Background: an optimization exercise with open tools, aiming at small area. Do not read the settings as production practice.
At most, simulation tests tie the RTL to the original design; equivalence was not proved.
The series may have gaps, and a smaller design here may also do less where the tests do not look.
Only the layout flow was run in runs 2 and 4; the RTL was not checked for function there.
The flow treats the clock pin as an ideal source, which a real chip does not have.

===== design/flow/run.sh =====
#!/bin/bash
# synth_recipe.tcl (not shown) runs the flow's synth.tcl, then flattens the netlist and writes it again
# the make line also repeats each setting of config.mk as NAME=value (left out here)
make -C /OpenROAD-flow-scripts/flow DESIGN_CONFIG=/design/flow/config.mk WORK_HOME=/design/flow/orfs CLKGATE_MAP_FILE= SYNTH_SCRIPT=/design/flow/synth_recipe.tcl finish

===== design/flow/config.mk =====
export PLATFORM = sky130hd
export DESIGN_NAME = periph_top
export DESIGN_NICKNAME = periph_top
export VERILOG_FILES = /design/flow/design.v
export SDC_FILE = /design/flow/constraint.sdc
export NUM_CORES = 4
export LEC_CHECK = 0
export CAP_MARGIN = 20
export CORE_MARGIN = 2
export CORE_UTILIZATION = 40
export SLEW_MARGIN = 20

===== design/flow/design.v =====
`timescale 1ns / 1ps
module address_decoder(
    input we_i, req_i,
    input [31:0] addr_i,
    output reg req_m, we_m, 
    output reg [5:0] req,  
    output reg we_d, 
    output reg [2:0] RDsel_o       
    );
  always @(*) begin
  {req_m, we_m, req, we_d, RDsel_o} = 'b0;
  if (req_i)
    case(addr_i[31:12])
      20'h80000: begin  
        req = 6'h01;
        RDsel_o = 3'd1;
        we_d = we_i;
      end
      20'h80001: begin  
        req = 6'h02;
        RDsel_o = 3'd2;
        we_d = we_i;
      end
      20'h80002: begin  
        req = 6'h04;
        RDsel_o = 3'd3;
        we_d = we_i;
      end
      20'h80003: begin  
        req = 6'h08;
        RDsel_o = 3'd4;
        we_d = we_i;
      end
      20'h80004: begin  
        req = 6'h10;
        RDsel_o = 3'd5;
        we_d = we_i;
      end
      20'h80005: begin  
        req = 6'h20;
        RDsel_o = 3'd6;
        we_d = we_i;
      end
      default: begin
        req_m = 'b1;
        we_m = we_i;
        RDsel_o = 3'b0;
      end
    endcase
  end
endmodule
`timescale 1ns / 1ps
module regs_leds(
    input req_i, we_i, CLK100, resetn,
    input [31:0] wdata, addr_i,
    output reg [31:0] out,
    output [15:0] LED
  );
  reg        clk_strb;
  reg [31:0] strb_buf;
  reg [15:0] data_strb;
  reg [15:0] LED_reg;
  assign LED = clk_strb? LED_reg | data_strb: LED_reg & ~data_strb;
  always @(posedge CLK100) begin
    if(!resetn) begin
      strb_buf  <= 'b0;
      clk_strb  <= 'b0;
      data_strb <= 'b0;
      LED_reg   <= 'b0;
      out       <= 'b0;
    end else begin
      if (strb_buf == 10**6) begin 
        clk_strb <= ~clk_strb;
        strb_buf <= 'b0;
      end else 
        strb_buf <= strb_buf + 1'b1;
      if(req_i) begin
        if(addr_i[11:0] == 12'h800) begin
          if(we_i) LED_reg <= wdata[31:16]? LED_reg: wdata[15:0];
          out <= 'b0 | LED_reg;
        end
        if(addr_i[11:0] == 12'hf00) begin
          if(we_i) data_strb <= wdata[31:16]? data_strb: wdata[15:0];
          out <= 'b0 | data_strb;
        end
      end
    end
  end
endmodule
`timescale 1ns / 1ps
module regs_semseg(
    input req_i, we_i, CLK100, resetn,
    input [31:0] wdata_i, addr_i,
    output reg [31:0] out,  
    output CA, CB, CC, CD, CE, CF, CG, 
    output [7:0] AN
  );
  reg [9:0] counter;
  reg [7:0] semseg;
  reg [7:0] ANreg;
  reg CAr, CBr, CCr, CDr, CEr, CFr, CGr;
  reg [31:0] wdata_seg;
  reg [7:0]  select_seg;
  reg        clk_strb;
  reg [31:0] strb_buf;
  reg [7:0]  strb_sel;
  assign AN = ANreg | ~(select_seg | (strb_sel & {8{clk_strb}}));
  assign {CA, CB, CC, CD, CE, CF, CG} = {CAr, CBr, CCr, CDr, CEr, CFr, CGr};
  always @(posedge CLK100) begin
    if (!resetn) begin
      counter <= 'b0;
      ANreg[7:0] <= 8'b11111111;
      {CAr, CBr, CCr, CDr, CEr, CFr, CGr} <= 7'b1111111;
      select_seg <= 'b0;
      clk_strb <= 'b0;
      strb_buf <= 'b0;
      strb_sel <= 'b0;
      out      <= 'b0;
      wdata_seg <= 'b0;
      semseg   <= 'b0;
    end
    else begin
      if(req_i)
        case (addr_i[11:0])
          12'h000: begin
            if(we_i) wdata_seg[3:0] <= wdata_i[31:4]? wdata_seg[3:0]: wdata_i[3:0];
            out <= wdata_seg;
          end
          12'h004: begin
            if(we_i) wdata_seg[7:4] <= wdata_i[31:4]? wdata_seg[7:4]: wdata_i[3:0];
            out <= wdata_seg;
          end
          12'h008: begin
            if(we_i) wdata_seg[11:8] <= wdata_i[31:4]? wdata_seg[11:8]: wdata_i[3:0];
            out <= wdata_seg;
          end
          12'h00C: begin
            if(we_i) wdata_seg[15:12] <= wdata_i[31:4]? wdata_seg[15:12]: wdata_i[3:0];
            out <= wdata_seg;
          end
          12'h010: begin
            if(we_i) wdata_seg[19:16] <= wdata_i[31:4]? wdata_seg[19:16]: wdata_i[3:0];
            out <= wdata_seg;
          end
          12'h014: begin
            if(we_i) wdata_seg[23:20] <= wdata_i[31:4]? wdata_seg[23:20]: wdata_i[3:0];
            out <= wdata_seg;
          end
          12'h018: begin
            if(we_i) wdata_seg[27:24] <= wdata_i[31:4]? wdata_seg[27:24]: wdata_i[3:0];
            out <= wdata_seg;
          end
          12'h01C: begin
            if(we_i) wdata_seg[31:28] <= wdata_i[31:4]? wdata_seg[31:28]: wdata_i[3:0];
            out <= wdata_seg;
          end
          12'h020: begin
            if(we_i) select_seg <= wdata_i[31:8]? select_seg: wdata_i[7:0];
            out <= 'b0 | select_seg;
          end
          12'h024: begin
            if(we_i) 
              if (&wdata_i[7:0])  
                strb_sel <= 'b0;  
              else if (&(~wdata_i[7:4]))  
                  strb_sel <= 8'b1 << wdata_i[3:0];
            out <= 'b0 | strb_sel;
          end
          12'h028: begin
            if(we_i) begin
              wdata_seg <= 'b0;
              select_seg <= 8'hFF;
              strb_sel <= 'b0;
            end
            out <= 'b0;
          end
          default: out <= 'b0;
        endcase
      if (strb_buf == 10**6) begin 
        clk_strb <= ~clk_strb;
        strb_buf <= 'b0;
      end else 
        strb_buf <= strb_buf + 1'b1;
      if (counter < 1000) counter <= counter + 'b1;
      else begin
        counter <= 'b0;
        ANreg[1] <= ANreg[0];
        ANreg[2] <= ANreg[1];
        ANreg[3] <= ANreg[2];
        ANreg[4] <= ANreg[3];
        ANreg[5] <= ANreg[4];
        ANreg[6] <= ANreg[5];
        ANreg[7] <= ANreg[6];
        ANreg[0] <= !(ANreg[6:0] == 7'b1111111);
      end
      case (1'b0)
        ANreg[0]: semseg <= wdata_seg[3 : 0];
        ANreg[1]: semseg <= wdata_seg[7 : 4];
        ANreg[2]: semseg <= wdata_seg[11: 8];
        ANreg[3]: semseg <= wdata_seg[15:12];
        ANreg[4]: semseg <= wdata_seg[19:16];
        ANreg[5]: semseg <= wdata_seg[23:20];
        ANreg[6]: semseg <= wdata_seg[27:24];
        ANreg[7]: semseg <= wdata_seg[31:28];
      endcase
      case (semseg)
          4'h0: {CAr, CBr, CCr, CDr, CEr, CFr, CGr} <= 7'b0000001;
          4'h1: {CAr, CBr, CCr, CDr, CEr, CFr, CGr} <= 7'b1001111;
          4'h2: {CAr, CBr, CCr, CDr, CEr, CFr, CGr} <= 7'b0010010;
          4'h3: {CAr, CBr, CCr, CDr, CEr, CFr, CGr} <= 7'b0000110;
          4'h4: {CAr, CBr, CCr, CDr, CEr, CFr, CGr} <= 7'b1001100;
          4'h5: {CAr, CBr, CCr, CDr, CEr, CFr, CGr} <= 7'b0100100;
          4'h6: {CAr, CBr, CCr, CDr, CEr, CFr, CGr} <= 7'b0100000;
          4'h7: {CAr, CBr, CCr, CDr, CEr, CFr, CGr} <= 7'b0001111;
          4'h8: {CAr, CBr, CCr, CDr, CEr, CFr, CGr} <= 7'b0000000;
          4'h9: {CAr, CBr, CCr, CDr, CEr, CFr, CGr} <= 7'b0000100;
          4'hA: {CAr, CBr, CCr, CDr, CEr, CFr, CGr} <= 7'b0001000;
          4'hB: {CAr, CBr, CCr, CDr, CEr, CFr, CGr} <= 7'b1100000;
          4'hC: {CAr, CBr, CCr, CDr, CEr, CFr, CGr} <= 7'b0110001;
          4'hD: {CAr, CBr, CCr, CDr, CEr, CFr, CGr} <= 7'b1000010;
          4'hE: {CAr, CBr, CCr, CDr, CEr, CFr, CGr} <= 7'b0110000;
          4'hF: {CAr, CBr, CCr, CDr, CEr, CFr, CGr} <= 7'b0111000;
          default: {CAr,CBr,CCr,CDr, CEr, CFr, CGr} <= 7'b1111111;
      endcase
    end
  end
endmodule
`timescale 1ns / 1ps
module regs_sw(
    input req_i, CLK100, resetn,
    input [31:0] addr_i,
    input [15:0] SW,
    input BTNU, BTNL, BTNC, BTNR, BTND,
    output reg [31:0] out
    );
  always @(posedge CLK100) begin
    if(!resetn) 
      out <= 'b0;
    else begin
      if(req_i) begin
        if(addr_i[11:0] == 12'h000)
          out <= 'b0 | SW;
        if(addr_i[11:0] == 12'h004)
          out <= 'b0 | {BTNU, BTNL, BTNC, BTNR, BTND};
      end
    end
  end
endmodule
`timescale 1ns / 1ps
module periph_top(
    input         clk,
    input         resetn,
    input         req_i,
    input         we_i,
    input  [31:0] addr_i,
    input  [31:0] wdata_i,
    input  [15:0] SW,
    input         BTNU, BTNL, BTNC, BTNR, BTND,
    output        req_m,
    output        we_m,
    output [5:0]  req,
    output        we_d,
    output [2:0]  RDsel_o,
    output [31:0] led_rdata,
    output [31:0] seg_rdata,
    output [31:0] sw_rdata,
    output [15:0] LED,
    output        CA, CB, CC, CD, CE, CF, CG,
    output [7:0]  AN
  );
  address_decoder u_dec (
    .we_i(we_i), .req_i(req_i), .addr_i(addr_i),
    .req_m(req_m), .we_m(we_m), .req(req), .we_d(we_d), .RDsel_o(RDsel_o)
  );
  regs_leds u_leds (
    .req_i(req[0]), .we_i(we_d), .CLK100(clk), .resetn(resetn),
    .wdata(wdata_i), .addr_i(addr_i), .out(led_rdata), .LED(LED)
  );
  regs_semseg u_seg (
    .req_i(req[1]), .we_i(we_d), .CLK100(clk), .resetn(resetn),
    .wdata_i(wdata_i), .addr_i(addr_i), .out(seg_rdata),
    .CA(CA), .CB(CB), .CC(CC), .CD(CD), .CE(CE), .CF(CF), .CG(CG), .AN(AN)
  );
  regs_sw u_sw (
    .req_i(req[2]), .CLK100(clk), .resetn(resetn), .addr_i(addr_i),
    .SW(SW), .BTNU(BTNU), .BTNL(BTNL), .BTNC(BTNC), .BTNR(BTNR), .BTND(BTND),
    .out(sw_rdata)
  );
endmodule

===== design/flow/constraint.sdc =====
create_clock -name core_clock -period 10.0 [get_ports {clk}]
set_input_delay 2.0000 -clock core_clock [delete_from_list [all_inputs] [get_ports {clk}]]
set_output_delay 2.0000 -clock core_clock [all_outputs]
set_load 0.01 [all_outputs]

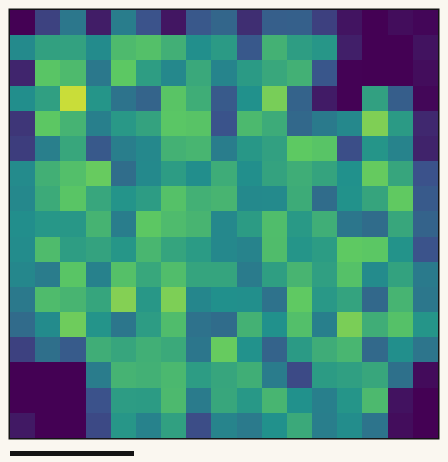
Figure 1: run 1, placement density heat map.
The bar under the picture is 50 microns long. 17 x 17 tiles, from dark purple (low) to yellow (high), 0 to 100% covered.
6.9% of the tiles are nearly empty. 4.2% of the tiles are over 75% full. The fullest tile reaches 92%. The emptiest ninth of the die: north-east. The mean over all tiles is 47%.

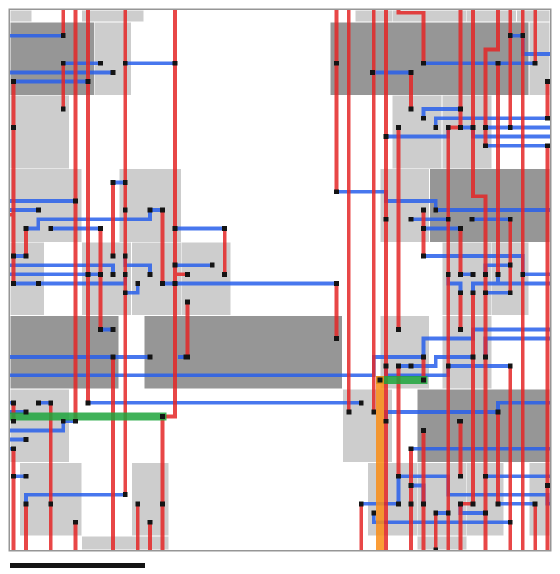
Figure 2: run 1, layout detail.
The bar under the picture is 5 microns long. Window x 76 to 96, y 111 to 131 microns. Cells in grey, sequential cells in the stronger grey; small squares are vias.
Key: M4 = orange; M2 = red; M1 = blue; M3 = green
Sequential cells in the window: 5. 28 logic cells have their middle in the window. Most frequent: nand3_1 (10), dfxtp_1 (5), nand2_1 (3). Netlist names of flops here include u_seg.wdata_seg (3), u_seg.strb_buf (2).

==> impl_metrics.toml, run 1 <==
[run_status]
status = "timing/DRC/antenna clean"

[clocking]
cts_tree = "yes"
clk_pin_slew_ps = 60
cts_hold_buf = 0
clkSinkCount = 239
cts_setup_buffers = 0
cts-resized-gates = 0
clock_path_buffers = 3
htreeDepth = 1
cts_root_buf = "clkbuf_16"
numCtsBuffers = 26
worstSkewPairLatency_ps = 530

[global_routing]
grt_overflow_total = 0
grt_pass1_wl_microns = 52400
met1_usage_pct = 27.1
grt_max_degree = 61
track_usage_pct = 21.2
grt_pass1_vias = 9696
met3_usage_pct = 3.21
met2_usage_pct = 37.1
grt.busiest_layer = "met2"
antenna_found_initial = 0

[synth]
synth_edf_count = 0
yosysSeqAreaShare_pct = 42.0
synth_cell_types = 58
synthCells = 1323
synthXorXnorAreaFrac_pct = 4.61
synth-seq-cells = 239
synthFlopType = "dfxtp_1"
async_reset_ff_share_pct = 0
netlist_top_cells_count = "239 x dfxtp_1, 160 x nand2_1, 118 x nand3_1, 113 x nor2_1, 70 x a21oi_1"
synth_adder_area_share_pct = 1.21
synth_top_area_share_pct = 42.0
muxShareOfSynthArea_pct = 7.66
synth_simple_gate_area_share_pct = 26.7
synth_top_family_by_area = "simple AND/OR/NAND/NOR gates"
synth_top_area_cell = "dfxtp_1"
synth-compound-area-share_pct = 12.2
synthesis.area_sq_um = 11400
synth.top_cells.by_area = "dfxtp_1 42%, mux2i_1 6.0%, nand2_1 5.3%, nand3_1 5.2%, nor2_1 3.7%"
avgSynthCellArea_sq_um = 8.61
yosysMostFrequentCell = "dfxtp_1"
ys_warn_count = 4

[finish]
final_common_cell = "dfxtp_1"
final-nonclk-buf-share_pct = 14.2
inv_count = 22
final_cell_mix = "239 x dfxtp_1, 194 x clkdlybuf4s50_1, 160 x nand2_1, 118 x nand3_1, 113 x nor2_1"
clock_buffers = 36
final_layout_size_suffix_gt1_share_pct = 7.26
buffers_excl_clock = 207
regArea_sq_um = 4780
multi_input_area_sq_um = 6120
syn_to_final_growth_pct = 26.1
seq_share_pct = 33.3
final_cell_area_sq_um = 14400
seq_cells = 239
clk_share_pct = 6.00
largest_class = "multi-input gates"
fin_nets = 1583
multi_input_area_share_pct = 42.6
multi_input_cells = 987
instances_no_fill = 1879
fin_util_pct = 51.4
num-fill-cells = 2695
diodes = 0

[worst_hold_path]
timing.hold.worst_endpoint = "u_sw.out[13]"
worst_hold_startpoint = "u_sw.out[13]"
hold-path-cell-count = 2
hp-class = "flop to flop"

[route]
drt_wl_total_microns = 32600
vias = 10170
vias_per_cell = 5.41
wl_met1_microns = 14600
highest_layer = "met4"
route.detailed.drc = 0
wl_met2_microns = 15700
detail_route.first_pass.iterations = 5
drt_iter0_markers = 633
dr_wl_met3_microns = 1440
wl_per_cell_microns = 17.3
antenna_left = 0

[pwr]
power_density_nw_per_um2 = 141
p_total_mw = 2.03
power.group.top = "the clock network"
ir_worst_vdd_mv = 0.0973
p_comb_mw = 0.103
p_sw_mw = 0.453
leakage_nw = 5.16
seq_power_share_pct = 47.4
seq_power_mw = 0.961
p_clk_share_pct = 47.5
p_clk_mw = 0.963
intPower_mw = 1.57
combPwrFrac_pct = 5.1
p_sw_share_pct = 22.3

[floorplanning]
die_area_sq_um = 29800
die_y_microns = 173
tap-cell-count = 378
io_pins = 228
initial_utilization_pct = 40.8
rows = 61
die-width_microns = 173
core_area_sq_um = 27900

[worst_setup_path]
critPathMaxStageDelay_ps = 590
crit_arrival_ps = 4670
worstPathRequired_ps = 8000
cp_max_fo = 7
critPathSlowestCell = "clkdlybuf4s50_1"
criticalPathCategory = "input pin to output pin"
cp-end-kind = "output pin"
cp-startpoint = "addr_i[23]"
crit_path_cell_trace = "clkdlybuf4s50_1, nor4_1, nand3_1, nor2_1, nand2_1, nor4_1, clkdlybuf4s50_1"
critPathBufInv = 2
crit_family = "simple AND/OR/NAND/NOR gates"
cp.depth = 7
r2r_start = "u_leds.strb_buf[11]"
crit_end = "req[3]"
cp-start-kind = "input pin"
rr_endpoint = "u_leds.strb_buf[8]"
rrSetupSlack_ps = 7770
reg2reg_depth = 5

[timing]
setup-violations-final = 0
post-route-period-util_pct = 66.7
rsz0062_at_grt = "no"
fin_tns_setup_ps = 0
drv_slew = 0
skew_ps = 18.7
worstMarginPinSlew_ps = 1150
fin_ws_ps = 3330
whs_ps = 448
finalHoldViolations = 0
slew_headroom_pct = 22.8
post-route-min-period_ps = 6670
max_freq_mhz = 150

[placement]
place_ws_ps = 3330
gp_congestion = 0.881
dp_hpwl_microns = 23800
dp_cells = 1832
placed_area_sq_um = 13500
numPortBuffers = 195

[flow_run]
drv_cap = 0
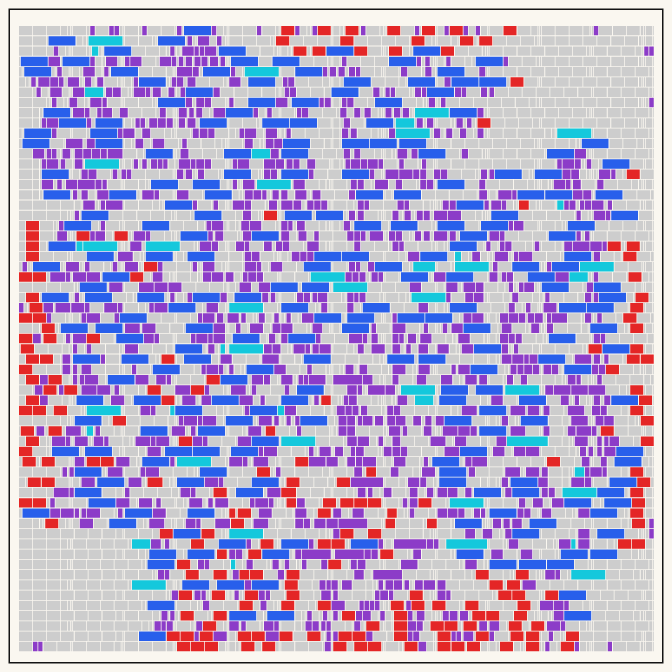
Figure 3: run 1, cells coloured by class.
Fill, decap, tap and diode cells in grey.
Key: registers = blue [cells 239]; remaining buffers and delay cells = red [cells 207]; remaining logic cells = purple [cells 1009]; clock drivers and dummy loads = cyan [cells 46]

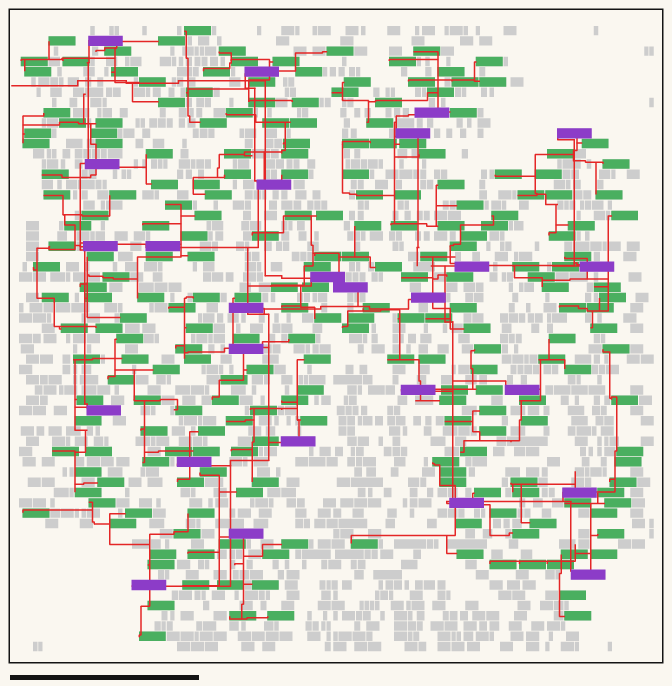
Figure 4: run 1, routed clock nets over the placement.
The bar under the picture is 50 microns long.
Key: clock wires = red [length 3040 microns]; flip-flops = green [count 239]; clock-net drivers = purple [count 26]
There are 27 routed clock nets. Position of the flops: widely spread.

Figure 5. Clock tree after CTS (run 1).
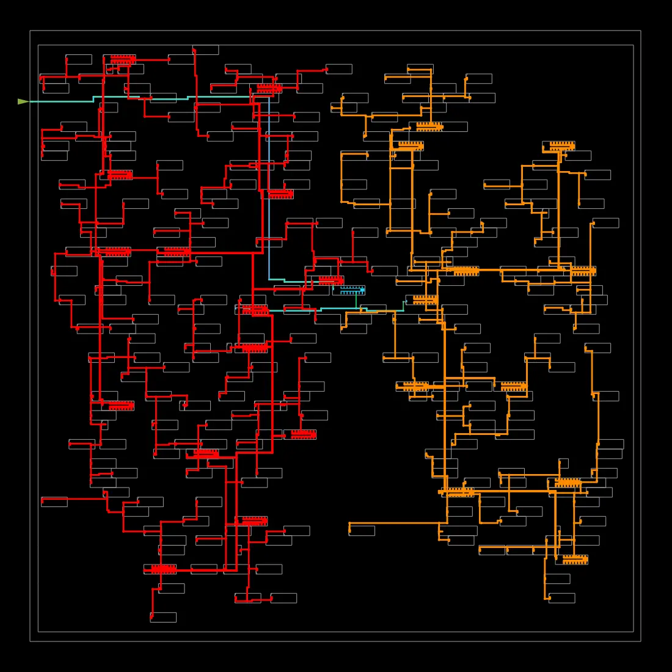

--- run 2 (changed files replaced; the others as in run 1) ---
==> design/flow/design.v <==
`timescale 1ns / 1ps
module periph_top(
    input         clk,
    input         resetn,
    input         req_i,
    input         we_i,
    input  [31:0] addr_i,
    input  [31:0] wdata_i,
    input  [15:0] SW,
    input         BTNU, BTNL, BTNC, BTNR, BTND,
    output        req_m,
    output        we_m,
    output [5:0]  req,
    output        we_d,
    output [2:0]  RDsel_o,
    output [31:0] led_rdata,
    output [31:0] seg_rdata,
    output [31:0] sw_rdata,
    output [15:0] LED,
    output        CA, CB, CC, CD, CE, CF, CG,
    output [7:0]  AN
  );
  wire [2:0] win  = addr_i[14:12];
  wire       base = req_i & addr_i[31] & ~|addr_i[30:15];
  wire       dev  = base & ~(win[2] & win[1]);
  assign req_m   = req_i & ~dev;
  assign we_m    = req_m & we_i;
  assign we_d    = dev & we_i;
  assign req     = {6{dev}} & (6'b1 << win);
  assign RDsel_o = dev ? win + 3'd1 : 3'd0;
  wire [11:0] off = addr_i[11:0];
  reg  [19:0] bt;
  reg         clk_strb;
  wire        bt_tc  = (bt == 20'b01111101001101011001);
  wire        bt_clr = ~resetn | bt_tc;
  always @(posedge clk) begin
    bt       <= ~({bt[18:0], bt[19] ^ bt[16]} | {20{bt_clr}});
    clk_strb <= resetn & (clk_strb ^ bt_tc);
  end
  reg [15:0] LED_reg, data_strb, led_out;
  wire led_a = req[0] & (off == 12'h800);
  wire led_b = req[0] & (off == 12'hF00);
  wire led_wok = we_d & ~|wdata_i[31:16];
  always @(posedge clk) begin
    if (!resetn) begin
      LED_reg   <= 16'b0;
      data_strb <= 16'b0;
      led_out   <= 16'b0;
    end else begin
      if (led_a & led_wok) LED_reg <= wdata_i[15:0];
      if (led_b & led_wok) data_strb <= wdata_i[15:0];
      if (led_a) led_out <= LED_reg;
      else if (led_b) led_out <= data_strb;
    end
  end
  assign LED = clk_strb ? (LED_reg | data_strb) : (LED_reg & ~data_strb);
  assign led_rdata = {16'b0, led_out};
  reg [31:0] wseg;
  reg [7:0]  select_seg;
  reg        sv;           
  reg [2:0]  sidx;         
  reg [31:0] seg_out;
  wire [7:0] strb_sel = {8{sv}} & (8'b1 << sidx);
  wire sreq    = req[1];
  wire sw_e    = sreq & we_d;
  wire dig     = (off[11:5] == 7'b0) & (off[1:0] == 2'b0);
  wire o_sel   = (off == 12'h020);
  wire o_strb  = (off == 12'h024);
  wire o_res   = (off == 12'h028);
  wire w4z     = ~|wdata_i[31:4];
  wire w8z     = ~|wdata_i[31:8];
  wire wff     = &wdata_i[7:0];
  wire w74z    = ~|wdata_i[7:4];
  integer k;
  always @(posedge clk) begin
    if (!resetn) begin
      wseg       <= 32'b0;
      select_seg <= 8'b0;
      sv         <= 1'b0;
      seg_out    <= 32'b0;
    end else if (sreq) begin
      for (k = 0; k < 8; k = k + 1)
        if (sw_e & dig & (off[4:2] == k) & w4z) wseg[4*k +: 4] <= wdata_i[3:0];
      if (sw_e & o_sel & w8z) select_seg <= wdata_i[7:0];
      if (sw_e & o_strb & wff) sv <= 1'b0;
      else if (sw_e & o_strb & w74z) sv <= ~wdata_i[3];
      if (sw_e & o_res) begin
        wseg       <= 32'b0;
        select_seg <= 8'hFF;
        sv         <= 1'b0;
      end
      if (dig)         seg_out <= wseg;
      else if (o_sel)  seg_out <= {24'b0, select_seg};
      else if (o_strb) seg_out <= {24'b0, strb_sel};
      else             seg_out <= 32'b0;
    end
  end
  always @(posedge clk)
    if (sw_e & o_strb & w74z) sidx <= wdata_i[2:0];
  assign seg_rdata = seg_out;
  reg [9:0] sc;
  reg       av;            
  reg [2:0] aidx;          
  wire      sc_tc  = (sc == 10'b1100100011);
  wire      sc_clr = ~resetn | sc_tc;
  always @(posedge clk) begin
    sc <= ~({sc[8:0], sc[9] ^ sc[6]} | {10{sc_clr}});
    av <= resetn & (av | sc_tc);
    if (sc_tc) aidx <= {3{av}} & (aidx + 3'd1);
  end
  reg [3:0] cur, prv;
  reg       first;
  always @(posedge clk) begin
    cur   <= (resetn & av) ? wseg[4*aidx +: 4] : 4'b0;
    prv   <= cur;
    first <= ~resetn;
  end
  reg [6:0] pat;
  always @(*)
    case (prv)
      4'h0: pat = 7'b0000001;
      4'h1: pat = 7'b1001111;
      4'h2: pat = 7'b0010010;
      4'h3: pat = 7'b0000110;
      4'h4: pat = 7'b1001100;
      4'h5: pat = 7'b0100100;
      4'h6: pat = 7'b0100000;
      4'h7: pat = 7'b0001111;
      4'h8: pat = 7'b0000000;
      4'h9: pat = 7'b0000100;
      4'hA: pat = 7'b0001000;
      4'hB: pat = 7'b1100000;
      4'hC: pat = 7'b0110001;
      4'hD: pat = 7'b1000010;
      4'hE: pat = 7'b0110000;
      default: pat = 7'b0111000;
    endcase
  assign {CA, CB, CC, CD, CE, CF, CG} = pat | {7{first}};
  wire [7:0] anon = {8{av}} & (8'b1 << aidx);
  assign AN = ~(anon & (select_seg | (strb_sel & {8{clk_strb}})));
  reg [15:0] sw_out;
  always @(posedge clk) begin
    if (!resetn) sw_out <= 16'b0;
    else if (req[2] & (off == 12'h000)) sw_out <= SW;
    else if (req[2] & (off == 12'h004)) sw_out <= {11'b0, BTNU, BTNL, BTNC, BTNR, BTND};
  end
  assign sw_rdata = {16'b0, sw_out};
endmodule
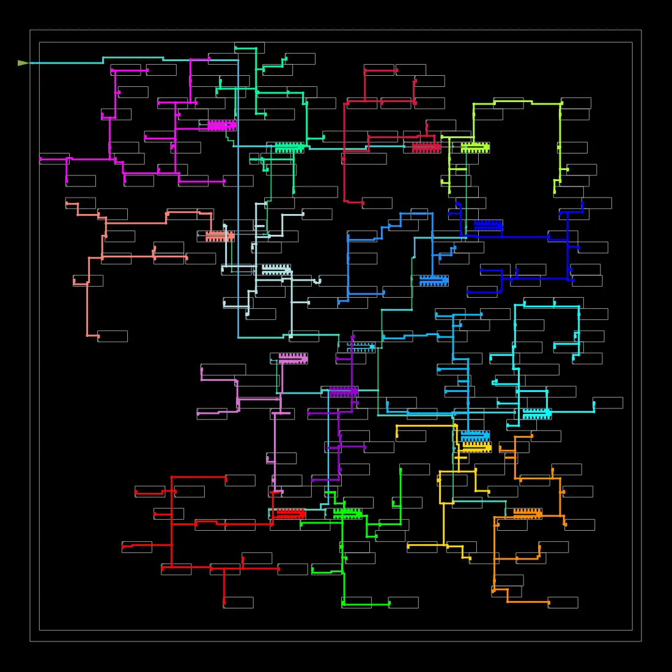
Figure 6: run 2, clock tree after CTS.
CTS Buf Count: 17
clk root buf: clkbuf_16

==> impl_metrics.toml, run 2 <==
[global_routing]
met1_usage_pct = 28.0
met3_usage_pct = 4.63
met2_usage_pct = 31.7
antenna_found_initial = 0
grt_pass1_vias = 6637
track_usage_pct = 20.3
grt_overflow_total = 0
grt_max_degree = 104
grt.busiest_layer = "met2"
grt_pass1_wl_microns = 35900

[pwr]
p_comb_mw = 0.0901
leakage_nw = 4.19
power.group.top = "registers"
p_total_mw = 1.53
p_clk_mw = 0.681
p_clk_share_pct = 44.4
seq_power_mw = 0.762
seq_power_share_pct = 49.7
combPwrFrac_pct = 5.9
p_sw_share_pct = 24.2
intPower_mw = 1.16
ir_worst_vdd_mv = 0.118
p_sw_mw = 0.371
power_density_nw_per_um2 = 138

[route]
antenna_left = 0
vias = 7097
wl_per_cell_microns = 16.6
dr_wl_met3_microns = 1330
detail_route.first_pass.iterations = 6
vias_per_cell = 5.21
wl_met1_microns = 10700
wl_met2_microns = 10200
route.detailed.drc = 0
highest_layer = "met4"
drt_wl_total_microns = 22600
drt_iter0_markers = 439

[timing]
worstMarginPinSlew_ps = 976
setup-violations-final = 0
slew_headroom_pct = 34.4
fin_tns_setup_ps = 0
fin_ws_ps = 3120
drv_slew = 0
post-route-period-util_pct = 68.8
skew_ps = 14.6
finalHoldViolations = 0
post-route-min-period_ps = 6880
rsz0062_at_grt = "no"
whs_ps = 400
max_freq_mhz = 145

[finish]
diodes = 0
buffers_excl_clock = 203
final_layout_size_suffix_gt1_share_pct = 9.57
final_cell_area_sq_um = 11100
instances_no_fill = 1362
multi_input_cells = 644
fin_util_pct = 52.9
seq_cells = 187
largest_class = "multi-input gates"
seq_share_pct = 34.3
multi_input_area_share_pct = 38.4
final_common_cell = "clkdlybuf4s50_1"
syn_to_final_growth_pct = 30.2
num-fill-cells = 1965
multi_input_area_sq_um = 4260
inv_count = 21
regArea_sq_um = 3800
fin_nets = 1180
final-nonclk-buf-share_pct = 18.1
final_cell_mix = "194 x clkdlybuf4s50_1, 181 x dfxtp_1, 93 x nand2_1, 87 x mux2i_1, 81 x nand3_1"
clock_buffers = 17
clk_share_pct = 5.37

[clocking]
clock_path_buffers = 2
cts-resized-gates = 0
cts_setup_buffers = 0
clk_pin_slew_ps = 70
htreeDepth = 4
cts_tree = "yes"
cts_hold_buf = 0
clkSinkCount = 187
worstSkewPairLatency_ps = 430

[worst_setup_path]
cp-start-kind = "input pin"
critPathMaxStageDelay_ps = 660
r2r_start = "sc[6]"
crit_path_cell_trace = "clkdlybuf4s50_1, or4_1, nor2_1, nand3_1, buf_4, inv_1, clkdlybuf4s50_1"
critPathSlowestCell = "clkdlybuf4s50_1"
worstPathRequired_ps = 8000
cp_max_fo = 33
reg2reg_depth = 5
criticalPathCategory = "input pin to output pin"
cp-startpoint = "addr_i[18]"
rrSetupSlack_ps = 7940
cp.depth = 7
crit_family = "buffers and inverters"
crit_arrival_ps = 4880
cp-end-kind = "output pin"
rr_endpoint = "sc[3]"
critPathBufInv = 4
crit_end = "req[1]"

[floorplanning]
die_area_sq_um = 22500
initial_utilization_pct = 40.6
rows = 53
core_area_sq_um = 21000
tap-cell-count = 275
die_y_microns = 150
die-width_microns = 150
io_pins = 228

[synth]
synthXorXnorAreaFrac_pct = 0.309
avgSynthCellArea_sq_um = 9.31
synthCells = 914
synthesis.area_sq_um = 8510
synth_cell_types = 57
synth_top_family_by_area = "simple AND/OR/NAND/NOR gates"
netlist_top_cells_count = "181 x dfxtp_1, 93 x nand2_1, 87 x mux2i_1, 81 x nand3_1, 54 x a21oi_1"
synth.top_cells.by_area = "dfxtp_1 43%, mux2i_1 10%, nand3_1 4.8%, nand2_1 4.1%, a21oi_1 3.2%"
synth-seq-cells = 187
synth_edf_count = 6
yosysMostFrequentCell = "dfxtp_1"
yosysSeqAreaShare_pct = 44.7
synth-compound-area-share_pct = 9.14
synth_top_area_share_pct = 42.6
synthFlopType = "dfxtp_1"
synth_top_area_cell = "dfxtp_1"
async_reset_ff_share_pct = 0
muxShareOfSynthArea_pct = 15.4
synth_adder_area_share_pct = 2.50
ys_warn_count = 1
synth_simple_gate_area_share_pct = 21.0

[placement]
placed_area_sq_um = 10500
dp_hpwl_microns = 16200
numPortBuffers = 195
dp_cells = 1330
place_ws_ps = 3100
gp_congestion = 0.906

[worst_hold_path]
hold-path-cell-count = 1
timing.hold.worst_endpoint = "bt[5]"
worst_hold_startpoint = "bt[4]"
hp-class = "flop to flop"

[run_status]
status = "timing/DRC/antenna clean"

[flow_run]
drv_cap = 0
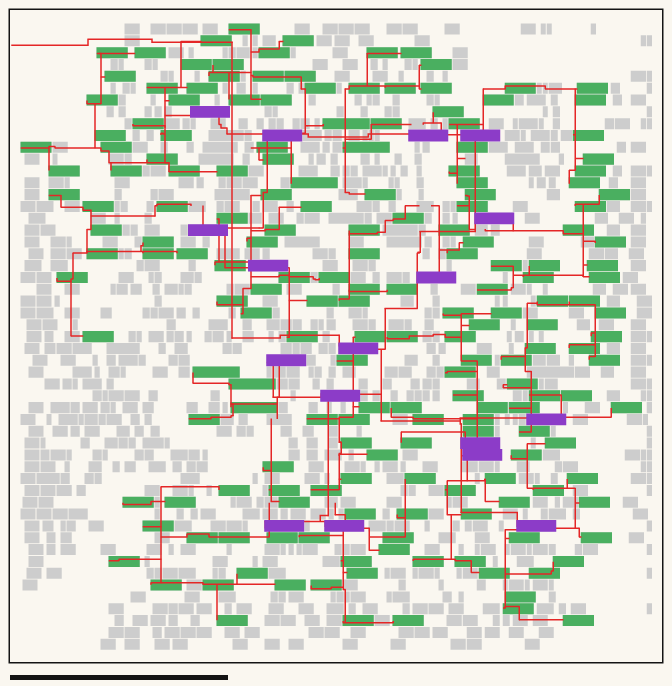
Figure 7: run 2, routed clock nets over the placement.
The bar under the picture is 50 microns long.
Key: clock-net drivers = purple [count 17]; flip-flops = green [count 187]; clock wires = red [length 2190 microns]
Position of the flops: widely spread.

Figure 8. Placement density heat map (run 2).
The bar under the picture is 50 microns long. 15 x 15 tiles, from dark purple (low) to yellow (high), 0 to 100% covered.
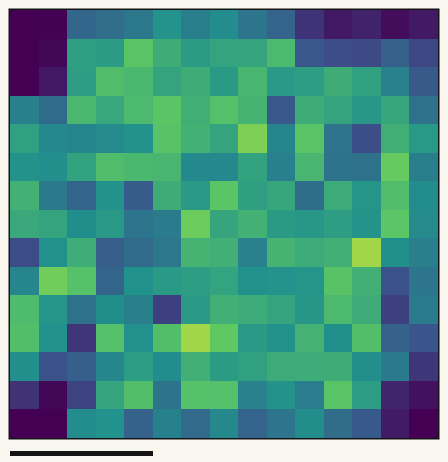

==> inputs of run 3 (changes only) <==
--- a/design/flow/design.v
+++ b/design/flow/design.v
@@ -43,13 +43,8 @@
   wire led_wok = we_d & ~|wdata_i[31:16];
+  wire        rst   = ~resetn;
+  wire [15:0] wd16  = wdata_i[15:0] & {16{resetn}};
   always @(posedge clk) begin
-    if (!resetn) begin
-      LED_reg   <= 16'b0;
-      data_strb <= 16'b0;
-      led_out   <= 16'b0;
-    end else begin
-      if (led_a & led_wok) LED_reg <= wdata_i[15:0];
-      if (led_b & led_wok) data_strb <= wdata_i[15:0];
-      if (led_a) led_out <= LED_reg;
-      else if (led_b) led_out <= data_strb;
-    end
+    if ((led_a & led_wok) | rst) LED_reg <= wd16;
+    if ((led_b & led_wok) | rst) data_strb <= wd16;
+    if (led_a | led_b | rst) led_out <= (led_a & resetn) ? LED_reg : (data_strb & {16{resetn}});
   end
@@ -73,25 +68,13 @@
   wire w74z    = ~|wdata_i[7:4];
+  wire [3:0] wd4   = wdata_i[3:0] & {4{resetn & ~(sw_e & o_res)}};
+  wire       clr   = rst | (sw_e & o_res);
   integer k;
   always @(posedge clk) begin
-    if (!resetn) begin
-      wseg       <= 32'b0;
-      select_seg <= 8'b0;
-      sv         <= 1'b0;
-      seg_out    <= 32'b0;
-    end else if (sreq) begin
-      for (k = 0; k < 8; k = k + 1)
-        if (sw_e & dig & (off[4:2] == k) & w4z) wseg[4*k +: 4] <= wdata_i[3:0];
-      if (sw_e & o_sel & w8z) select_seg <= wdata_i[7:0];
-      if (sw_e & o_strb & wff) sv <= 1'b0;
-      else if (sw_e & o_strb & w74z) sv <= ~wdata_i[3];
-      if (sw_e & o_res) begin
-        wseg       <= 32'b0;
-        select_seg <= 8'hFF;
-        sv         <= 1'b0;
-      end
-      if (dig)         seg_out <= wseg;
-      else if (o_sel)  seg_out <= {24'b0, select_seg};
-      else if (o_strb) seg_out <= {24'b0, strb_sel};
-      else             seg_out <= 32'b0;
-    end
+    for (k = 0; k < 8; k = k + 1)
+      if ((sw_e & dig & (off[4:2] == k) & w4z) | clr) wseg[4*k +: 4] <= wd4;
+    if ((sw_e & o_sel & w8z) | clr) select_seg <= (sw_e & o_res & resetn) ? 8'hFF : wdata_i[7:0] & {8{resetn}};
+    if ((sw_e & o_strb & (wff | w74z)) | clr) sv <= resetn & ~(sw_e & o_res) & ~wff & ~wdata_i[3];
+    if (sreq | rst) seg_out <= {32{resetn}} & (dig ? wseg :
+                                  o_sel  ? {24'b0, select_seg} :
+                                  o_strb ? {24'b0, strb_sel} : 32'b0);
   end
@@ -141,7 +124,7 @@
   reg [15:0] sw_out;
-  always @(posedge clk) begin
-    if (!resetn) sw_out <= 16'b0;
-    else if (req[2] & (off == 12'h000)) sw_out <= SW;
-    else if (req[2] & (off == 12'h004)) sw_out <= {11'b0, BTNU, BTNL, BTNC, BTNR, BTND};
-  end
+  wire sw_a = req[2] & (off == 12'h000);
+  wire sw_b = req[2] & (off == 12'h004);
+  always @(posedge clk)
+    if (sw_a | sw_b | rst)
+      sw_out <= {16{resetn}} & (sw_a ? SW : {11'b0, BTNU, BTNL, BTNC, BTNR, BTND});
   assign sw_rdata = {16'b0, sw_out};
==> design/flow/flow/run.sh (new file) <==
#!/bin/bash
set -e
echo 'export BUFFER_PORTS_ARGS = -buffer_cell sky130_fd_sc_hd__buf_1' >> config.mk
bash standard.sh > standard.log 2>&1
==> design/flow/standard.sh (new file) <==
#!/bin/bash
# synth_recipe.tcl (not shown) runs the flow's synth.tcl, then flattens the netlist and writes it again
# the make line also repeats each setting of config.mk as NAME=value (left out here)
make -C /OpenROAD-flow-scripts/flow DESIGN_CONFIG=/design/flow/config.mk WORK_HOME=/design/flow/orfs CLKGATE_MAP_FILE= SYNTH_SCRIPT=/design/flow/synth_recipe.tcl "${@:-finish}"
--- a/design/flow/config.mk
+++ b/design/flow/config.mk
@@ -9,3 +9,5 @@
 export CORE_MARGIN = 2
-export CORE_UTILIZATION = 40
+export CORE_UTILIZATION = 60
+export CTS_BUF_LIST = sky130_fd_sc_hd__clkbuf_8
 export SLEW_MARGIN = 20
+export BUFFER_PORTS_ARGS = -buffer_cell sky130_fd_sc_hd__buf_1
removed: design/flow/run.sh
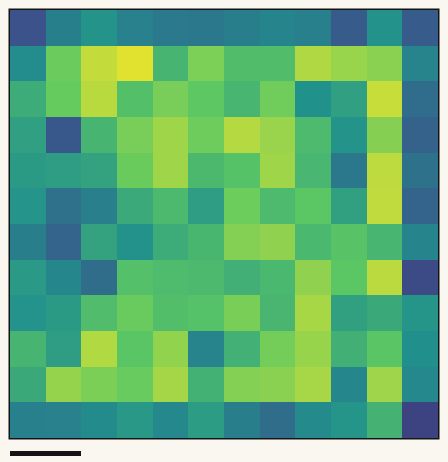
Figure 9: run 3, placement density heat map.
The bar under the picture is 20 microns long. 12 x 12 tiles, from dark purple (low) to yellow (high), 0 to 100% covered.
The mean over all tiles is 63%. The fullest tile reaches 96%. 30% of the tiles are over 75% full.

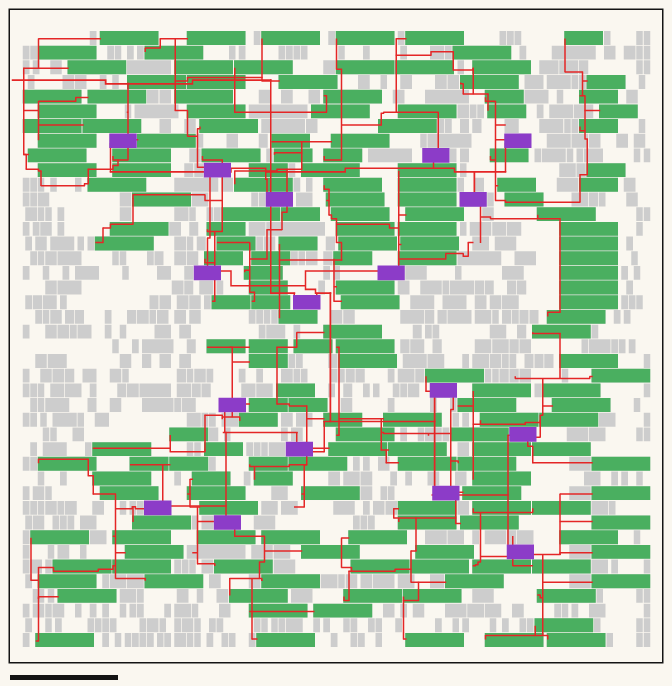
Figure 10: run 3, routed clock nets over the placement.
The bar under the picture is 20 microns long.
Key: clock-net drivers = purple [count 17]; flip-flops = green [count 187]; clock wires = red [length 1860 microns]
Position of the flops: widely spread. There are 18 routed clock nets.

==> impl_metrics.toml, run 3 <==
[route]
dr_wl_met3_microns = 1440
drt_wl_total_microns = 18300
detail_route.first_pass.iterations = 5
highest_layer = "met4"
wl_met1_microns = 7530
wl_met2_microns = 9070
vias_per_cell = 5.59
vias = 5693
route.detailed.drc = 0
wl_per_cell_microns = 18.0
drt_iter0_markers = 358
antenna_left = 0

[pwr]
p_comb_mw = 0.113
p_clk_share_pct = 33.4
seq_power_mw = 0.904
seq_power_share_pct = 59.2
power.group.top = "registers"
leakage_nw = 3.50
p_clk_mw = 0.509
p_total_mw = 1.53
ir_worst_vdd_mv = 0.123
p_sw_share_pct = 23.3
power_density_nw_per_um2 = 163
intPower_mw = 1.17
combPwrFrac_pct = 7.4
p_sw_mw = 0.355

[synth]
synth_edf_count = 143
synthesis.area_sq_um = 8180
netlist_top_cells_count = "143 x edfxtp_1, 57 x nor2_1, 44 x dfxtp_1, 35 x nand2_1"
muxShareOfSynthArea_pct = 5.31
ys_warn_count = 1
synthFlopType = "edfxtp_1"
yosysSeqAreaShare_pct = 63.3
synth.top_cells.by_area = "edfxtp_1 52%, dfxtp_1 11%, buf_4 3.1%, nor2_1 2.6%, and3_1 2.6%"
synth_simple_gate_area_share_pct = 15.6
yosysMostFrequentCell = "edfxtp_1"
synth_top_area_cell = "edfxtp_1"
avgSynthCellArea_sq_um = 12.8
synth_cell_types = 52
synth-compound-area-share_pct = 7.39
synth_adder_area_share_pct = 2.60
synthXorXnorAreaFrac_pct = 0.321
synthCells = 639
async_reset_ff_share_pct = 0
synth_top_area_share_pct = 52.5
synth_top_family_by_area = "simple AND/OR/NAND/NOR gates"
synth-seq-cells = 187

[timing]
post-route-period-util_pct = 55.7
slew_headroom_pct = 39.9
fin_tns_setup_ps = 0
setup-violations-final = 0
fin_ws_ps = 4430
worstMarginPinSlew_ps = 898
whs_ps = 413
post-route-min-period_ps = 5570
rsz0062_at_grt = "no"
drv_slew = 0
skew_ps = 10.7
max_freq_mhz = 180
finalHoldViolations = 0

[worst_setup_path]
crit_family = "simple AND/OR/NAND/NOR gates"
criticalPathCategory = "input pin to output pin"
crit_top_cell = "buf_1"
r2r_start = "sc[4]"
cp.depth = 7
crit_path_cell_trace = "buf_1, nor4_2, nand3_2, nor3_1, nand2_1, inv_1, buf_1"
crit_arrival_ps = 3570
cp-end-kind = "output pin"
reg2reg_depth = 5
critPathBufInv = 3
rrSetupSlack_ps = 7970
crit_end = "req[2]"
cp-startpoint = "addr_i[23]"
rr_endpoint = "sc[8]"
worstPathRequired_ps = 8000
cp-start-kind = "input pin"
critPathSlowestCell = "nor3_1"
critPathMaxStageDelay_ps = 570
cp_max_fo = 7

[clocking]
clock_path_buffers = 2
clkSinkCount = 187
worstSkewPairLatency_ps = 450
cts_root_buf = "clkbuf_8"
cts-resized-gates = 0
htreeDepth = 4
cts_setup_buffers = 0
cts_tree = "yes"
cts_hold_buf = 0
clk_pin_slew_ps = 90
numCtsBuffers = 17

[finish]
largest_class = "flip-flops and latches"
clock_buffers = 17
diodes = 0
clk_share_pct = 4.36
multi_input_cells = 402
final_cell_area_sq_um = 9350
final_common_cell = "buf_1"
multi_input_area_share_pct = 28.7
reg_top3 = "seg_out: 32 flops, wseg: 32 flops, bt: 20 flops"
instances_no_fill = 1019
num-fill-cells = 971
final_cell_mix = "194 x buf_1, 143 x edfxtp_1, 57 x nor2_1, 44 x dfxtp_1, 35 x nand2_1"
buffers_excl_clock = 202
multi_input_area_sq_um = 2690
final_layout_size_suffix_gt1_share_pct = 9.61
regArea_sq_um = 5170
syn_to_final_growth_pct = 14.3
inv_count = 20
fin_nets = 936
final-nonclk-buf-share_pct = 8.40
fin_util_pct = 70.3
seq_share_pct = 55.3
seq_cells = 187

[global_routing]
antenna_found_initial = 0
grt.busiest_layer = "met2"
grt_pass1_vias = 5593
grt_pass1_wl_microns = 28200
met3_usage_pct = 7.22
track_usage_pct = 25.7
grt_max_degree = 64
grt_overflow_total = 0
met1_usage_pct = 34.0
met2_usage_pct = 41.9

[floorplanning]
rows = 42
io_pins = 228
core_area_sq_um = 13300
die-width_microns = 121
die_y_microns = 121
initial_utilization_pct = 61.5
tap-cell-count = 176
die_area_sq_um = 14600

[placement]
place_ws_ps = 4450
gp_congestion = 0.901
placed_area_sq_um = 8940
numPortBuffers = 195
dp_cells = 987
dp_hpwl_microns = 13600

[worst_hold_path]
hp-class = "flop to flop"
timing.hold.worst_endpoint = "bt[5]"
hold-path-cell-count = 1
worst_hold_startpoint = "bt[4]"

[run_status]
status = "timing/DRC/antenna clean"

[flow_run]
drv_cap = 0
Figure 11. Cells coloured by class (run 3).
Fill, decap, tap and diode cells in grey.
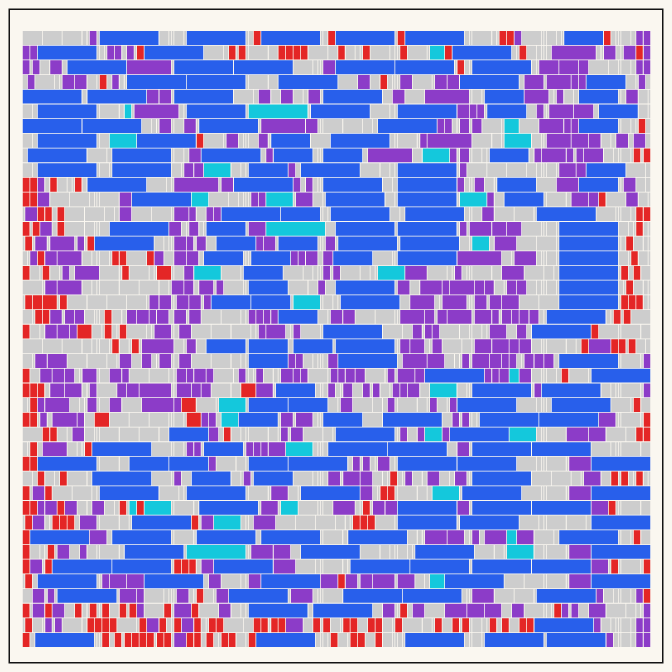

==> inputs of run 4 (changes only) <==
--- a/design/flow/design.v
+++ b/design/flow/design.v
@@ -93,2 +93,10 @@
   end
+  wire [7:0] anon = {8{av}} & (8'b1 << aidx);
+  reg  [3:0] digsel;
+  integer j;
+  always @(*) begin
+    digsel = 4'b0;
+    for (j = 0; j < 8; j = j + 1)
+      digsel = digsel | ({4{anon[j]}} & wseg[4*j +: 4]);
+  end
   reg [3:0] cur, prv;
@@ -96,3 +104,3 @@
   always @(posedge clk) begin
-    cur   <= (resetn & av) ? wseg[4*aidx +: 4] : 4'b0;
+    cur   <= {4{resetn}} & digsel;
     prv   <= cur;
@@ -121,3 +129,2 @@
   assign {CA, CB, CC, CD, CE, CF, CG} = pat | {7{first}};
-  wire [7:0] anon = {8{av}} & (8'b1 << aidx);
   assign AN = ~(anon & (select_seg | (strb_sel & {8{clk_strb}})));
==> design/flow/flow/run.sh (replaced) <==
#!/bin/bash
set -e
cat >> config.mk <<'EOC'
export BUFFER_PORTS_ARGS = -buffer_cell sky130_fd_sc_hd__buf_1
export CTS_ARGS = -sink_clustering_enable -repair_clock_nets -dont_use_dummy_load -buf_list sky130_fd_sc_hd__clkbuf_8
EOC
bash standard.sh > standard.log 2>&1
--- a/design/flow/config.mk
+++ b/design/flow/config.mk
@@ -10,4 +10,4 @@
 export CORE_UTILIZATION = 60
-export CTS_BUF_LIST = sky130_fd_sc_hd__clkbuf_8
 export SLEW_MARGIN = 20
 export BUFFER_PORTS_ARGS = -buffer_cell sky130_fd_sc_hd__buf_1
+export CTS_ARGS = -sink_clustering_enable -repair_clock_nets -dont_use_dummy_load -buf_list sky130_fd_sc_hd__clkbuf_8
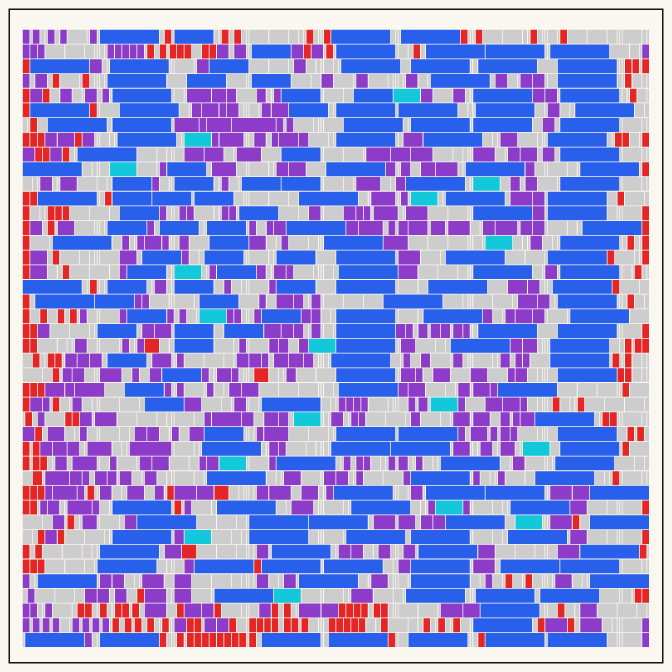
Figure 12: run 4, cells coloured by class.
Fill, decap, tap and diode cells in grey.
Key: registers = blue [cells 187]; remaining buffers and delay cells = red [cells 199]; remaining logic cells = purple [cells 421]; clock-net drivers = cyan [cells 17]

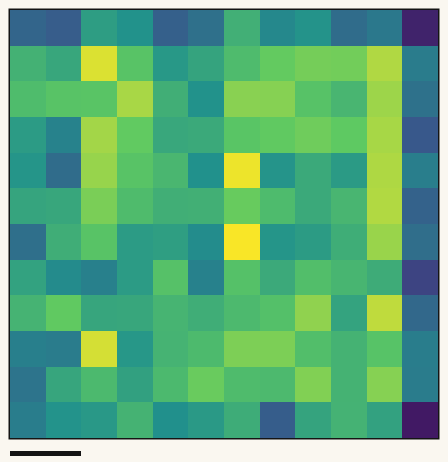
Figure 13: run 4, placement density heat map.
The bar under the picture is 20 microns long. 12 x 12 tiles, from dark purple (low) to yellow (high), 0 to 100% covered.
The mean over all tiles is 61%. 22% of the tiles are over 75% full. The fullest tile reaches 99%.

==> impl_metrics.toml, run 4 <==
[run_status]
status = "timing/DRC/antenna clean"

[floorplanning]
rows = 42
core_area_sq_um = 13200
initial_utilization_pct = 61.5
die-width_microns = 121
die_area_sq_um = 14500
io_pins = 228
tap-cell-count = 176
die_y_microns = 121

[timing]
fin_tns_setup_ps = 0
max_freq_mhz = 177
post-route-min-period_ps = 5660
rsz0062_at_grt = "no"
setup-violations-final = 0
worstMarginPinSlew_ps = 998
whs_ps = 408
post-route-period-util_pct = 56.6
finalHoldViolations = 0
skew_ps = 22.4
drv_slew = 0
slew_headroom_pct = 32.9
fin_ws_ps = 4340

[worst_hold_path]
worst_hold_startpoint = "bt[6]"
hp-class = "flop to flop"
hold-path-cell-count = 1
timing.hold.worst_endpoint = "bt[7]"

[worst_setup_path]
criticalPathCategory = "input pin to output pin"
worstPathRequired_ps = 8000
critPathMaxStageDelay_ps = 550
cp-startpoint = "addr_i[22]"
reg2reg_depth = 5
rr_endpoint = "bt[14]"
cp-end-kind = "output pin"
crit_arrival_ps = 3660
critPathSlowestCell = "a211oi_1"
cp_max_fo = 9
rrSetupSlack_ps = 8090
crit_end = "we_d"
cp-start-kind = "input pin"
crit_path_cell_trace = "buf_1, nor4_1, nand3_1, a211oi_1, and2_1, buf_1"
critPathBufInv = 2
r2r_start = "bt[4]"
crit_top_cell = "buf_1"
cp.depth = 6

[synth]
ys_warn_count = 1
avgSynthCellArea_sq_um = 12.7
synthCells = 641
synthFlopType = "edfxtp_1"
synth_adder_area_share_pct = 2.61
muxShareOfSynthArea_pct = 3.84
synth_edf_count = 143
synth_cell_types = 61
synth_top_area_cell = "edfxtp_1"
synth-seq-cells = 187
synth_top_family_by_area = "simple AND/OR/NAND/NOR gates"
yosysSeqAreaShare_pct = 63.5
synthesis.area_sq_um = 8150
async_reset_ff_share_pct = 0
synth.top_cells.by_area = "edfxtp_1 53%, dfxtp_1 11%, nor2_1 3.1%, buf_4 3.0%, ha_1 2.6%"
synth_simple_gate_area_share_pct = 16.0
synth_top_area_share_pct = 52.7
synth-compound-area-share_pct = 8.04
netlist_top_cells_count = "143 x edfxtp_1, 67 x nor2_1, 44 x dfxtp_1, 33 x buf_4, 31 x and2_1"
yosysMostFrequentCell = "edfxtp_1"

[clocking]
clock_path_buffers = 2
numCtsBuffers = 17
cts-resized-gates = 0
htreeDepth = 4
worstSkewPairLatency_ps = 460
cts_setup_buffers = 0
cts_root_buf = "clkbuf_8"
cts_tree = "yes"
clkSinkCount = 187
cts_hold_buf = 0

[global_routing]
grt.busiest_layer = "met2"
grt_pass1_wl_microns = 26700
track_usage_pct = 24.1
antenna_found_initial = 0
grt_pass1_vias = 5354
met3_usage_pct = 4.81
met2_usage_pct = 39.6
grt_max_degree = 59
met1_usage_pct = 32.5

[route]
detail_route.first_pass.iterations = 7
dr_wl_met3_microns = 1240
vias = 5638
drt_iter0_markers = 413
highest_layer = "met4"
vias_per_cell = 5.64
antenna_left = 0
wl_per_cell_microns = 17.2
wl_met2_microns = 8340
route.detailed.drc = 0
wl_met1_microns = 7440

[finish]
instances_no_fill = 1000
reg_top3 = "seg_out: 32 flops, wseg: 32 flops, bt: 20 flops"
multi_input_area_sq_um = 2640
inv_count = 18
seq_share_pct = 56.9
final_cell_mix = "194 x buf_1, 143 x edfxtp_1, 67 x nor2_1, 44 x dfxtp_1, 32 x conb_1"
final_cell_area_sq_um = 9100
num-fill-cells = 1010
multi_input_area_share_pct = 29.0
clock_buffers = 17
largest_class = "flip-flops and latches"
regArea_sq_um = 5170
multi_input_cells = 403
buffers_excl_clock = 199
final_layout_size_suffix_gt1_share_pct = 7.04
diodes = 0
final_common_cell = "buf_1"
syn_to_final_growth_pct = 11.7
seq_cells = 187
fin_nets = 932
clk_share_pct = 2.57

[pwr]
p_sw_share_pct = 22.3
leakage_nw = 3.31
power_density_nw_per_um2 = 151
p_total_mw = 1.38
p_sw_mw = 0.307
seq_power_share_pct = 65.6
ir_worst_vdd_mv = 0.0919
p_clk_mw = 0.368
combPwrFrac_pct = 7.6
power.group.top = "registers"
seq_power_mw = 0.904

[placement]
placed_area_sq_um = 8860
numPortBuffers = 195
dp_hpwl_microns = 13000
place_ws_ps = 4160
dp_cells = 983

[flow_run]
drv_cap = 0
Figure 14. Routed clock nets over the placement (run 4).
The bar under the picture is 20 microns long.
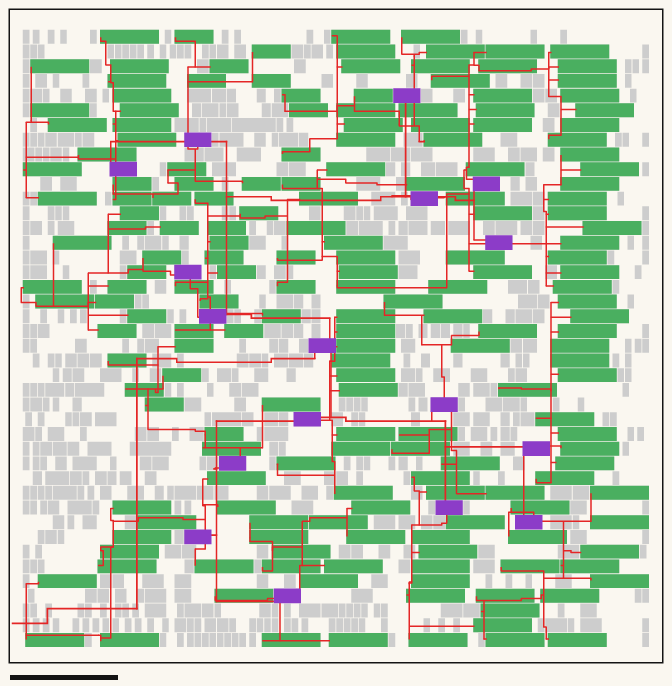

==> inputs of run 5 (changes only) <==
--- a/design/flow/design.v
+++ b/design/flow/design.v
@@ -53,2 +53,5 @@
   reg [31:0] wseg;
+  reg        pv;
+  reg [2:0]  pidx;
+  reg [3:0]  pval;
   reg [7:0]  select_seg;
@@ -56,3 +59,4 @@
   reg [2:0]  sidx;         
-  reg [31:0] seg_out;
+  reg        segw;         
+  reg [7:0]  seg_lo;       
   wire [7:0] strb_sel = {8{sv}} & (8'b1 << sidx);
@@ -68,4 +72,5 @@
   wire w74z    = ~|wdata_i[7:4];
-  wire [3:0] wd4   = wdata_i[3:0] & {4{resetn & ~(sw_e & o_res)}};
+  wire       dwr   = sw_e & dig & w4z;
   wire       clr   = rst | (sw_e & o_res);
+  wire [3:0] cd    = pval & {4{~clr}};
   integer k;
@@ -73,12 +78,19 @@
     for (k = 0; k < 8; k = k + 1)
-      if ((sw_e & dig & (off[4:2] == k) & w4z) | clr) wseg[4*k +: 4] <= wd4;
+      if ((sreq & pv & (pidx == k)) | clr) wseg[4*k +: 4] <= cd;
+    if (sreq | rst) begin
+      pv     <= resetn & dwr;
+      segw   <= resetn & dig;
+      seg_lo <= {8{resetn}} & (o_sel ? select_seg : o_strb ? strb_sel : 8'b0);
+    end
     if ((sw_e & o_sel & w8z) | clr) select_seg <= (sw_e & o_res & resetn) ? 8'hFF : wdata_i[7:0] & {8{resetn}};
     if ((sw_e & o_strb & (wff | w74z)) | clr) sv <= resetn & ~(sw_e & o_res) & ~wff & ~wdata_i[3];
-    if (sreq | rst) seg_out <= {32{resetn}} & (dig ? wseg :
-                                  o_sel  ? {24'b0, select_seg} :
-                                  o_strb ? {24'b0, strb_sel} : 32'b0);
   end
-  always @(posedge clk)
+  always @(posedge clk) begin
+    if (dwr) begin
+      pidx <= off[4:2];
+      pval <= wdata_i[3:0];
+    end
     if (sw_e & o_strb & w74z) sidx <= wdata_i[2:0];
-  assign seg_rdata = seg_out;
+  end
+  assign seg_rdata = segw ? wseg : {24'b0, seg_lo};
   reg [9:0] sc;
@@ -104,3 +116,3 @@
   always @(posedge clk) begin
-    cur   <= {4{resetn}} & digsel;
+    cur   <= {4{resetn}} & ((av & pv & (pidx == aidx)) ? pval : digsel);
     prv   <= cur;
@@ -108,22 +120,11 @@
   end
-  reg [6:0] pat;
-  always @(*)
-    case (prv)
-      4'h0: pat = 7'b0000001;
-      4'h1: pat = 7'b1001111;
-      4'h2: pat = 7'b0010010;
-      4'h3: pat = 7'b0000110;
-      4'h4: pat = 7'b1001100;
-      4'h5: pat = 7'b0100100;
-      4'h6: pat = 7'b0100000;
-      4'h7: pat = 7'b0001111;
-      4'h8: pat = 7'b0000000;
-      4'h9: pat = 7'b0000100;
-      4'hA: pat = 7'b0001000;
-      4'hB: pat = 7'b1100000;
-      4'hC: pat = 7'b0110001;
-      4'hD: pat = 7'b1000010;
-      4'hE: pat = 7'b0110000;
-      default: pat = 7'b0111000;
-    endcase
+  wire [15:0] dhot = 16'b1 << prv;
+  wire [6:0]  pat;
+  assign pat[6] = |(dhot & 16'b0010100000010010);   
+  assign pat[5] = |(dhot & 16'b1101100001100000);   
+  assign pat[4] = |(dhot & 16'b1101000000000100);   
+  assign pat[3] = |(dhot & 16'b1000010010010010);   
+  assign pat[2] = |(dhot & 16'b0000001010111010);   
+  assign pat[1] = |(dhot & 16'b0010000010001110);   
+  assign pat[0] = |(dhot & 16'b0001000010000011);   
   assign {CA, CB, CC, CD, CE, CF, CG} = pat | {7{first}};
--- a/design/flow/flow/run.sh
+++ b/design/flow/flow/run.sh
@@ -1,3 +1,11 @@
 #!/bin/bash
-set -e
+# Layout flow: the standard flow (standard.sh) with three changes.
+#  - Synthesis is the standard flow's own script, except that its abc call maps the logic
+#    with an area-oriented script (flow/area.abc). Every pass before abc,
+#    flip-flop mapping included, is the standard one, so the registers are the
+#    standard synthesis's.
+#  - The port buffers are the smallest buffer cell.
+#  - Clock tree synthesis adds no dummy loads.
+set -euo pipefail
+W=$PWD
 cat >> config.mk <<'EOC'
@@ -6,2 +14,14 @@
 EOC
-bash standard.sh > standard.log 2>&1
+{
+  cat <<'EOT'
+proc abc {args} {
+  set i [lsearch -exact $args -script]
+  if { $i >= 0 } { lset args [expr {$i + 1}] $::env(AREA_ABC_SCRIPT) }
+  yosys abc {*}$args
+}
+EOT
+  cat synth_recipe.tcl
+} > area_synth.tcl
+sed "s|SYNTH_SCRIPT=[^ ]*|SYNTH_SCRIPT=$W/area_synth.tcl|" standard.sh > area_standard.sh
+export AREA_ABC_SCRIPT=$W/flow/area.abc
+bash area_standard.sh > standard.log 2>&1
==> design/flow/flow/area.abc (new file) <==
strash
balance
rewrite
refactor
balance
rewrite
rewrite -z
balance
refactor -z
rewrite -z
balance
balance
rewrite
refactor
balance
rewrite
rewrite -z
balance
refactor -z
rewrite -z
balance
dch -f
amap
mfs2
strash
dch -f
amap
topo
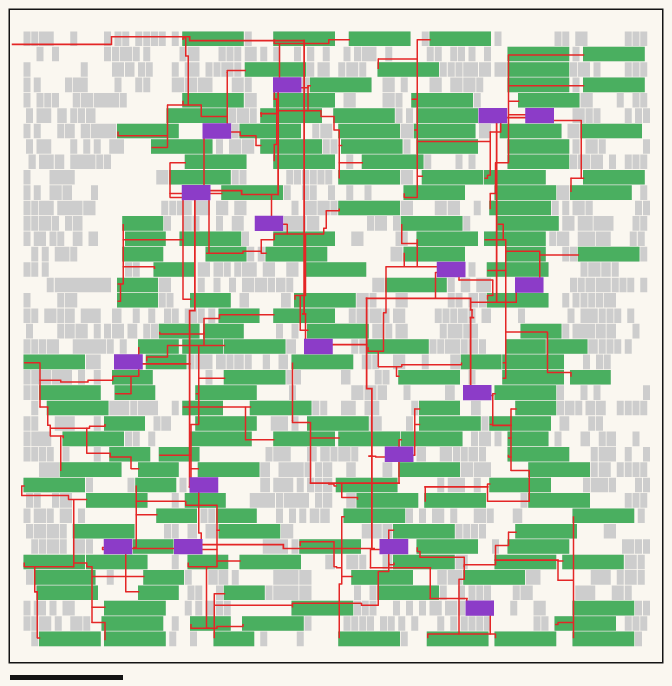
Figure 15: run 5, routed clock nets over the placement.
The bar under the picture is 20 microns long.
Key: clock wires = red [length 1750 microns]; flip-flops = green [count 169]; clock-net drivers = purple [count 17]
There are 18 routed clock nets. Position of the flops: widely spread.

==> impl_metrics.toml, run 5 <==
[run_status]
status = "timing/DRC/antenna clean"

[route]
drt_iter0_markers = 412
antenna_left = 0
wl_per_cell_microns = 16.1
vias_per_cell = 5.49
route.detailed.drc = 0
dr_wl_met3_microns = 1420
highest_layer = "met4"
detail_route.first_pass.iterations = 5
vias = 5875

[worst_setup_path]
cp_max_fo = 10
rr_endpoint = "cur[1]"
crit_path_cell_trace = "buf_1, or4_1, nor3_1, nand4_1, nor3_1, buf_1"
cp-start-kind = "input pin"
worstPathRequired_ps = 8000
critPathBufInv = 2
cp-end-kind = "output pin"
critPathMaxStageDelay_ps = 840

[finish]
reg_top3 = "wseg: 32 flops, bt: 20 flops"
syn_to_final_growth_pct = 15.1
final_common_cell = "buf_1"
num-fill-cells = 916
largest_class = "flip-flops and latches"
seq_share_pct = 54.6
clk_share_pct = 2.74
final_layout_size_suffix_gt1_share_pct = 2.88
final_cell_mix = "195 x buf_1, 128 x edfxtp_1, 120 x nor2_1, 98 x clkinv_1, 46 x o22ai_1"
final_cell_area_sq_um = 8540
fin_nets = 1004
inv_count = 98
multi_input_area_sq_um = 2290
clock_buffers = 17
buffers_excl_clock = 201
diodes = 0

[timing]
fin_ws_ps = 3800
fin_tns_setup_ps = 0
post-route-min-period_ps = 6200
slew_headroom_pct = 37.9
worstMarginPinSlew_ps = 925
whs_ps = 329
post-route-period-util_pct = 62.0
rsz0062_at_grt = "no"
finalHoldViolations = 0
setup-violations-final = 0
drv_slew = 0
skew_ps = 25.2

[global_routing]
grt.busiest_layer = "met2"
met3_usage_pct = 5.27
grt_max_degree = 51
grt_pass1_vias = 5399
antenna_found_initial = 0
grt_pass1_wl_microns = 25900
met2_usage_pct = 45.4
track_usage_pct = 25.9

[synth]
synth.top_cells.by_area = "edfxtp_1 52%, dfxtp_1 11%, nor2_1 6.1%, clkinv_1 5.0%, o22ai_1 3.9%"
synth_top_area_cell = "edfxtp_1"
ys_warn_count = 1
synth_top_family_by_area = "simple AND/OR/NAND/NOR gates"
avgSynthCellArea_sq_um = 10.8
synthCells = 686
synthFlopType = "edfxtp_1"
synth_simple_gate_area_share_pct = 16.7
yosysMostFrequentCell = "edfxtp_1"
synthesis.area_sq_um = 7420

[pwr]
seq_power_share_pct = 63.2
power_density_nw_per_um2 = 150
p_sw_share_pct = 23.4
leakage_nw = 2.94
p_clk_mw = 0.356
power.group.top = "registers"
p_sw_mw = 0.301
ir_worst_vdd_mv = 0.107
p_total_mw = 1.28

[clocking]
worstSkewPairLatency_ps = 470
cts_tree = "yes"
cts-resized-gates = 0
cts_hold_buf = 0
clock_path_buffers = 2
numCtsBuffers = 17

[placement]
numPortBuffers = 195
dp_cells = 1053
place_ws_ps = 3820

[floorplanning]
tap-cell-count = 168
die_y_microns = 115
die_area_sq_um = 13300
initial_utilization_pct = 61.5
rows = 40

[worst_hold_path]
timing.hold.worst_endpoint = "prv[2]"
worst_hold_startpoint = "cur[2]"
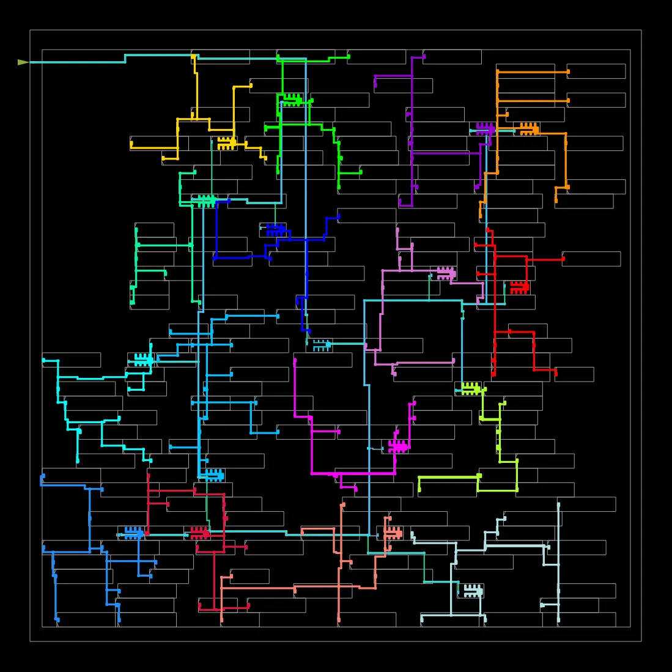
Figure 16: run 5, clock tree after CTS.
clk root buf: clkbuf_8
FF+latch count: 169
CTS sink cnt: 169
H-tree levels: 4

Figure 17. Placement density heat map (run 5).
The bar under the picture is 20 microns long. 12 x 12 tiles, from dark purple (low) to yellow (high), 0 to 100% covered.
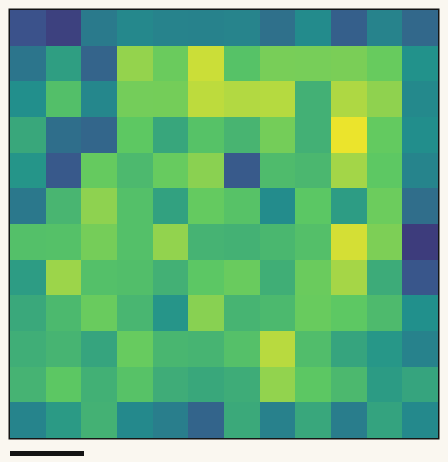

==> inputs of run 6 (changes only) <==
--- a/design/flow/flow/run.sh
+++ b/design/flow/flow/run.sh
@@ -12,2 +12,3 @@
 export BUFFER_PORTS_ARGS = -buffer_cell sky130_fd_sc_hd__buf_1
+export SKIP_REPAIR_TIE_FANOUT = 1
 export CTS_ARGS = -sink_clustering_enable -repair_clock_nets -dont_use_dummy_load -buf_list sky130_fd_sc_hd__clkbuf_8
--- a/design/flow/config.mk
+++ b/design/flow/config.mk
@@ -12,2 +12,3 @@
 export BUFFER_PORTS_ARGS = -buffer_cell sky130_fd_sc_hd__buf_1
+export SKIP_REPAIR_TIE_FANOUT = 1
 export CTS_ARGS = -sink_clustering_enable -repair_clock_nets -dont_use_dummy_load -buf_list sky130_fd_sc_hd__clkbuf_8
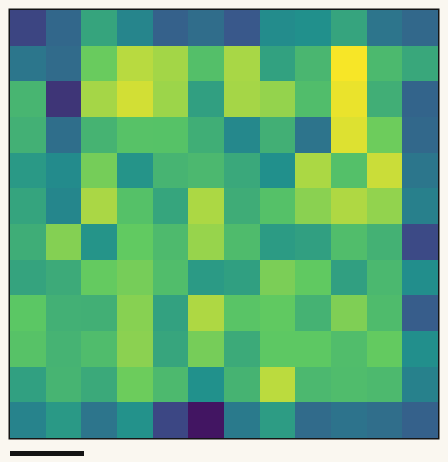
Figure 18: run 6, placement density heat map.
The bar under the picture is 20 microns long. 12 x 12 tiles, from dark purple (low) to yellow (high), 0 to 100% covered.
26% of the tiles are over 75% full. The mean over all tiles is 62%. The fullest tile reaches 99%.

==> impl_metrics.toml, run 6 <==
[global_routing]
track_usage_pct = 26.2
met3_usage_pct = 4.80
grt_max_degree = 50
grt.busiest_layer = "met2"
met2_usage_pct = 45.5

[clocking]
clkSinkCount = 169
clock_path_buffers = 2
cts-resized-gates = 0
worstSkewPairLatency_ps = 450
cts_hold_buf = 0
cts_root_buf = "clkbuf_8"
cts_tree = "yes"
numCtsBuffers = 17

[placement]
numPortBuffers = 195
place_ws_ps = 3720

[finish]
multi_input_area_sq_um = 2180
buffers_excl_clock = 199
reg_top3 = "wseg: 32 flops, bt: 20 flops"
diodes = 0
clk_share_pct = 2.78
largest_class = "flip-flops and latches"
final_cell_area_sq_um = 8420
clock_buffers = 17
syn_to_final_growth_pct = 13.4
inv_count = 98
seq_share_pct = 55.4
final_common_cell = "buf_1"
num-fill-cells = 920
final_layout_size_suffix_gt1_share_pct = 2.88
fin_nets = 971

[timing]
whs_ps = 316
finalHoldViolations = 0
worstMarginPinSlew_ps = 1030
fin_ws_ps = 3720
post-route-period-util_pct = 62.8
slew_headroom_pct = 31.3
rsz0062_at_grt = "no"
setup-violations-final = 0

[pwr]
seq_power_share_pct = 63.4
p_sw_mw = 0.296
power.group.top = "registers"
power_density_nw_per_um2 = 152
p_clk_mw = 0.351
p_sw_share_pct = 23.1

[floorplanning]
rows = 40
tap-cell-count = 168
die_y_microns = 115
initial_utilization_pct = 61.5

[route]
highest_layer = "met4"
detail_route.first_pass.iterations = 7
route.detailed.drc = 0
vias = 5754
wl_per_cell_microns = 16.6
antenna_left = 0
dr_wl_met3_microns = 1200

[synth]
synth.top_cells.by_area = "edfxtp_1 52%, dfxtp_1 11%, nor2_1 6.1%, clkinv_1 5.0%, o22ai_1 3.9%"
yosysMostFrequentCell = "edfxtp_1"
avgSynthCellArea_sq_um = 10.8
synth_top_family_by_area = "simple AND/OR/NAND/NOR gates"
ys_warn_count = 1
synthesis.area_sq_um = 7420
synthCells = 686

[worst_setup_path]
critPathMaxStageDelay_ps = 880
crit_path_cell_trace = "buf_1, or4_1, nor3_1, nand4_1, nor3_1, buf_1"
worstPathRequired_ps = 8000
rr_endpoint = "cur[1]"
critPathBufInv = 2
cp-start-kind = "input pin"

[worst_hold_path]
timing.hold.worst_endpoint = "prv[3]"
worst_hold_startpoint = "cur[3]"

[run_status]
status = "timing/DRC/antenna clean"
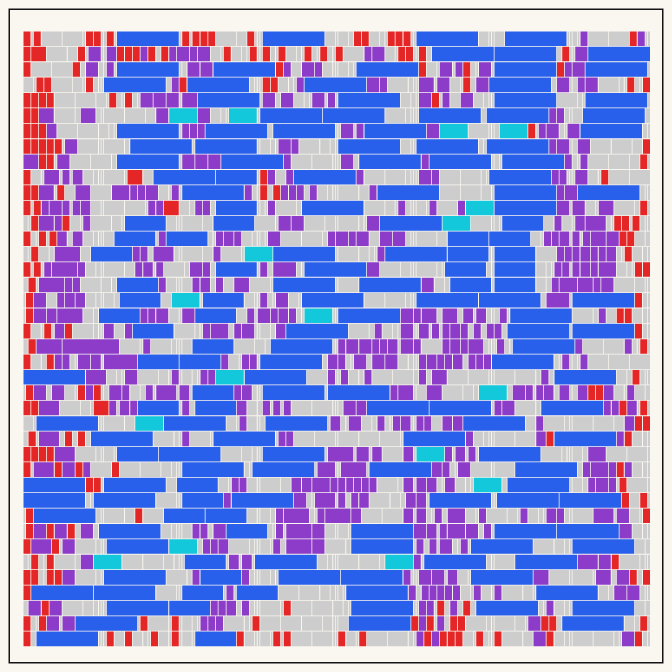
Figure 19: run 6, cells coloured by class.
Fill, decap, tap and diode cells in grey.
Key: clock-net drivers = cyan [cells 17]; remaining logic cells = purple [cells 484]; remaining buffers and delay cells = red [cells 199]; registers = blue [cells 169]

Figure 20. Layout detail (run 6).
The bar under the picture is 5 microns long. Window x 48 to 68, y 71 to 91 microns. Cells in grey, sequential cells in the stronger grey; small squares are vias.
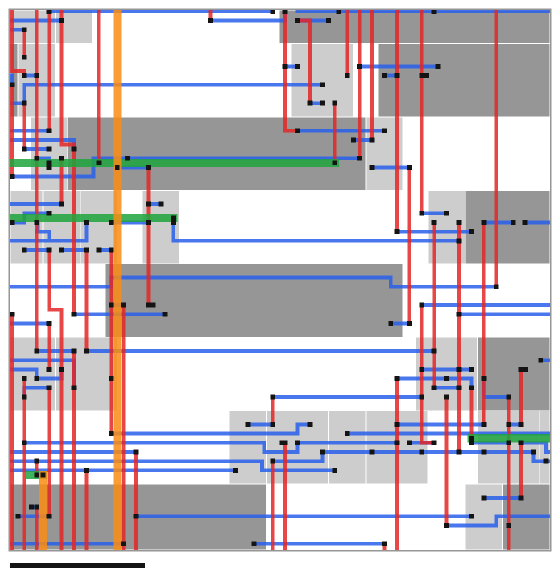

==> inputs of run 7 (changes only) <==
--- a/design/flow/flow/run.sh
+++ b/design/flow/flow/run.sh
@@ -12,4 +12,3 @@
 export BUFFER_PORTS_ARGS = -buffer_cell sky130_fd_sc_hd__buf_1
-export SKIP_REPAIR_TIE_FANOUT = 1
-export CTS_ARGS = -sink_clustering_enable -repair_clock_nets -dont_use_dummy_load -buf_list sky130_fd_sc_hd__clkbuf_8
+export CTS_ARGS = -sink_clustering_enable -repair_clock_nets -dont_use_dummy_load -buf_list sky130_fd_sc_hd__clkbuf_16 -sink_clustering_size 30 -sink_clustering_max_diameter 60
 EOC
--- a/design/flow/config.mk
+++ b/design/flow/config.mk
@@ -12,3 +12,2 @@
 export BUFFER_PORTS_ARGS = -buffer_cell sky130_fd_sc_hd__buf_1
-export SKIP_REPAIR_TIE_FANOUT = 1
-export CTS_ARGS = -sink_clustering_enable -repair_clock_nets -dont_use_dummy_load -buf_list sky130_fd_sc_hd__clkbuf_8
+export CTS_ARGS = -sink_clustering_enable -repair_clock_nets -dont_use_dummy_load -buf_list sky130_fd_sc_hd__clkbuf_16 -sink_clustering_size 30 -sink_clustering_max_diameter 60
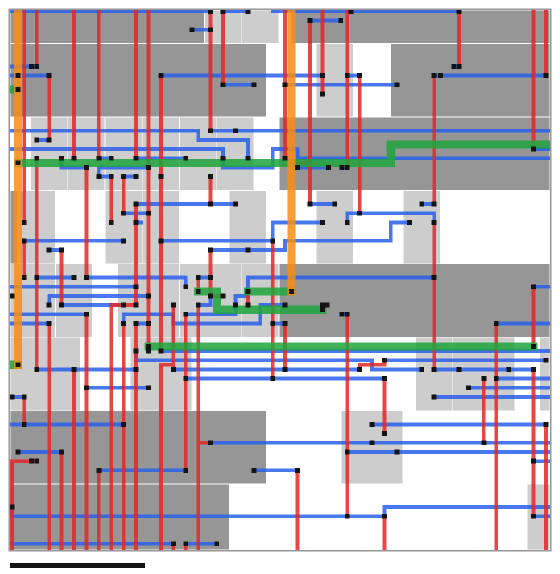
Figure 21: run 7, layout detail.
The bar under the picture is 5 microns long. Window x 48 to 68, y 71 to 91 microns. Cells in grey, sequential cells in the stronger grey; small squares are vias.
Key: M4 = orange; M2 = red; M1 = blue; M3 = green
Most frequent: edfxtp_1 (6), clkinv_1 (5), buf_1 (5). 27 logic cells have their middle in the window. Netlist names of flops here include select_seg (3), data_strb (2). Sequential cells in the window: 6.

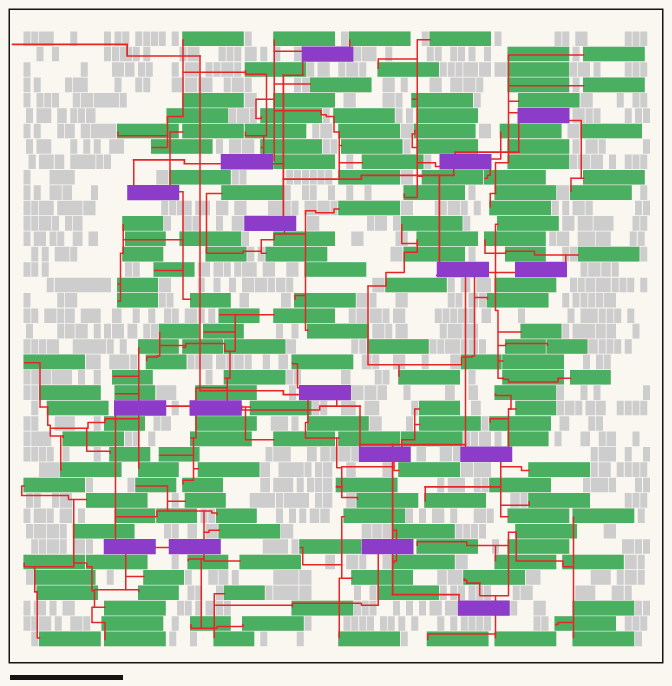
Figure 22: run 7, routed clock nets over the placement.
The bar under the picture is 20 microns long.
Key: flip-flops = green [count 169]; clock wires = red [length 1740 microns]; clock-net drivers = purple [count 17]
Position of the flops: widely spread.

==> impl_metrics.toml, run 7 <==
[timing]
post-route-period-util_pct = 61.4
worstMarginPinSlew_ps = 859
setup-violations-final = 0
fin_tns_setup_ps = 0
whs_ps = 322
rsz0062_at_grt = "no"
finalHoldViolations = 0
max_freq_mhz = 163
fin_ws_ps = 3860
drv_slew = 0
post-route-min-period_ps = 6140
skew_ps = 12.0
slew_headroom_pct = 42.3

[pwr]
ir_worst_vdd_mv = 0.119
p_comb_mw = 0.117
combPwrFrac_pct = 8.1
leakage_nw = 3.03
p_total_mw = 1.45
p_sw_mw = 0.320
intPower_mw = 1.13
p_sw_share_pct = 22.1
p_clk_mw = 0.519
power.group.top = "registers"
seq_power_share_pct = 56.1
seq_power_mw = 0.813
p_clk_share_pct = 35.8
power_density_nw_per_um2 = 166

[finish]
multi_input_cells = 417
regArea_sq_um = 4660
top_register = "wseg"
fin_nets = 1004
buffers_excl_clock = 201
multi_input_area_share_pct = 26.2
syn_to_final_growth_pct = 17.7
seq_share_pct = 53.4
largest_class = "flip-flops and latches"
inv_count = 98
clk_share_pct = 4.87
final_layout_size_suffix_gt1_share_pct = 2.88
multi_input_area_sq_um = 2290
final_cell_area_sq_um = 8740
final_common_cell = "buf_1"
final_cell_mix = "195 x buf_1, 128 x edfxtp_1, 120 x nor2_1, 98 x clkinv_1, 46 x o22ai_1"
diodes = 0
fin_util_pct = 72.4
final-nonclk-buf-share_pct = 8.89
num-fill-cells = 889
reg_top3 = "wseg: 32 flops, bt: 20 flops"
instances_no_fill = 1070
clock_buffers = 17

[worst_setup_path]
criticalPathCategory = "input pin to output pin"
rr_endpoint = "cur[2]"
crit_path_cell_trace = "buf_1, or4_1, nor3_1, nand4_1, nor3_1, buf_1"
cp.depth = 6
cp-startpoint = "addr_i[24]"
cp-start-kind = "input pin"
crit_family = "simple AND/OR/NAND/NOR gates"
critPathBufInv = 2
reg2reg_depth = 7
worstPathRequired_ps = 8000
cp_max_fo = 10
r2r_start = "pidx[0]"
rrSetupSlack_ps = 7580
cp-end-kind = "output pin"
critPathMaxStageDelay_ps = 790

[route]
detail_route.first_pass.iterations = 5
antenna_left = 0
wl_per_cell_microns = 16.1
wl_met1_microns = 6850
vias = 5854
drt_wl_total_microns = 17200
dr_wl_met3_microns = 1280
drt_iter0_markers = 446
vias_per_cell = 5.47
highest_layer = "met4"
wl_met2_microns = 8830
route.detailed.drc = 0

[clocking]
cts-resized-gates = 0
cts_tree = "yes"
cts_hold_buf = 0
cts_root_buf = "clkbuf_16"
clock_path_buffers = 2
clk_pin_slew_ps = 50
worstSkewPairLatency_ps = 420
htreeDepth = 4
numCtsBuffers = 17
clkSinkCount = 169
cts_setup_buffers = 0

[synth]
yosysMostFrequentCell = "edfxtp_1"
synth_cell_types = 38
synth.top_cells.by_area = "edfxtp_1 52%, dfxtp_1 11%, nor2_1 6.1%, clkinv_1 5.0%, o22ai_1 3.9%"
async_reset_ff_share_pct = 0
ys_warn_count = 1
synthCells = 686
avgSynthCellArea_sq_um = 10.8
synth_adder_area_share_pct = 1.85
synth-compound-area-share_pct = 10.3
synthFlopType = "edfxtp_1"
synth_top_family_by_area = "simple AND/OR/NAND/NOR gates"
synthXorXnorAreaFrac_pct = 0
synth-seq-cells = 169
netlist_top_cells_count = "128 x edfxtp_1, 120 x nor2_1, 98 x clkinv_1, 46 x o22ai_1, 41 x dfxtp_1"
synthesis.area_sq_um = 7420
synth_edf_count = 128

[flow_run]
drv_cap = 0

[worst_hold_path]
timing.hold.worst_endpoint = "prv[2]"
hold-path-cell-count = 0
hp-class = "flop to flop"
worst_hold_startpoint = "cur[2]"

[placement]
gp_congestion = 0.889
dp_cells = 1053
dp_hpwl_microns = 13100
place_ws_ps = 3820
placed_area_sq_um = 8290
numPortBuffers = 195

[floorplanning]
tap-cell-count = 168
die_y_microns = 115
core_area_sq_um = 12100
die-width_microns = 115
initial_utilization_pct = 61.5
die_area_sq_um = 13300
io_pins = 228
rows = 40

[global_routing]
antenna_found_initial = 0
track_usage_pct = 26.2
met2_usage_pct = 45.8
grt_pass1_vias = 5412
met3_usage_pct = 6.27
grt_pass1_wl_microns = 26000
grt_overflow_total = 0
grt_max_degree = 51
grt.busiest_layer = "met2"

[run_status]
status = "timing/DRC/antenna clean"
Figure 23. Placement density heat map (run 7).
The bar under the picture is 20 microns long. 12 x 12 tiles, from dark purple (low) to yellow (high), 0 to 100% covered.
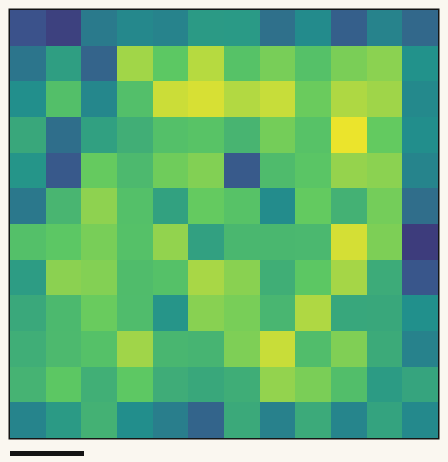

==> inputs of run 8 (changes only) <==
==> design/flow/flow/run.sh (replaced) <==
#!/bin/bash
# Layout flow: the standard flow (standard.sh) with these changes.
#  - Synthesis is the standard flow's own script, except that its abc call maps the logic
#    with an area-oriented script (flow/area.abc) and the extract_fa pass (which
#    makes half/full-adder cells of small xor/and groups) is skipped. Every
#    other pass, flip-flop mapping included, is the standard one, so the
#    registers are the standard synthesis's.
#  - The port buffers are the smallest buffer cell.
#  - One tie cell drives all the constant outputs (no tie fanout repair).
#  - Clock tree synthesis adds no dummy loads.
set -euo pipefail
W=$PWD
cat >> config.mk <<'EOC'
export BUFFER_PORTS_ARGS = -buffer_cell sky130_fd_sc_hd__buf_1
export SKIP_REPAIR_TIE_FANOUT = 1
export CTS_ARGS = -sink_clustering_enable -repair_clock_nets -dont_use_dummy_load -buf_list sky130_fd_sc_hd__clkbuf_8
EOC
{
  cat <<'EOT'
proc extract_fa {args} { puts "extract_fa skipped" }
proc abc {args} {
  set i [lsearch -exact $args -script]
  if { $i >= 0 } { lset args [expr {$i + 1}] $::env(AREA_ABC_SCRIPT) }
  yosys abc {*}$args
}
EOT
  cat synth_recipe.tcl
} > area_synth.tcl
sed "s|SYNTH_SCRIPT=[^ ]*|SYNTH_SCRIPT=$W/area_synth.tcl|" standard.sh > area_standard.sh
export AREA_ABC_SCRIPT=$W/flow/area.abc
bash area_standard.sh > standard.log 2>&1
--- a/design/flow/config.mk
+++ b/design/flow/config.mk
@@ -12,2 +12,3 @@
 export BUFFER_PORTS_ARGS = -buffer_cell sky130_fd_sc_hd__buf_1
-export CTS_ARGS = -sink_clustering_enable -repair_clock_nets -dont_use_dummy_load -buf_list sky130_fd_sc_hd__clkbuf_16 -sink_clustering_size 30 -sink_clustering_max_diameter 60
+export SKIP_REPAIR_TIE_FANOUT = 1
+export CTS_ARGS = -sink_clustering_enable -repair_clock_nets -dont_use_dummy_load -buf_list sky130_fd_sc_hd__clkbuf_8
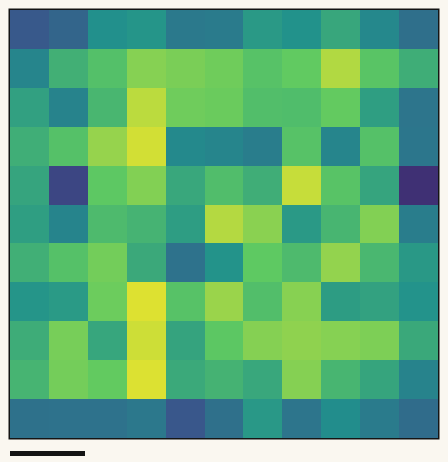
Figure 24: run 8, placement density heat map.
The bar under the picture is 20 microns long. 11 x 11 tiles, from dark purple (low) to yellow (high), 0 to 100% covered.
The fullest tile reaches 95%. The mean over all tiles is 62%. 26% of the tiles are over 75% full.

==> impl_metrics.toml, run 8 <==
[clocking]
cts_tree = "yes"
clock_path_buffers = 2
htreeDepth = 4
cts_root_buf = "clkbuf_8"
cts_hold_buf = 0
cts_setup_buffers = 0
worstSkewPairLatency_ps = 450
cts-resized-gates = 0
clkSinkCount = 169

[route]
wl_met2_microns = 8820
drt_iter0_markers = 429
vias = 5908
route.detailed.drc = 0
detail_route.first_pass.iterations = 5
antenna_left = 0
highest_layer = "met4"
wl_per_cell_microns = 16.9

[finish]
fin_nets = 980
final-nonclk-buf-share_pct = 9.42
final_layout_size_suffix_gt1_share_pct = 3.04
multi_input_area_share_pct = 24.6
fin_util_pct = 69.3
clk_share_pct = 2.81
num-fill-cells = 937
reg_top3 = "wseg: 32 flops, bt: 20 flops"
diodes = 0
multi_input_area_sq_um = 2050
final_cell_area_sq_um = 8330
final_common_cell = "buf_1"
syn_to_final_growth_pct = 13.3
inv_count = 111
top_register = "wseg"
instances_no_fill = 1036
clock_buffers = 17
buffers_excl_clock = 202
largest_class = "flip-flops and latches"
seq_share_pct = 56.0
multi_input_cells = 390

[worst_setup_path]
cp_max_fo = 8
cp-end-kind = "output pin"
criticalPathCategory = "input pin to output pin"
cp.depth = 6
cp-startpoint = "addr_i[24]"
rrSetupSlack_ps = 7530
rr_endpoint = "bt[14]"
critPathBufInv = 2
cp-start-kind = "input pin"
reg2reg_depth = 6
r2r_start = "bt[5]"
critPathMaxStageDelay_ps = 870
worstPathRequired_ps = 8000
crit_family = "simple AND/OR/NAND/NOR gates"

[timing]
skew_ps = 16.1
post-route-min-period_ps = 6180
rsz0062_at_grt = "no"
finalHoldViolations = 0
max_freq_mhz = 162
setup-violations-final = 0
post-route-period-util_pct = 61.8
slew_headroom_pct = 27.4
worstMarginPinSlew_ps = 1080
fin_tns_setup_ps = 0
fin_ws_ps = 3820
whs_ps = 328

[floorplanning]
initial_utilization_pct = 61.2
die_y_microns = 115
tap-cell-count = 147
core_area_sq_um = 12000
die-width_microns = 115
die_area_sq_um = 13200

[pwr]
p_comb_mw = 0.112
seq_power_share_pct = 63.4
p_clk_share_pct = 27.8
ir_worst_vdd_mv = 0.0871
combPwrFrac_pct = 8.8
p_total_mw = 1.28
p_clk_mw = 0.354
power.group.top = "registers"
p_sw_share_pct = 23.3
seq_power_mw = 0.809
leakage_nw = 2.81
intPower_mw = 0.978
p_sw_mw = 0.298

[global_routing]
grt_max_degree = 48
antenna_found_initial = 0
grt_pass1_vias = 5666
met2_usage_pct = 46.4
grt_overflow_total = 0
met3_usage_pct = 7.15

[placement]
dp_cells = 1019
place_ws_ps = 3810
gp_congestion = 0.887
numPortBuffers = 195

[run_status]
status = "timing/DRC/antenna clean"

[synth]
async_reset_ff_share_pct = 0
synth_top_family_by_area = "simple AND/OR/NAND/NOR gates"
ys_warn_count = 1
synth_adder_area_share_pct = 0
synth-compound-area-share_pct = 9.87
synth.top_cells.by_area = "edfxtp_1 52%, dfxtp_1 11%, nor2_1 7.7%, clkinv_1 5.7%, buf_4 3.4%"
synth_edf_count = 128
synthFlopType = "edfxtp_1"
yosysMostFrequentCell = "nor2_1"
avgSynthCellArea_sq_um = 10.5
synthXorXnorAreaFrac_pct = 0
synthesis.area_sq_um = 7350
synth_cell_types = 38

[worst_hold_path]
hold-path-cell-count = 0
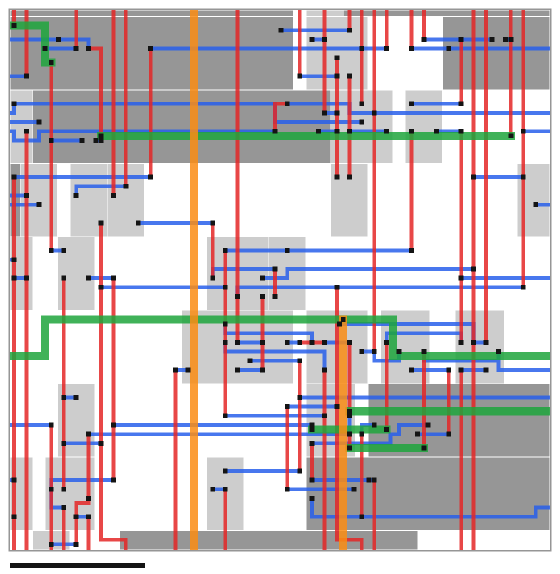
Figure 25: run 8, layout detail.
The bar under the picture is 5 microns long. Window x 47 to 67, y 70 to 90 microns. Cells in grey, sequential cells in the stronger grey; small squares are vias.
Key: M3 = green; M1 = blue; M2 = red; M4 = orange
Most frequent: clkinv_1 (7), o21ai_0 (4), edfxtp_1 (4). 25 logic cells have their middle in the window. Sequential cells in the window: 4. Netlist names of flops here include data_strb (2), select_seg (2).

Figure 26. Routed clock nets over the placement (run 8).
The bar under the picture is 20 microns long.
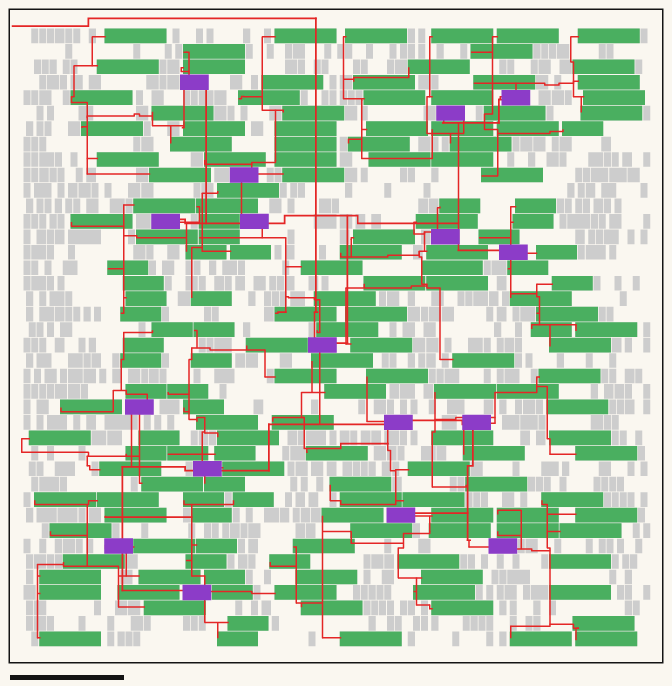

==> inputs of run 9 (changes only) <==
--- a/design/flow/design.v
+++ b/design/flow/design.v
@@ -106,9 +106,2 @@
   wire [7:0] anon = {8{av}} & (8'b1 << aidx);
-  reg  [3:0] digsel;
-  integer j;
-  always @(*) begin
-    digsel = 4'b0;
-    for (j = 0; j < 8; j = j + 1)
-      digsel = digsel | ({4{anon[j]}} & wseg[4*j +: 4]);
-  end
   reg [3:0] cur, prv;
@@ -116,3 +109,3 @@
   always @(posedge clk) begin
-    cur   <= {4{resetn}} & ((av & pv & (pidx == aidx)) ? pval : digsel);
+    cur   <= {4{resetn}} & ((av & pv & (pidx == aidx)) ? pval : (av ? wseg[4*aidx +: 4] : 4'b0));
     prv   <= cur;
--- a/design/flow/flow/run.sh
+++ b/design/flow/flow/run.sh
@@ -9,3 +9,5 @@
 #  - One tie cell drives all the constant outputs (no tie fanout repair).
-#  - Clock tree synthesis adds no dummy loads.
+#  - Clock tree synthesis adds no dummy loads, and afterwards each clock buffer
+#    is made a clkbuf_4 where the flip-flop clock slew stays under 110 ps
+#    (flow/shrink_clk.tcl).
 set -euo pipefail
@@ -17,2 +19,3 @@
 EOC
+echo "export POST_CTS_TCL = $W/flow/shrink_clk.tcl" >> config.mk
 {
==> design/flow/flow/shrink_clk.tcl (new file) <==
set clk_bufs {sky130_fd_sc_hd__clkbuf_4}
set slew_cap 0.110
proc clk_max_slew {} {
  set m 0.0
  foreach p [get_pins -hierarchical */CLK] {
    set s [get_property $p slew_max]
    if { $s > $m } { set m $s }
  }
  return $m
}
estimate_parasitics -placement
puts "clock buffer resize: max flip-flop clock slew before [clk_max_slew]"
foreach inst [get_cells -hierarchical clkbuf_*] {
  set name [get_property $inst full_name]
  set orig [get_property [get_property $inst liberty_cell] name]
  foreach cell $clk_bufs {
    replace_cell $inst $cell
    estimate_parasitics -placement
    if { [clk_max_slew] <= $slew_cap } {
      puts "clock buffer resize: $name $orig -> $cell"
      break
    }
    replace_cell $inst $orig
  }
}
estimate_parasitics -placement
puts "clock buffer resize: max flip-flop clock slew after [clk_max_slew]"
--- a/design/flow/config.mk
+++ b/design/flow/config.mk
@@ -9,3 +9,3 @@
 export CORE_MARGIN = 2
-export CORE_UTILIZATION = 60
+export CORE_UTILIZATION = 75
 export SLEW_MARGIN = 20
@@ -14 +14,2 @@
 export CTS_ARGS = -sink_clustering_enable -repair_clock_nets -dont_use_dummy_load -buf_list sky130_fd_sc_hd__clkbuf_8
+export POST_CTS_TCL = /design/flow/flow/shrink_clk.tcl
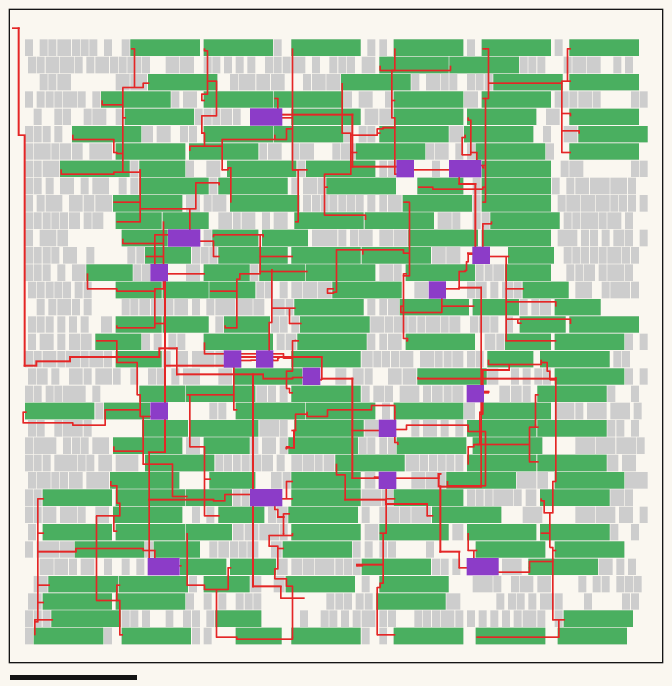
Figure 27: run 9, routed clock nets over the placement.
The bar under the picture is 20 microns long.
Key: clock-net drivers = purple [count 17]; clock wires = red [length 1650 microns]; flip-flops = green [count 169]
Position of the flops: widely spread.

==> impl_metrics.toml, run 9 <==
[run_status]
status = "timing/DRC/antenna clean"

[timing]
fin_tns_setup_ps = 0
finalHoldViolations = 0
drv_slew = 0
post-route-period-util_pct = 60.2
worstMarginPinSlew_ps = 1060
fin_ws_ps = 3980
skew_ps = 34.2
max_freq_mhz = 166
setup-violations-final = 0
whs_ps = 339
post-route-min-period_ps = 6020
slew_headroom_pct = 28.5
rsz0062_at_grt = "no"

[placement]
placed_area_sq_um = 7950
numPortBuffers = 195
place_ws_ps = 4020
dp_cells = 968
dp_hpwl_microns = 13500
gp_congestion = 0.930

[global_routing]
track_usage_pct = 35.8
antenna_found_initial = 0
grt_overflow_total = 0
met3_usage_pct = 7.73
grt_max_degree = 55
grt_pass1_wl_microns = 27800
met2_usage_pct = 64.0
grt_pass1_vias = 5937
grt.busiest_layer = "met2"
met1_usage_pct = 40.9

[finish]
top_register = "wseg"
reg_top3 = "wseg: 32 flops, bt: 20 flops"
num-fill-cells = 471
largest_register_ffs = 32
clk_share_pct = 2.03
fin_util_pct = 87.2
inv_count = 88
fin_nets = 947
final_layout_size_suffix_gt1_share_pct = 2.80
buffers_excl_clock = 199
regArea_sq_um = 4660
seq_cells = 169
final_cell_area_sq_um = 8130
largest_class = "flip-flops and latches"
final_common_cell = "buf_1"
instances_no_fill = 986
multi_input_cells = 383
final-nonclk-buf-share_pct = 9.37
final_cell_mix = "195 x buf_1, 128 x edfxtp_1, 127 x nor2_1, 88 x clkinv_1, 43 x o22ai_1"
multi_input_area_share_pct = 25.1
multi_input_area_sq_um = 2040
diodes = 1
clock_buffers = 17
syn_to_final_growth_pct = 11.8
seq_share_pct = 57.4

[floorplanning]
initial_utilization_pct = 78.0
die_y_microns = 102
tap-cell-count = 129
rows = 35
io_pins = 228
core_area_sq_um = 9330
die_area_sq_um = 10500
die-width_microns = 102

[worst_setup_path]
crit_family = "simple AND/OR/NAND/NOR gates"
reg2reg_depth = 8
critPathMaxStageDelay_ps = 530
cp.depth = 10
worstPathRequired_ps = 8000
rr_endpoint = "cur[0]"
cp-end-kind = "output pin"
rrSetupSlack_ps = 7440
critPathBufInv = 4
cp-start-kind = "input pin"
cp-startpoint = "addr_i[20]"
crit_path_cell_trace = "buf_1, or4_1, nor3_1, nand4_1, nor2_1, clkinv_1, nor2_1, clkinv_1, o21ai_0, buf_1"
cp_max_fo = 6
crit_end = "RDsel_o[1]"
critPathSlowestCell = "or4_1"
r2r_start = "aidx[2]"
crit_arrival_ps = 4020
criticalPathCategory = "input pin to output pin"

[route]
vias_per_cell = 6.31
wl_met2_microns = 9780
dr_wl_met3_microns = 2080
antenna_left = 0
wl_per_cell_microns = 19.1
highest_layer = "met4"
drt_iter0_markers = 532
vias = 6218
wl_met1_microns = 6110
detail_route.first_pass.iterations = 6
drt_wl_total_microns = 18800
route.detailed.drc = 0

[synth]
synth-compound-area-share_pct = 11.2
ys_warn_count = 1
netlist_top_cells_count = "128 x edfxtp_1, 127 x nor2_1, 88 x clkinv_1, 43 x o22ai_1, 41 x dfxtp_1"
synth_edf_count = 128
synth_top_area_share_pct = 52.8
async_reset_ff_share_pct = 0
synthXorXnorAreaFrac_pct = 0
synth_cell_types = 37
synth_simple_gate_area_share_pct = 16.7
synth_top_area_cell = "edfxtp_1"
synthCells = 673
synth-seq-cells = 169
yosysMostFrequentCell = "edfxtp_1"
muxShareOfSynthArea_pct = 0
synth_adder_area_share_pct = 0
synth_top_family_by_area = "simple AND/OR/NAND/NOR gates"
yosysSeqAreaShare_pct = 64.1
synthesis.area_sq_um = 7270
avgSynthCellArea_sq_um = 10.8
synth.top_cells.by_area = "edfxtp_1 53%, dfxtp_1 11%, nor2_1 6.6%, clkinv_1 4.5%, o22ai_1 3.7%"
synthFlopType = "edfxtp_1"

[clocking]
worstSkewPairLatency_ps = 560
clk_pin_slew_ps = 100
clkSinkCount = 169
cts_tree = "yes"

[pwr]
seq_power_share_pct = 66.2
p_clk_share_pct = 24.5
p_comb_mw = 0.113
seq_power_mw = 0.812
intPower_mw = 0.932
p_sw_mw = 0.294
p_total_mw = 1.23
leakage_nw = 2.71
p_sw_share_pct = 24.0
ir_worst_vdd_mv = 0.0934
power_density_nw_per_um2 = 151
power.group.top = "registers"
p_clk_mw = 0.301
combPwrFrac_pct = 9.2

[worst_hold_path]
hold-path-cell-count = 0
worst_hold_startpoint = "cur[0]"
hp-class = "flop to flop"
timing.hold.worst_endpoint = "prv[0]"

[flow_run]
drv_cap = 0
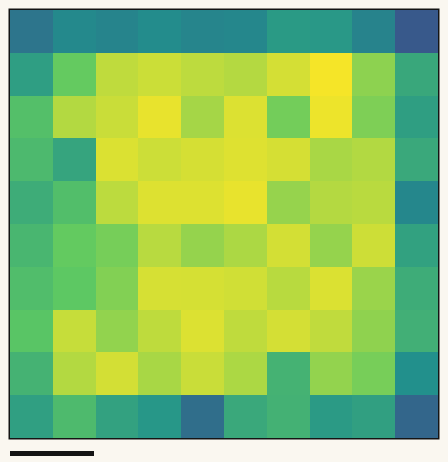
Figure 28: run 9, placement density heat map.
The bar under the picture is 20 microns long. 10 x 10 tiles, from dark purple (low) to yellow (high), 0 to 100% covered.
60% of the tiles are over 75% full. The densest ninth of the die: centre. The fullest tile reaches 99%.

Figure 29. Cells coloured by class (run 9).
Fill, decap, tap and diode cells in grey.
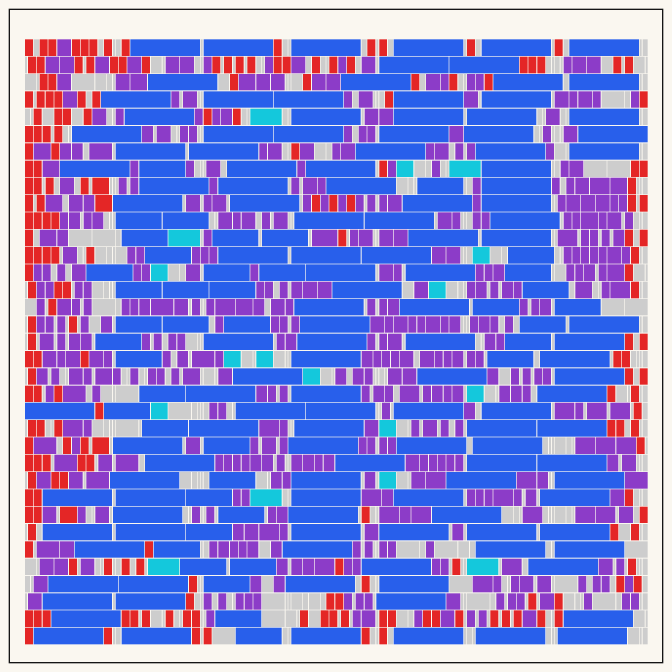

==> inputs of run 10 (changes only) <==
--- a/design/flow/flow/area.abc
+++ b/design/flow/flow/area.abc
@@ -25,4 +25,6 @@
 strash
-dch -f
-amap
+&get -n
+&dch -f
+&nf -a -R 2000 -E 50
+&put
 topo
--- a/design/flow/config.mk
+++ b/design/flow/config.mk
@@ -9,3 +9,3 @@
 export CORE_MARGIN = 2
-export CORE_UTILIZATION = 75
+export CORE_UTILIZATION = 60
 export SLEW_MARGIN = 20
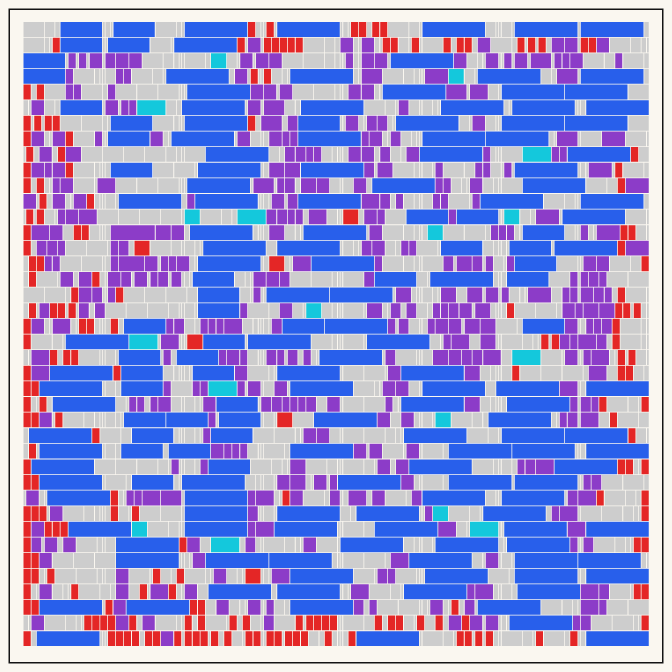
Figure 30: run 10, cells coloured by class.
Fill, decap, tap and diode cells in grey.
Key: registers = blue [cells 169]; remaining buffers and delay cells = red [cells 201]; remaining logic cells = purple [cells 399]; clock-net drivers = cyan [cells 17]

==> impl_metrics.toml, run 10 <==
[run_status]
status = "timing/DRC/antenna clean"

[worst_setup_path]
crit_family = "simple AND/OR/NAND/NOR gates"
cp-end-kind = "output pin"
criticalPathCategory = "input pin to output pin"
crit_end = "req[1]"
critPathBufInv = 2
cp.depth = 7
cp_max_fo = 8
cp-start-kind = "input pin"
crit_arrival_ps = 3940
critPathSlowestCell = "nor3_1"
cp-startpoint = "addr_i[22]"
crit_path_cell_trace = "buf_1, nor4_1, nand3_1, nor2_1, nand2_1, nor3_1, buf_1"

[timing]
post-route-period-util_pct = 59.4
post-route-min-period_ps = 5940
drv_slew = 0
slew_headroom_pct = 26.0
max_freq_mhz = 168
rsz0062_at_grt = "no"

[synth]
ys_warn_count = 1
synth-compound-area-share_pct = 9.97
synth_top_area_share_pct = 53.4
synth_simple_gate_area_share_pct = 19.8
synth-seq-cells = 169
synth_adder_area_share_pct = 0
avgSynthCellArea_sq_um = 12.0
synth_cell_types = 44
synth_top_area_cell = "edfxtp_1"

[global_routing]
track_usage_pct = 27.3
grt_overflow_total = 0
grt.busiest_layer = "met2"
grt_max_degree = 33
met1_usage_pct = 33.6
antenna_found_initial = 0

[clocking]
worstSkewPairLatency_ps = 570
cts_tree = "yes"

[pwr]
p_total_mw = 1.22
p_sw_share_pct = 23.0
power.group.top = "registers"
p_sw_mw = 0.281
seq_power_share_pct = 66.5
p_clk_mw = 0.305
ir_worst_vdd_mv = 0.0807
p_comb_mw = 0.104
intPower_mw = 0.942

[placement]
gp_congestion = 0.988
place_ws_ps = 4110
dp_cells = 916

[finish]
top_register = "wseg"
final_cell_area_sq_um = 8110
buffers_excl_clock = 201
largest_register_ffs = 32
multi_input_area_share_pct = 28.0
inv_count = 11
multi_input_cells = 388
syn_to_final_growth_pct = 12.6
final_layout_size_suffix_gt1_share_pct = 3.18
clk_share_pct = 2.19
largest_class = "flip-flops and latches"
final_cell_mix = "195 x buf_1, 128 x edfxtp_1, 81 x nor2_1, 59 x and2_0, 41 x dfxtp_1"
clock_buffers = 17
fin_nets = 877

[route]
wl_met2_microns = 8560
detail_route.first_pass.iterations = 6
highest_layer = "met4"
vias = 5509
drt_wl_total_microns = 17300
route.detailed.drc = 0
wl_per_cell_microns = 18.5

[floorplanning]
io_pins = 228
die_area_sq_um = 12900
initial_utilization_pct = 60.7
tap-cell-count = 147
die_y_microns = 114

[flow_run]
drv_cap = 0

[worst_hold_path]
worst_hold_startpoint = "cur[2]"
timing.hold.worst_endpoint = "prv[2]"
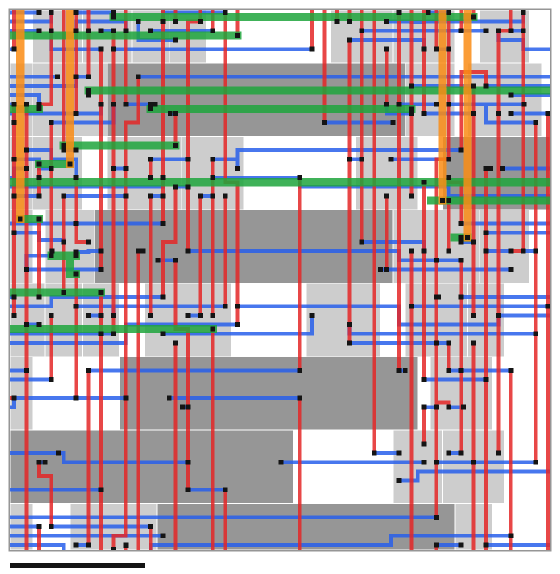
Figure 31: run 10, layout detail.
The bar under the picture is 5 microns long. Window x 47 to 67, y 69 to 89 microns. Cells in grey, sequential cells in the stronger grey; small squares are vias.
Key: M2 = red; M1 = blue; M3 = green; M4 = orange
Sequential cells in the window: 5. Most frequent: o21ai_0 (6), edfxtp_1 (5). Netlist names of flops here include pval (4), wseg (1). 35 logic cells have their middle in the window.

Figure 32. Placement density heat map (run 10).
The bar under the picture is 20 microns long. 11 x 11 tiles, from dark purple (low) to yellow (high), 0 to 100% covered.
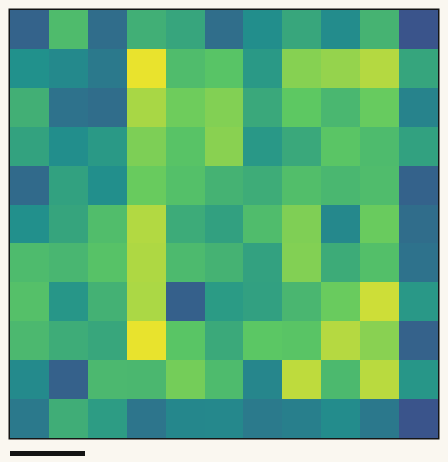

==> inputs of run 11 (changes only) <==
--- a/design/flow/config.mk
+++ b/design/flow/config.mk
@@ -9,3 +9,3 @@
 export CORE_MARGIN = 2
-export CORE_UTILIZATION = 60
+export CORE_UTILIZATION = 72
 export SLEW_MARGIN = 20
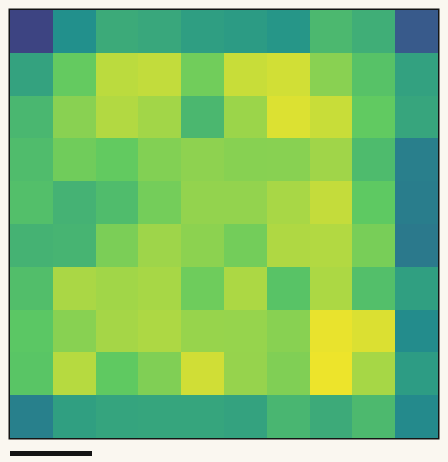
Figure 33: run 11, placement density heat map.
The bar under the picture is 20 microns long. 10 x 10 tiles, from dark purple (low) to yellow (high), 0 to 100% covered.
The fullest tile reaches 98%. The mean over all tiles is 73%. 55% of the tiles are over 75% full.

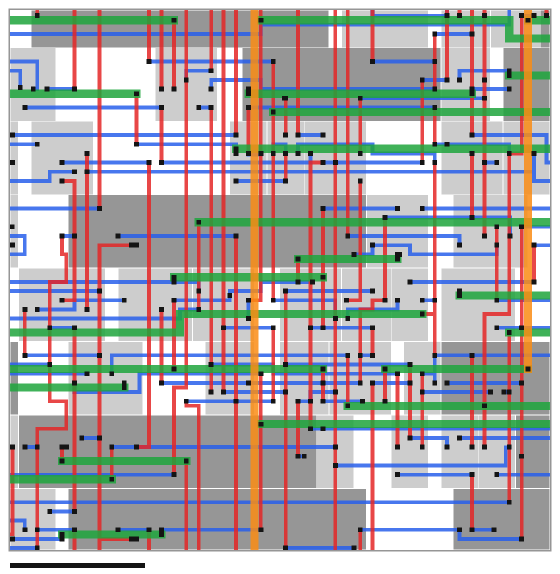
Figure 34: run 11, layout detail.
The bar under the picture is 5 microns long. Window x 42 to 62, y 63 to 83 microns. Cells in grey, sequential cells in the stronger grey; small squares are vias.
Key: M1 = blue; M4 = orange; M2 = red; M3 = green
Most frequent: nor2_1 (6), and3_1 (4), edfxtp_1 (4). Netlist names of flops here include pval (3). Sequential cells in the window: 5. 35 logic cells have their middle in the window.

==> impl_metrics.toml, run 11 <==
[synth]
synthCells = 601
synth_adder_area_share_pct = 0
synth_top_area_share_pct = 53.4
yosysSeqAreaShare_pct = 64.8
ys_warn_count = 1
synth-compound-area-share_pct = 9.97
yosysMostFrequentCell = "edfxtp_1"
synthesis.area_sq_um = 7200
synth-seq-cells = 169
netlist_top_cells_count = "128 x edfxtp_1, 81 x nor2_1, 59 x and2_0, 41 x dfxtp_1"
synth.top_cells.by_area = "edfxtp_1 53%, dfxtp_1 11%, and2_0 5.1%, nor2_1 4.2%, buf_4 3.4%"
synth_simple_gate_area_share_pct = 19.8
synth_top_family_by_area = "simple AND/OR/NAND/NOR gates"
avgSynthCellArea_sq_um = 12.0
synth_top_area_cell = "edfxtp_1"
synthXorXnorAreaFrac_pct = 0.122
muxShareOfSynthArea_pct = 1.25
async_reset_ff_share_pct = 0
synth_edf_count = 128
synthFlopType = "edfxtp_1"
synth_cell_types = 44

[finish]
instances_no_fill = 918
seq_cells = 169
clock_buffers = 17
regArea_sq_um = 4660
largest_register_ffs = 32
largest_class = "flip-flops and latches"
top_register = "wseg"
final_layout_size_suffix_gt1_share_pct = 3.31
multi_input_area_share_pct = 28.1
final_cell_mix = "195 x buf_1, 128 x edfxtp_1, 80 x nor2_1, 59 x and2_0, 41 x dfxtp_1"
seq_share_pct = 57.7
final_cell_area_sq_um = 8090
multi_input_cells = 388
buffers_excl_clock = 200
diodes = 0
multi_input_area_sq_um = 2280
final_common_cell = "buf_1"
reg_top3 = "wseg: 32 flops, bt: 20 flops"
fin_nets = 876
syn_to_final_growth_pct = 12.3
num-fill-cells = 561
inv_count = 11
clk_share_pct = 2.12
fin_util_pct = 83.2
final-nonclk-buf-share_pct = 9.51

[pwr]
p_comb_mw = 0.104
leakage_nw = 2.74
power_density_nw_per_um2 = 150
power.group.top = "registers"
seq_power_mw = 0.815
seq_power_share_pct = 66.9
intPower_mw = 0.937
p_sw_mw = 0.280
p_total_mw = 1.22
combPwrFrac_pct = 8.6
p_sw_share_pct = 23.0
p_clk_mw = 0.298
p_clk_share_pct = 24.5
ir_worst_vdd_mv = 0.119

[clocking]
cts_tree = "yes"
clk_pin_slew_ps = 90
worstSkewPairLatency_ps = 540
clkSinkCount = 169

[route]
detail_route.first_pass.iterations = 7
route.detailed.drc = 0
antenna_left = 0
drt_wl_total_microns = 16700
wl_met1_microns = 6190
drt_iter0_markers = 563
wl_met2_microns = 8490
vias_per_cell = 6.15
dr_wl_met3_microns = 1680
vias = 5647
wl_per_cell_microns = 18.2
highest_layer = "met4"

[timing]
whs_ps = 335
finalHoldViolations = 0
worstMarginPinSlew_ps = 967
fin_ws_ps = 4350
drv_slew = 0
max_freq_mhz = 177
fin_tns_setup_ps = 0
post-route-period-util_pct = 56.5
rsz0062_at_grt = "no"
slew_headroom_pct = 35.1
post-route-min-period_ps = 5650
setup-violations-final = 0
skew_ps = 26.7

[worst_setup_path]
reg2reg_depth = 9
worstPathRequired_ps = 8000
rr_endpoint = "cur[0]"
crit_end = "RDsel_o[1]"
cp-start-kind = "input pin"
r2r_start = "aidx[2]"
critPathMaxStageDelay_ps = 350
rrSetupSlack_ps = 7740
crit_arrival_ps = 3650
crit_path_cell_trace = "buf_1, nor4_1, nand4_1, nor2_1, nor2b_1, nand2_1, o21ai_0, buf_1"
critPathBufInv = 2
cp.depth = 8
critPathSlowestCell = "nor2_1"
crit_top_cell = "buf_1"
cp-end-kind = "output pin"
crit_family = "simple AND/OR/NAND/NOR gates"
cp_max_fo = 8
cp-startpoint = "addr_i[16]"
criticalPathCategory = "input pin to output pin"

[global_routing]
grt_pass1_vias = 5497
grt_overflow_total = 0
grt.busiest_layer = "met2"
met1_usage_pct = 38.7
grt_max_degree = 33
track_usage_pct = 31.6
antenna_found_initial = 0
grt_pass1_wl_microns = 26600
met3_usage_pct = 8.08
met2_usage_pct = 54.3

[placement]
place_ws_ps = 4430
dp_cells = 901
dp_hpwl_microns = 12500
gp_congestion = 1.00
placed_area_sq_um = 7900
numPortBuffers = 195

[run_status]
status = "timing/DRC/antenna clean"

[flow_run]
drv_cap = 0

[floorplanning]
die-width_microns = 104
tap-cell-count = 133
die_area_sq_um = 10800
core_area_sq_um = 9730
initial_utilization_pct = 74.0
rows = 36
io_pins = 228
die_y_microns = 104

[worst_hold_path]
hold-path-cell-count = 0
timing.hold.worst_endpoint = "prv[1]"
worst_hold_startpoint = "cur[1]"
hp-class = "flop to flop"
Figure 35. Routed clock nets over the placement (run 11).
The bar under the picture is 20 microns long.
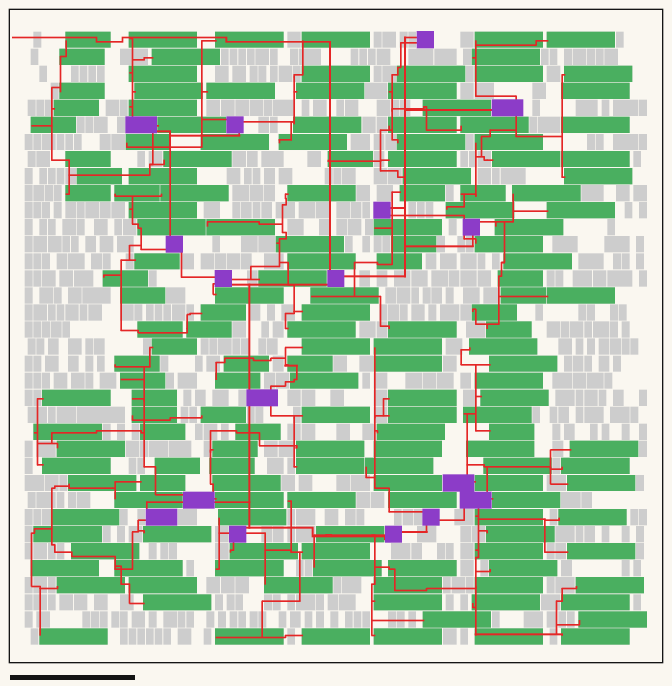

==> inputs of run 12 (changes only) <==
--- a/design/flow/flow/area.abc
+++ b/design/flow/flow/area.abc
@@ -25,6 +25,4 @@
 strash
-&get -n
-&dch -f
-&nf -a -R 2000 -E 50
-&put
+dch -f
+amap
 topo
--- a/design/flow/config.mk
+++ b/design/flow/config.mk
@@ -9,3 +9,3 @@
 export CORE_MARGIN = 2
-export CORE_UTILIZATION = 72
+export CORE_UTILIZATION = 60
 export SLEW_MARGIN = 20
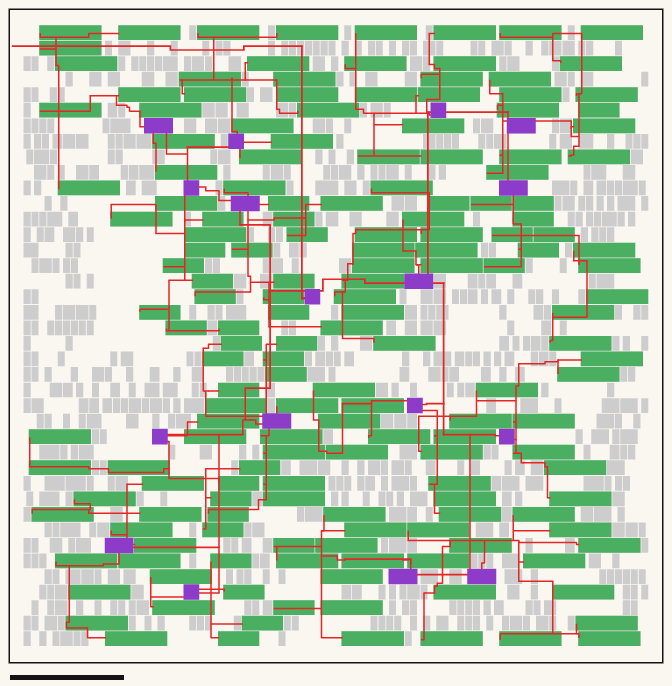
Figure 36: run 12, routed clock nets over the placement.
The bar under the picture is 20 microns long.
Key: clock-net drivers = purple [count 17]; flip-flops = green [count 169]; clock wires = red [length 1680 microns]
There are 18 routed clock nets.

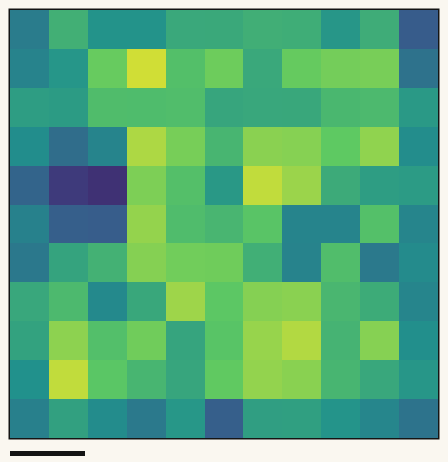
Figure 37: run 12, placement density heat map.
The bar under the picture is 20 microns long. 11 x 11 tiles, from dark purple (low) to yellow (high), 0 to 100% covered.
The fullest tile reaches 93%. The mean over all tiles is 61%. The emptiest ninth of the die: west. 25% of the tiles are over 75% full.

==> impl_metrics.toml, run 12 <==
[run_status]
status = "timing/DRC/antenna clean"

[pwr]
leakage_nw = 2.73
p_clk_mw = 0.313
p_comb_mw = 0.113
seq_power_share_pct = 65.5
combPwrFrac_pct = 9.1
power.group.top = "registers"
p_total_mw = 1.24
p_sw_mw = 0.291
ir_worst_vdd_mv = 0.0897
p_sw_share_pct = 23.6
p_clk_share_pct = 25.3
seq_power_mw = 0.810

[timing]
slew_headroom_pct = 30.4
whs_ps = 330
worstMarginPinSlew_ps = 1040
fin_tns_setup_ps = 0
setup-violations-final = 0
max_freq_mhz = 168
fin_ws_ps = 4060
finalHoldViolations = 0
skew_ps = 41.2
drv_slew = 0
rsz0062_at_grt = "no"
post-route-min-period_ps = 5940
post-route-period-util_pct = 59.4

[floorplanning]
initial_utilization_pct = 61.1
die_area_sq_um = 13000
die_y_microns = 114
rows = 40
io_pins = 228
core_area_sq_um = 11900
tap-cell-count = 147

[global_routing]
met2_usage_pct = 47.3
track_usage_pct = 28.2
grt_overflow_total = 0
grt_pass1_wl_microns = 27700
antenna_found_initial = 1
grt_max_degree = 56
grt.busiest_layer = "met2"
met1_usage_pct = 35.1

[finish]
final-nonclk-buf-share_pct = 9.56
diodes = 1
largest_register_ffs = 32
syn_to_final_growth_pct = 12.5
inv_count = 88
top_register = "wseg"
fin_nets = 950
fin_util_pct = 68.7
largest_class = "flip-flops and latches"
buffers_excl_clock = 202
final_layout_size_suffix_gt1_share_pct = 2.91
reg_top3 = "wseg: 32 flops, bt: 20 flops"
regArea_sq_um = 4660
multi_input_cells = 383

[worst_hold_path]
hp-class = "flop to flop"
timing.hold.worst_endpoint = "prv[1]"

[synth]
ys_warn_count = 1
synth_cell_types = 37
synth-seq-cells = 169
yosysSeqAreaShare_pct = 64.1
synth_edf_count = 128
synth.top_cells.by_area = "edfxtp_1 53%, dfxtp_1 11%, nor2_1 6.6%, clkinv_1 4.5%, o22ai_1 3.7%"
synthFlopType = "edfxtp_1"
synth_adder_area_share_pct = 0
synth-compound-area-share_pct = 11.2
synth_simple_gate_area_share_pct = 16.7
async_reset_ff_share_pct = 0
muxShareOfSynthArea_pct = 0
avgSynthCellArea_sq_um = 10.8
synth_top_area_cell = "edfxtp_1"

[placement]
dp_hpwl_microns = 13900
gp_congestion = 0.926
place_ws_ps = 4070
dp_cells = 988
numPortBuffers = 195

[worst_setup_path]
critPathBufInv = 3
reg2reg_depth = 6
crit_family = "simple AND/OR/NAND/NOR gates"
rr_endpoint = "bt[0]"
critPathMaxStageDelay_ps = 530
crit_top_cell = "buf_1"
crit_end = "req[1]"
crit_arrival_ps = 3940
crit_path_cell_trace = "buf_1, or4_1, nor3_1, nand4_1, clkinv_1, nand2_1, nor2_1, buf_1"
cp-start-kind = "input pin"
worstPathRequired_ps = 8000
cp-startpoint = "addr_i[20]"
rrSetupSlack_ps = 7600

[route]
wl_per_cell_microns = 18.2
detail_route.first_pass.iterations = 5
dr_wl_met3_microns = 1540
highest_layer = "met4"
drt_wl_total_microns = 18400
route.detailed.drc = 0
vias = 5848
vias_per_cell = 5.81
antenna_left = 0
wl_met1_microns = 7210

[clocking]
clkSinkCount = 169
clk_pin_slew_ps = 70

==> separate check: timing with driven ports <==
No port has a modelled driver above. Below, the same layouts with a new extraction and two added sets of constraints. Step 1: set_driving_cell puts a clkbuf_16 on clk and a buf_2 on each other input, an assumption about the parent block. Step 2 also shifts input and output timing later by t, the mid clock arrival at the registers, as if the neighbouring blocks saw the same clock. Slacks: ideal ports / drivers / drivers and shift; pairs: ideal ports / drivers.
run	t, ns	setup slack, ns	worst hold slack (ns)	worst slew at a driven data input, ns	cell pins on the clock port's net
run 1	0.574	3.328 / 3.299 / 3.299	0.448 / 0.448 / 0.448	0.07	1
run 2	0.479	3.124 / 3.102 / 3.102	0.400 / 0.400 / 0.400	0.06	1
run 3	0.485	4.431 / 4.402 / 4.402	0.413 / 0.413 / 0.413	0.05	1
run 4	0.481	4.342 / 4.320 / 4.204	0.408 / 0.408 / 0.408	0.06	1
run 5	0.491	3.801 / 3.774 / 3.774	0.329 / 0.329 / 0.329	0.05	1
run 6	0.475	3.722 / 3.703 / 3.703	0.316 / 0.316 / 0.316	0.05	1
run 7	0.462	3.859 / 3.833 / 3.833	0.322 / 0.322 / 0.322	0.05	1
run 8	0.481	3.822 / 3.803 / 3.803	0.328 / 0.328 / 0.328	0.06	1
run 9	0.592	3.980 / 3.957 / 3.957	0.339 / 0.339 / 0.339	0.05	1
run 10	0.583	4.061 / 4.040 / 4.040	0.342 / 0.342 / 0.342	0.05	1
run 11	0.560	4.346 / 4.322 / 4.322	0.335 / 0.335 / 0.335	0.06	1
run 12	0.595	4.058 / 4.038 / 4.038	0.330 / 0.330 / 0.330	0.10	1
After both steps setup and hold are still met in every run listed. The setup slack of run 4, which loses most, moves by -0.022 ns with the drivers and by -0.138 ns with both steps.
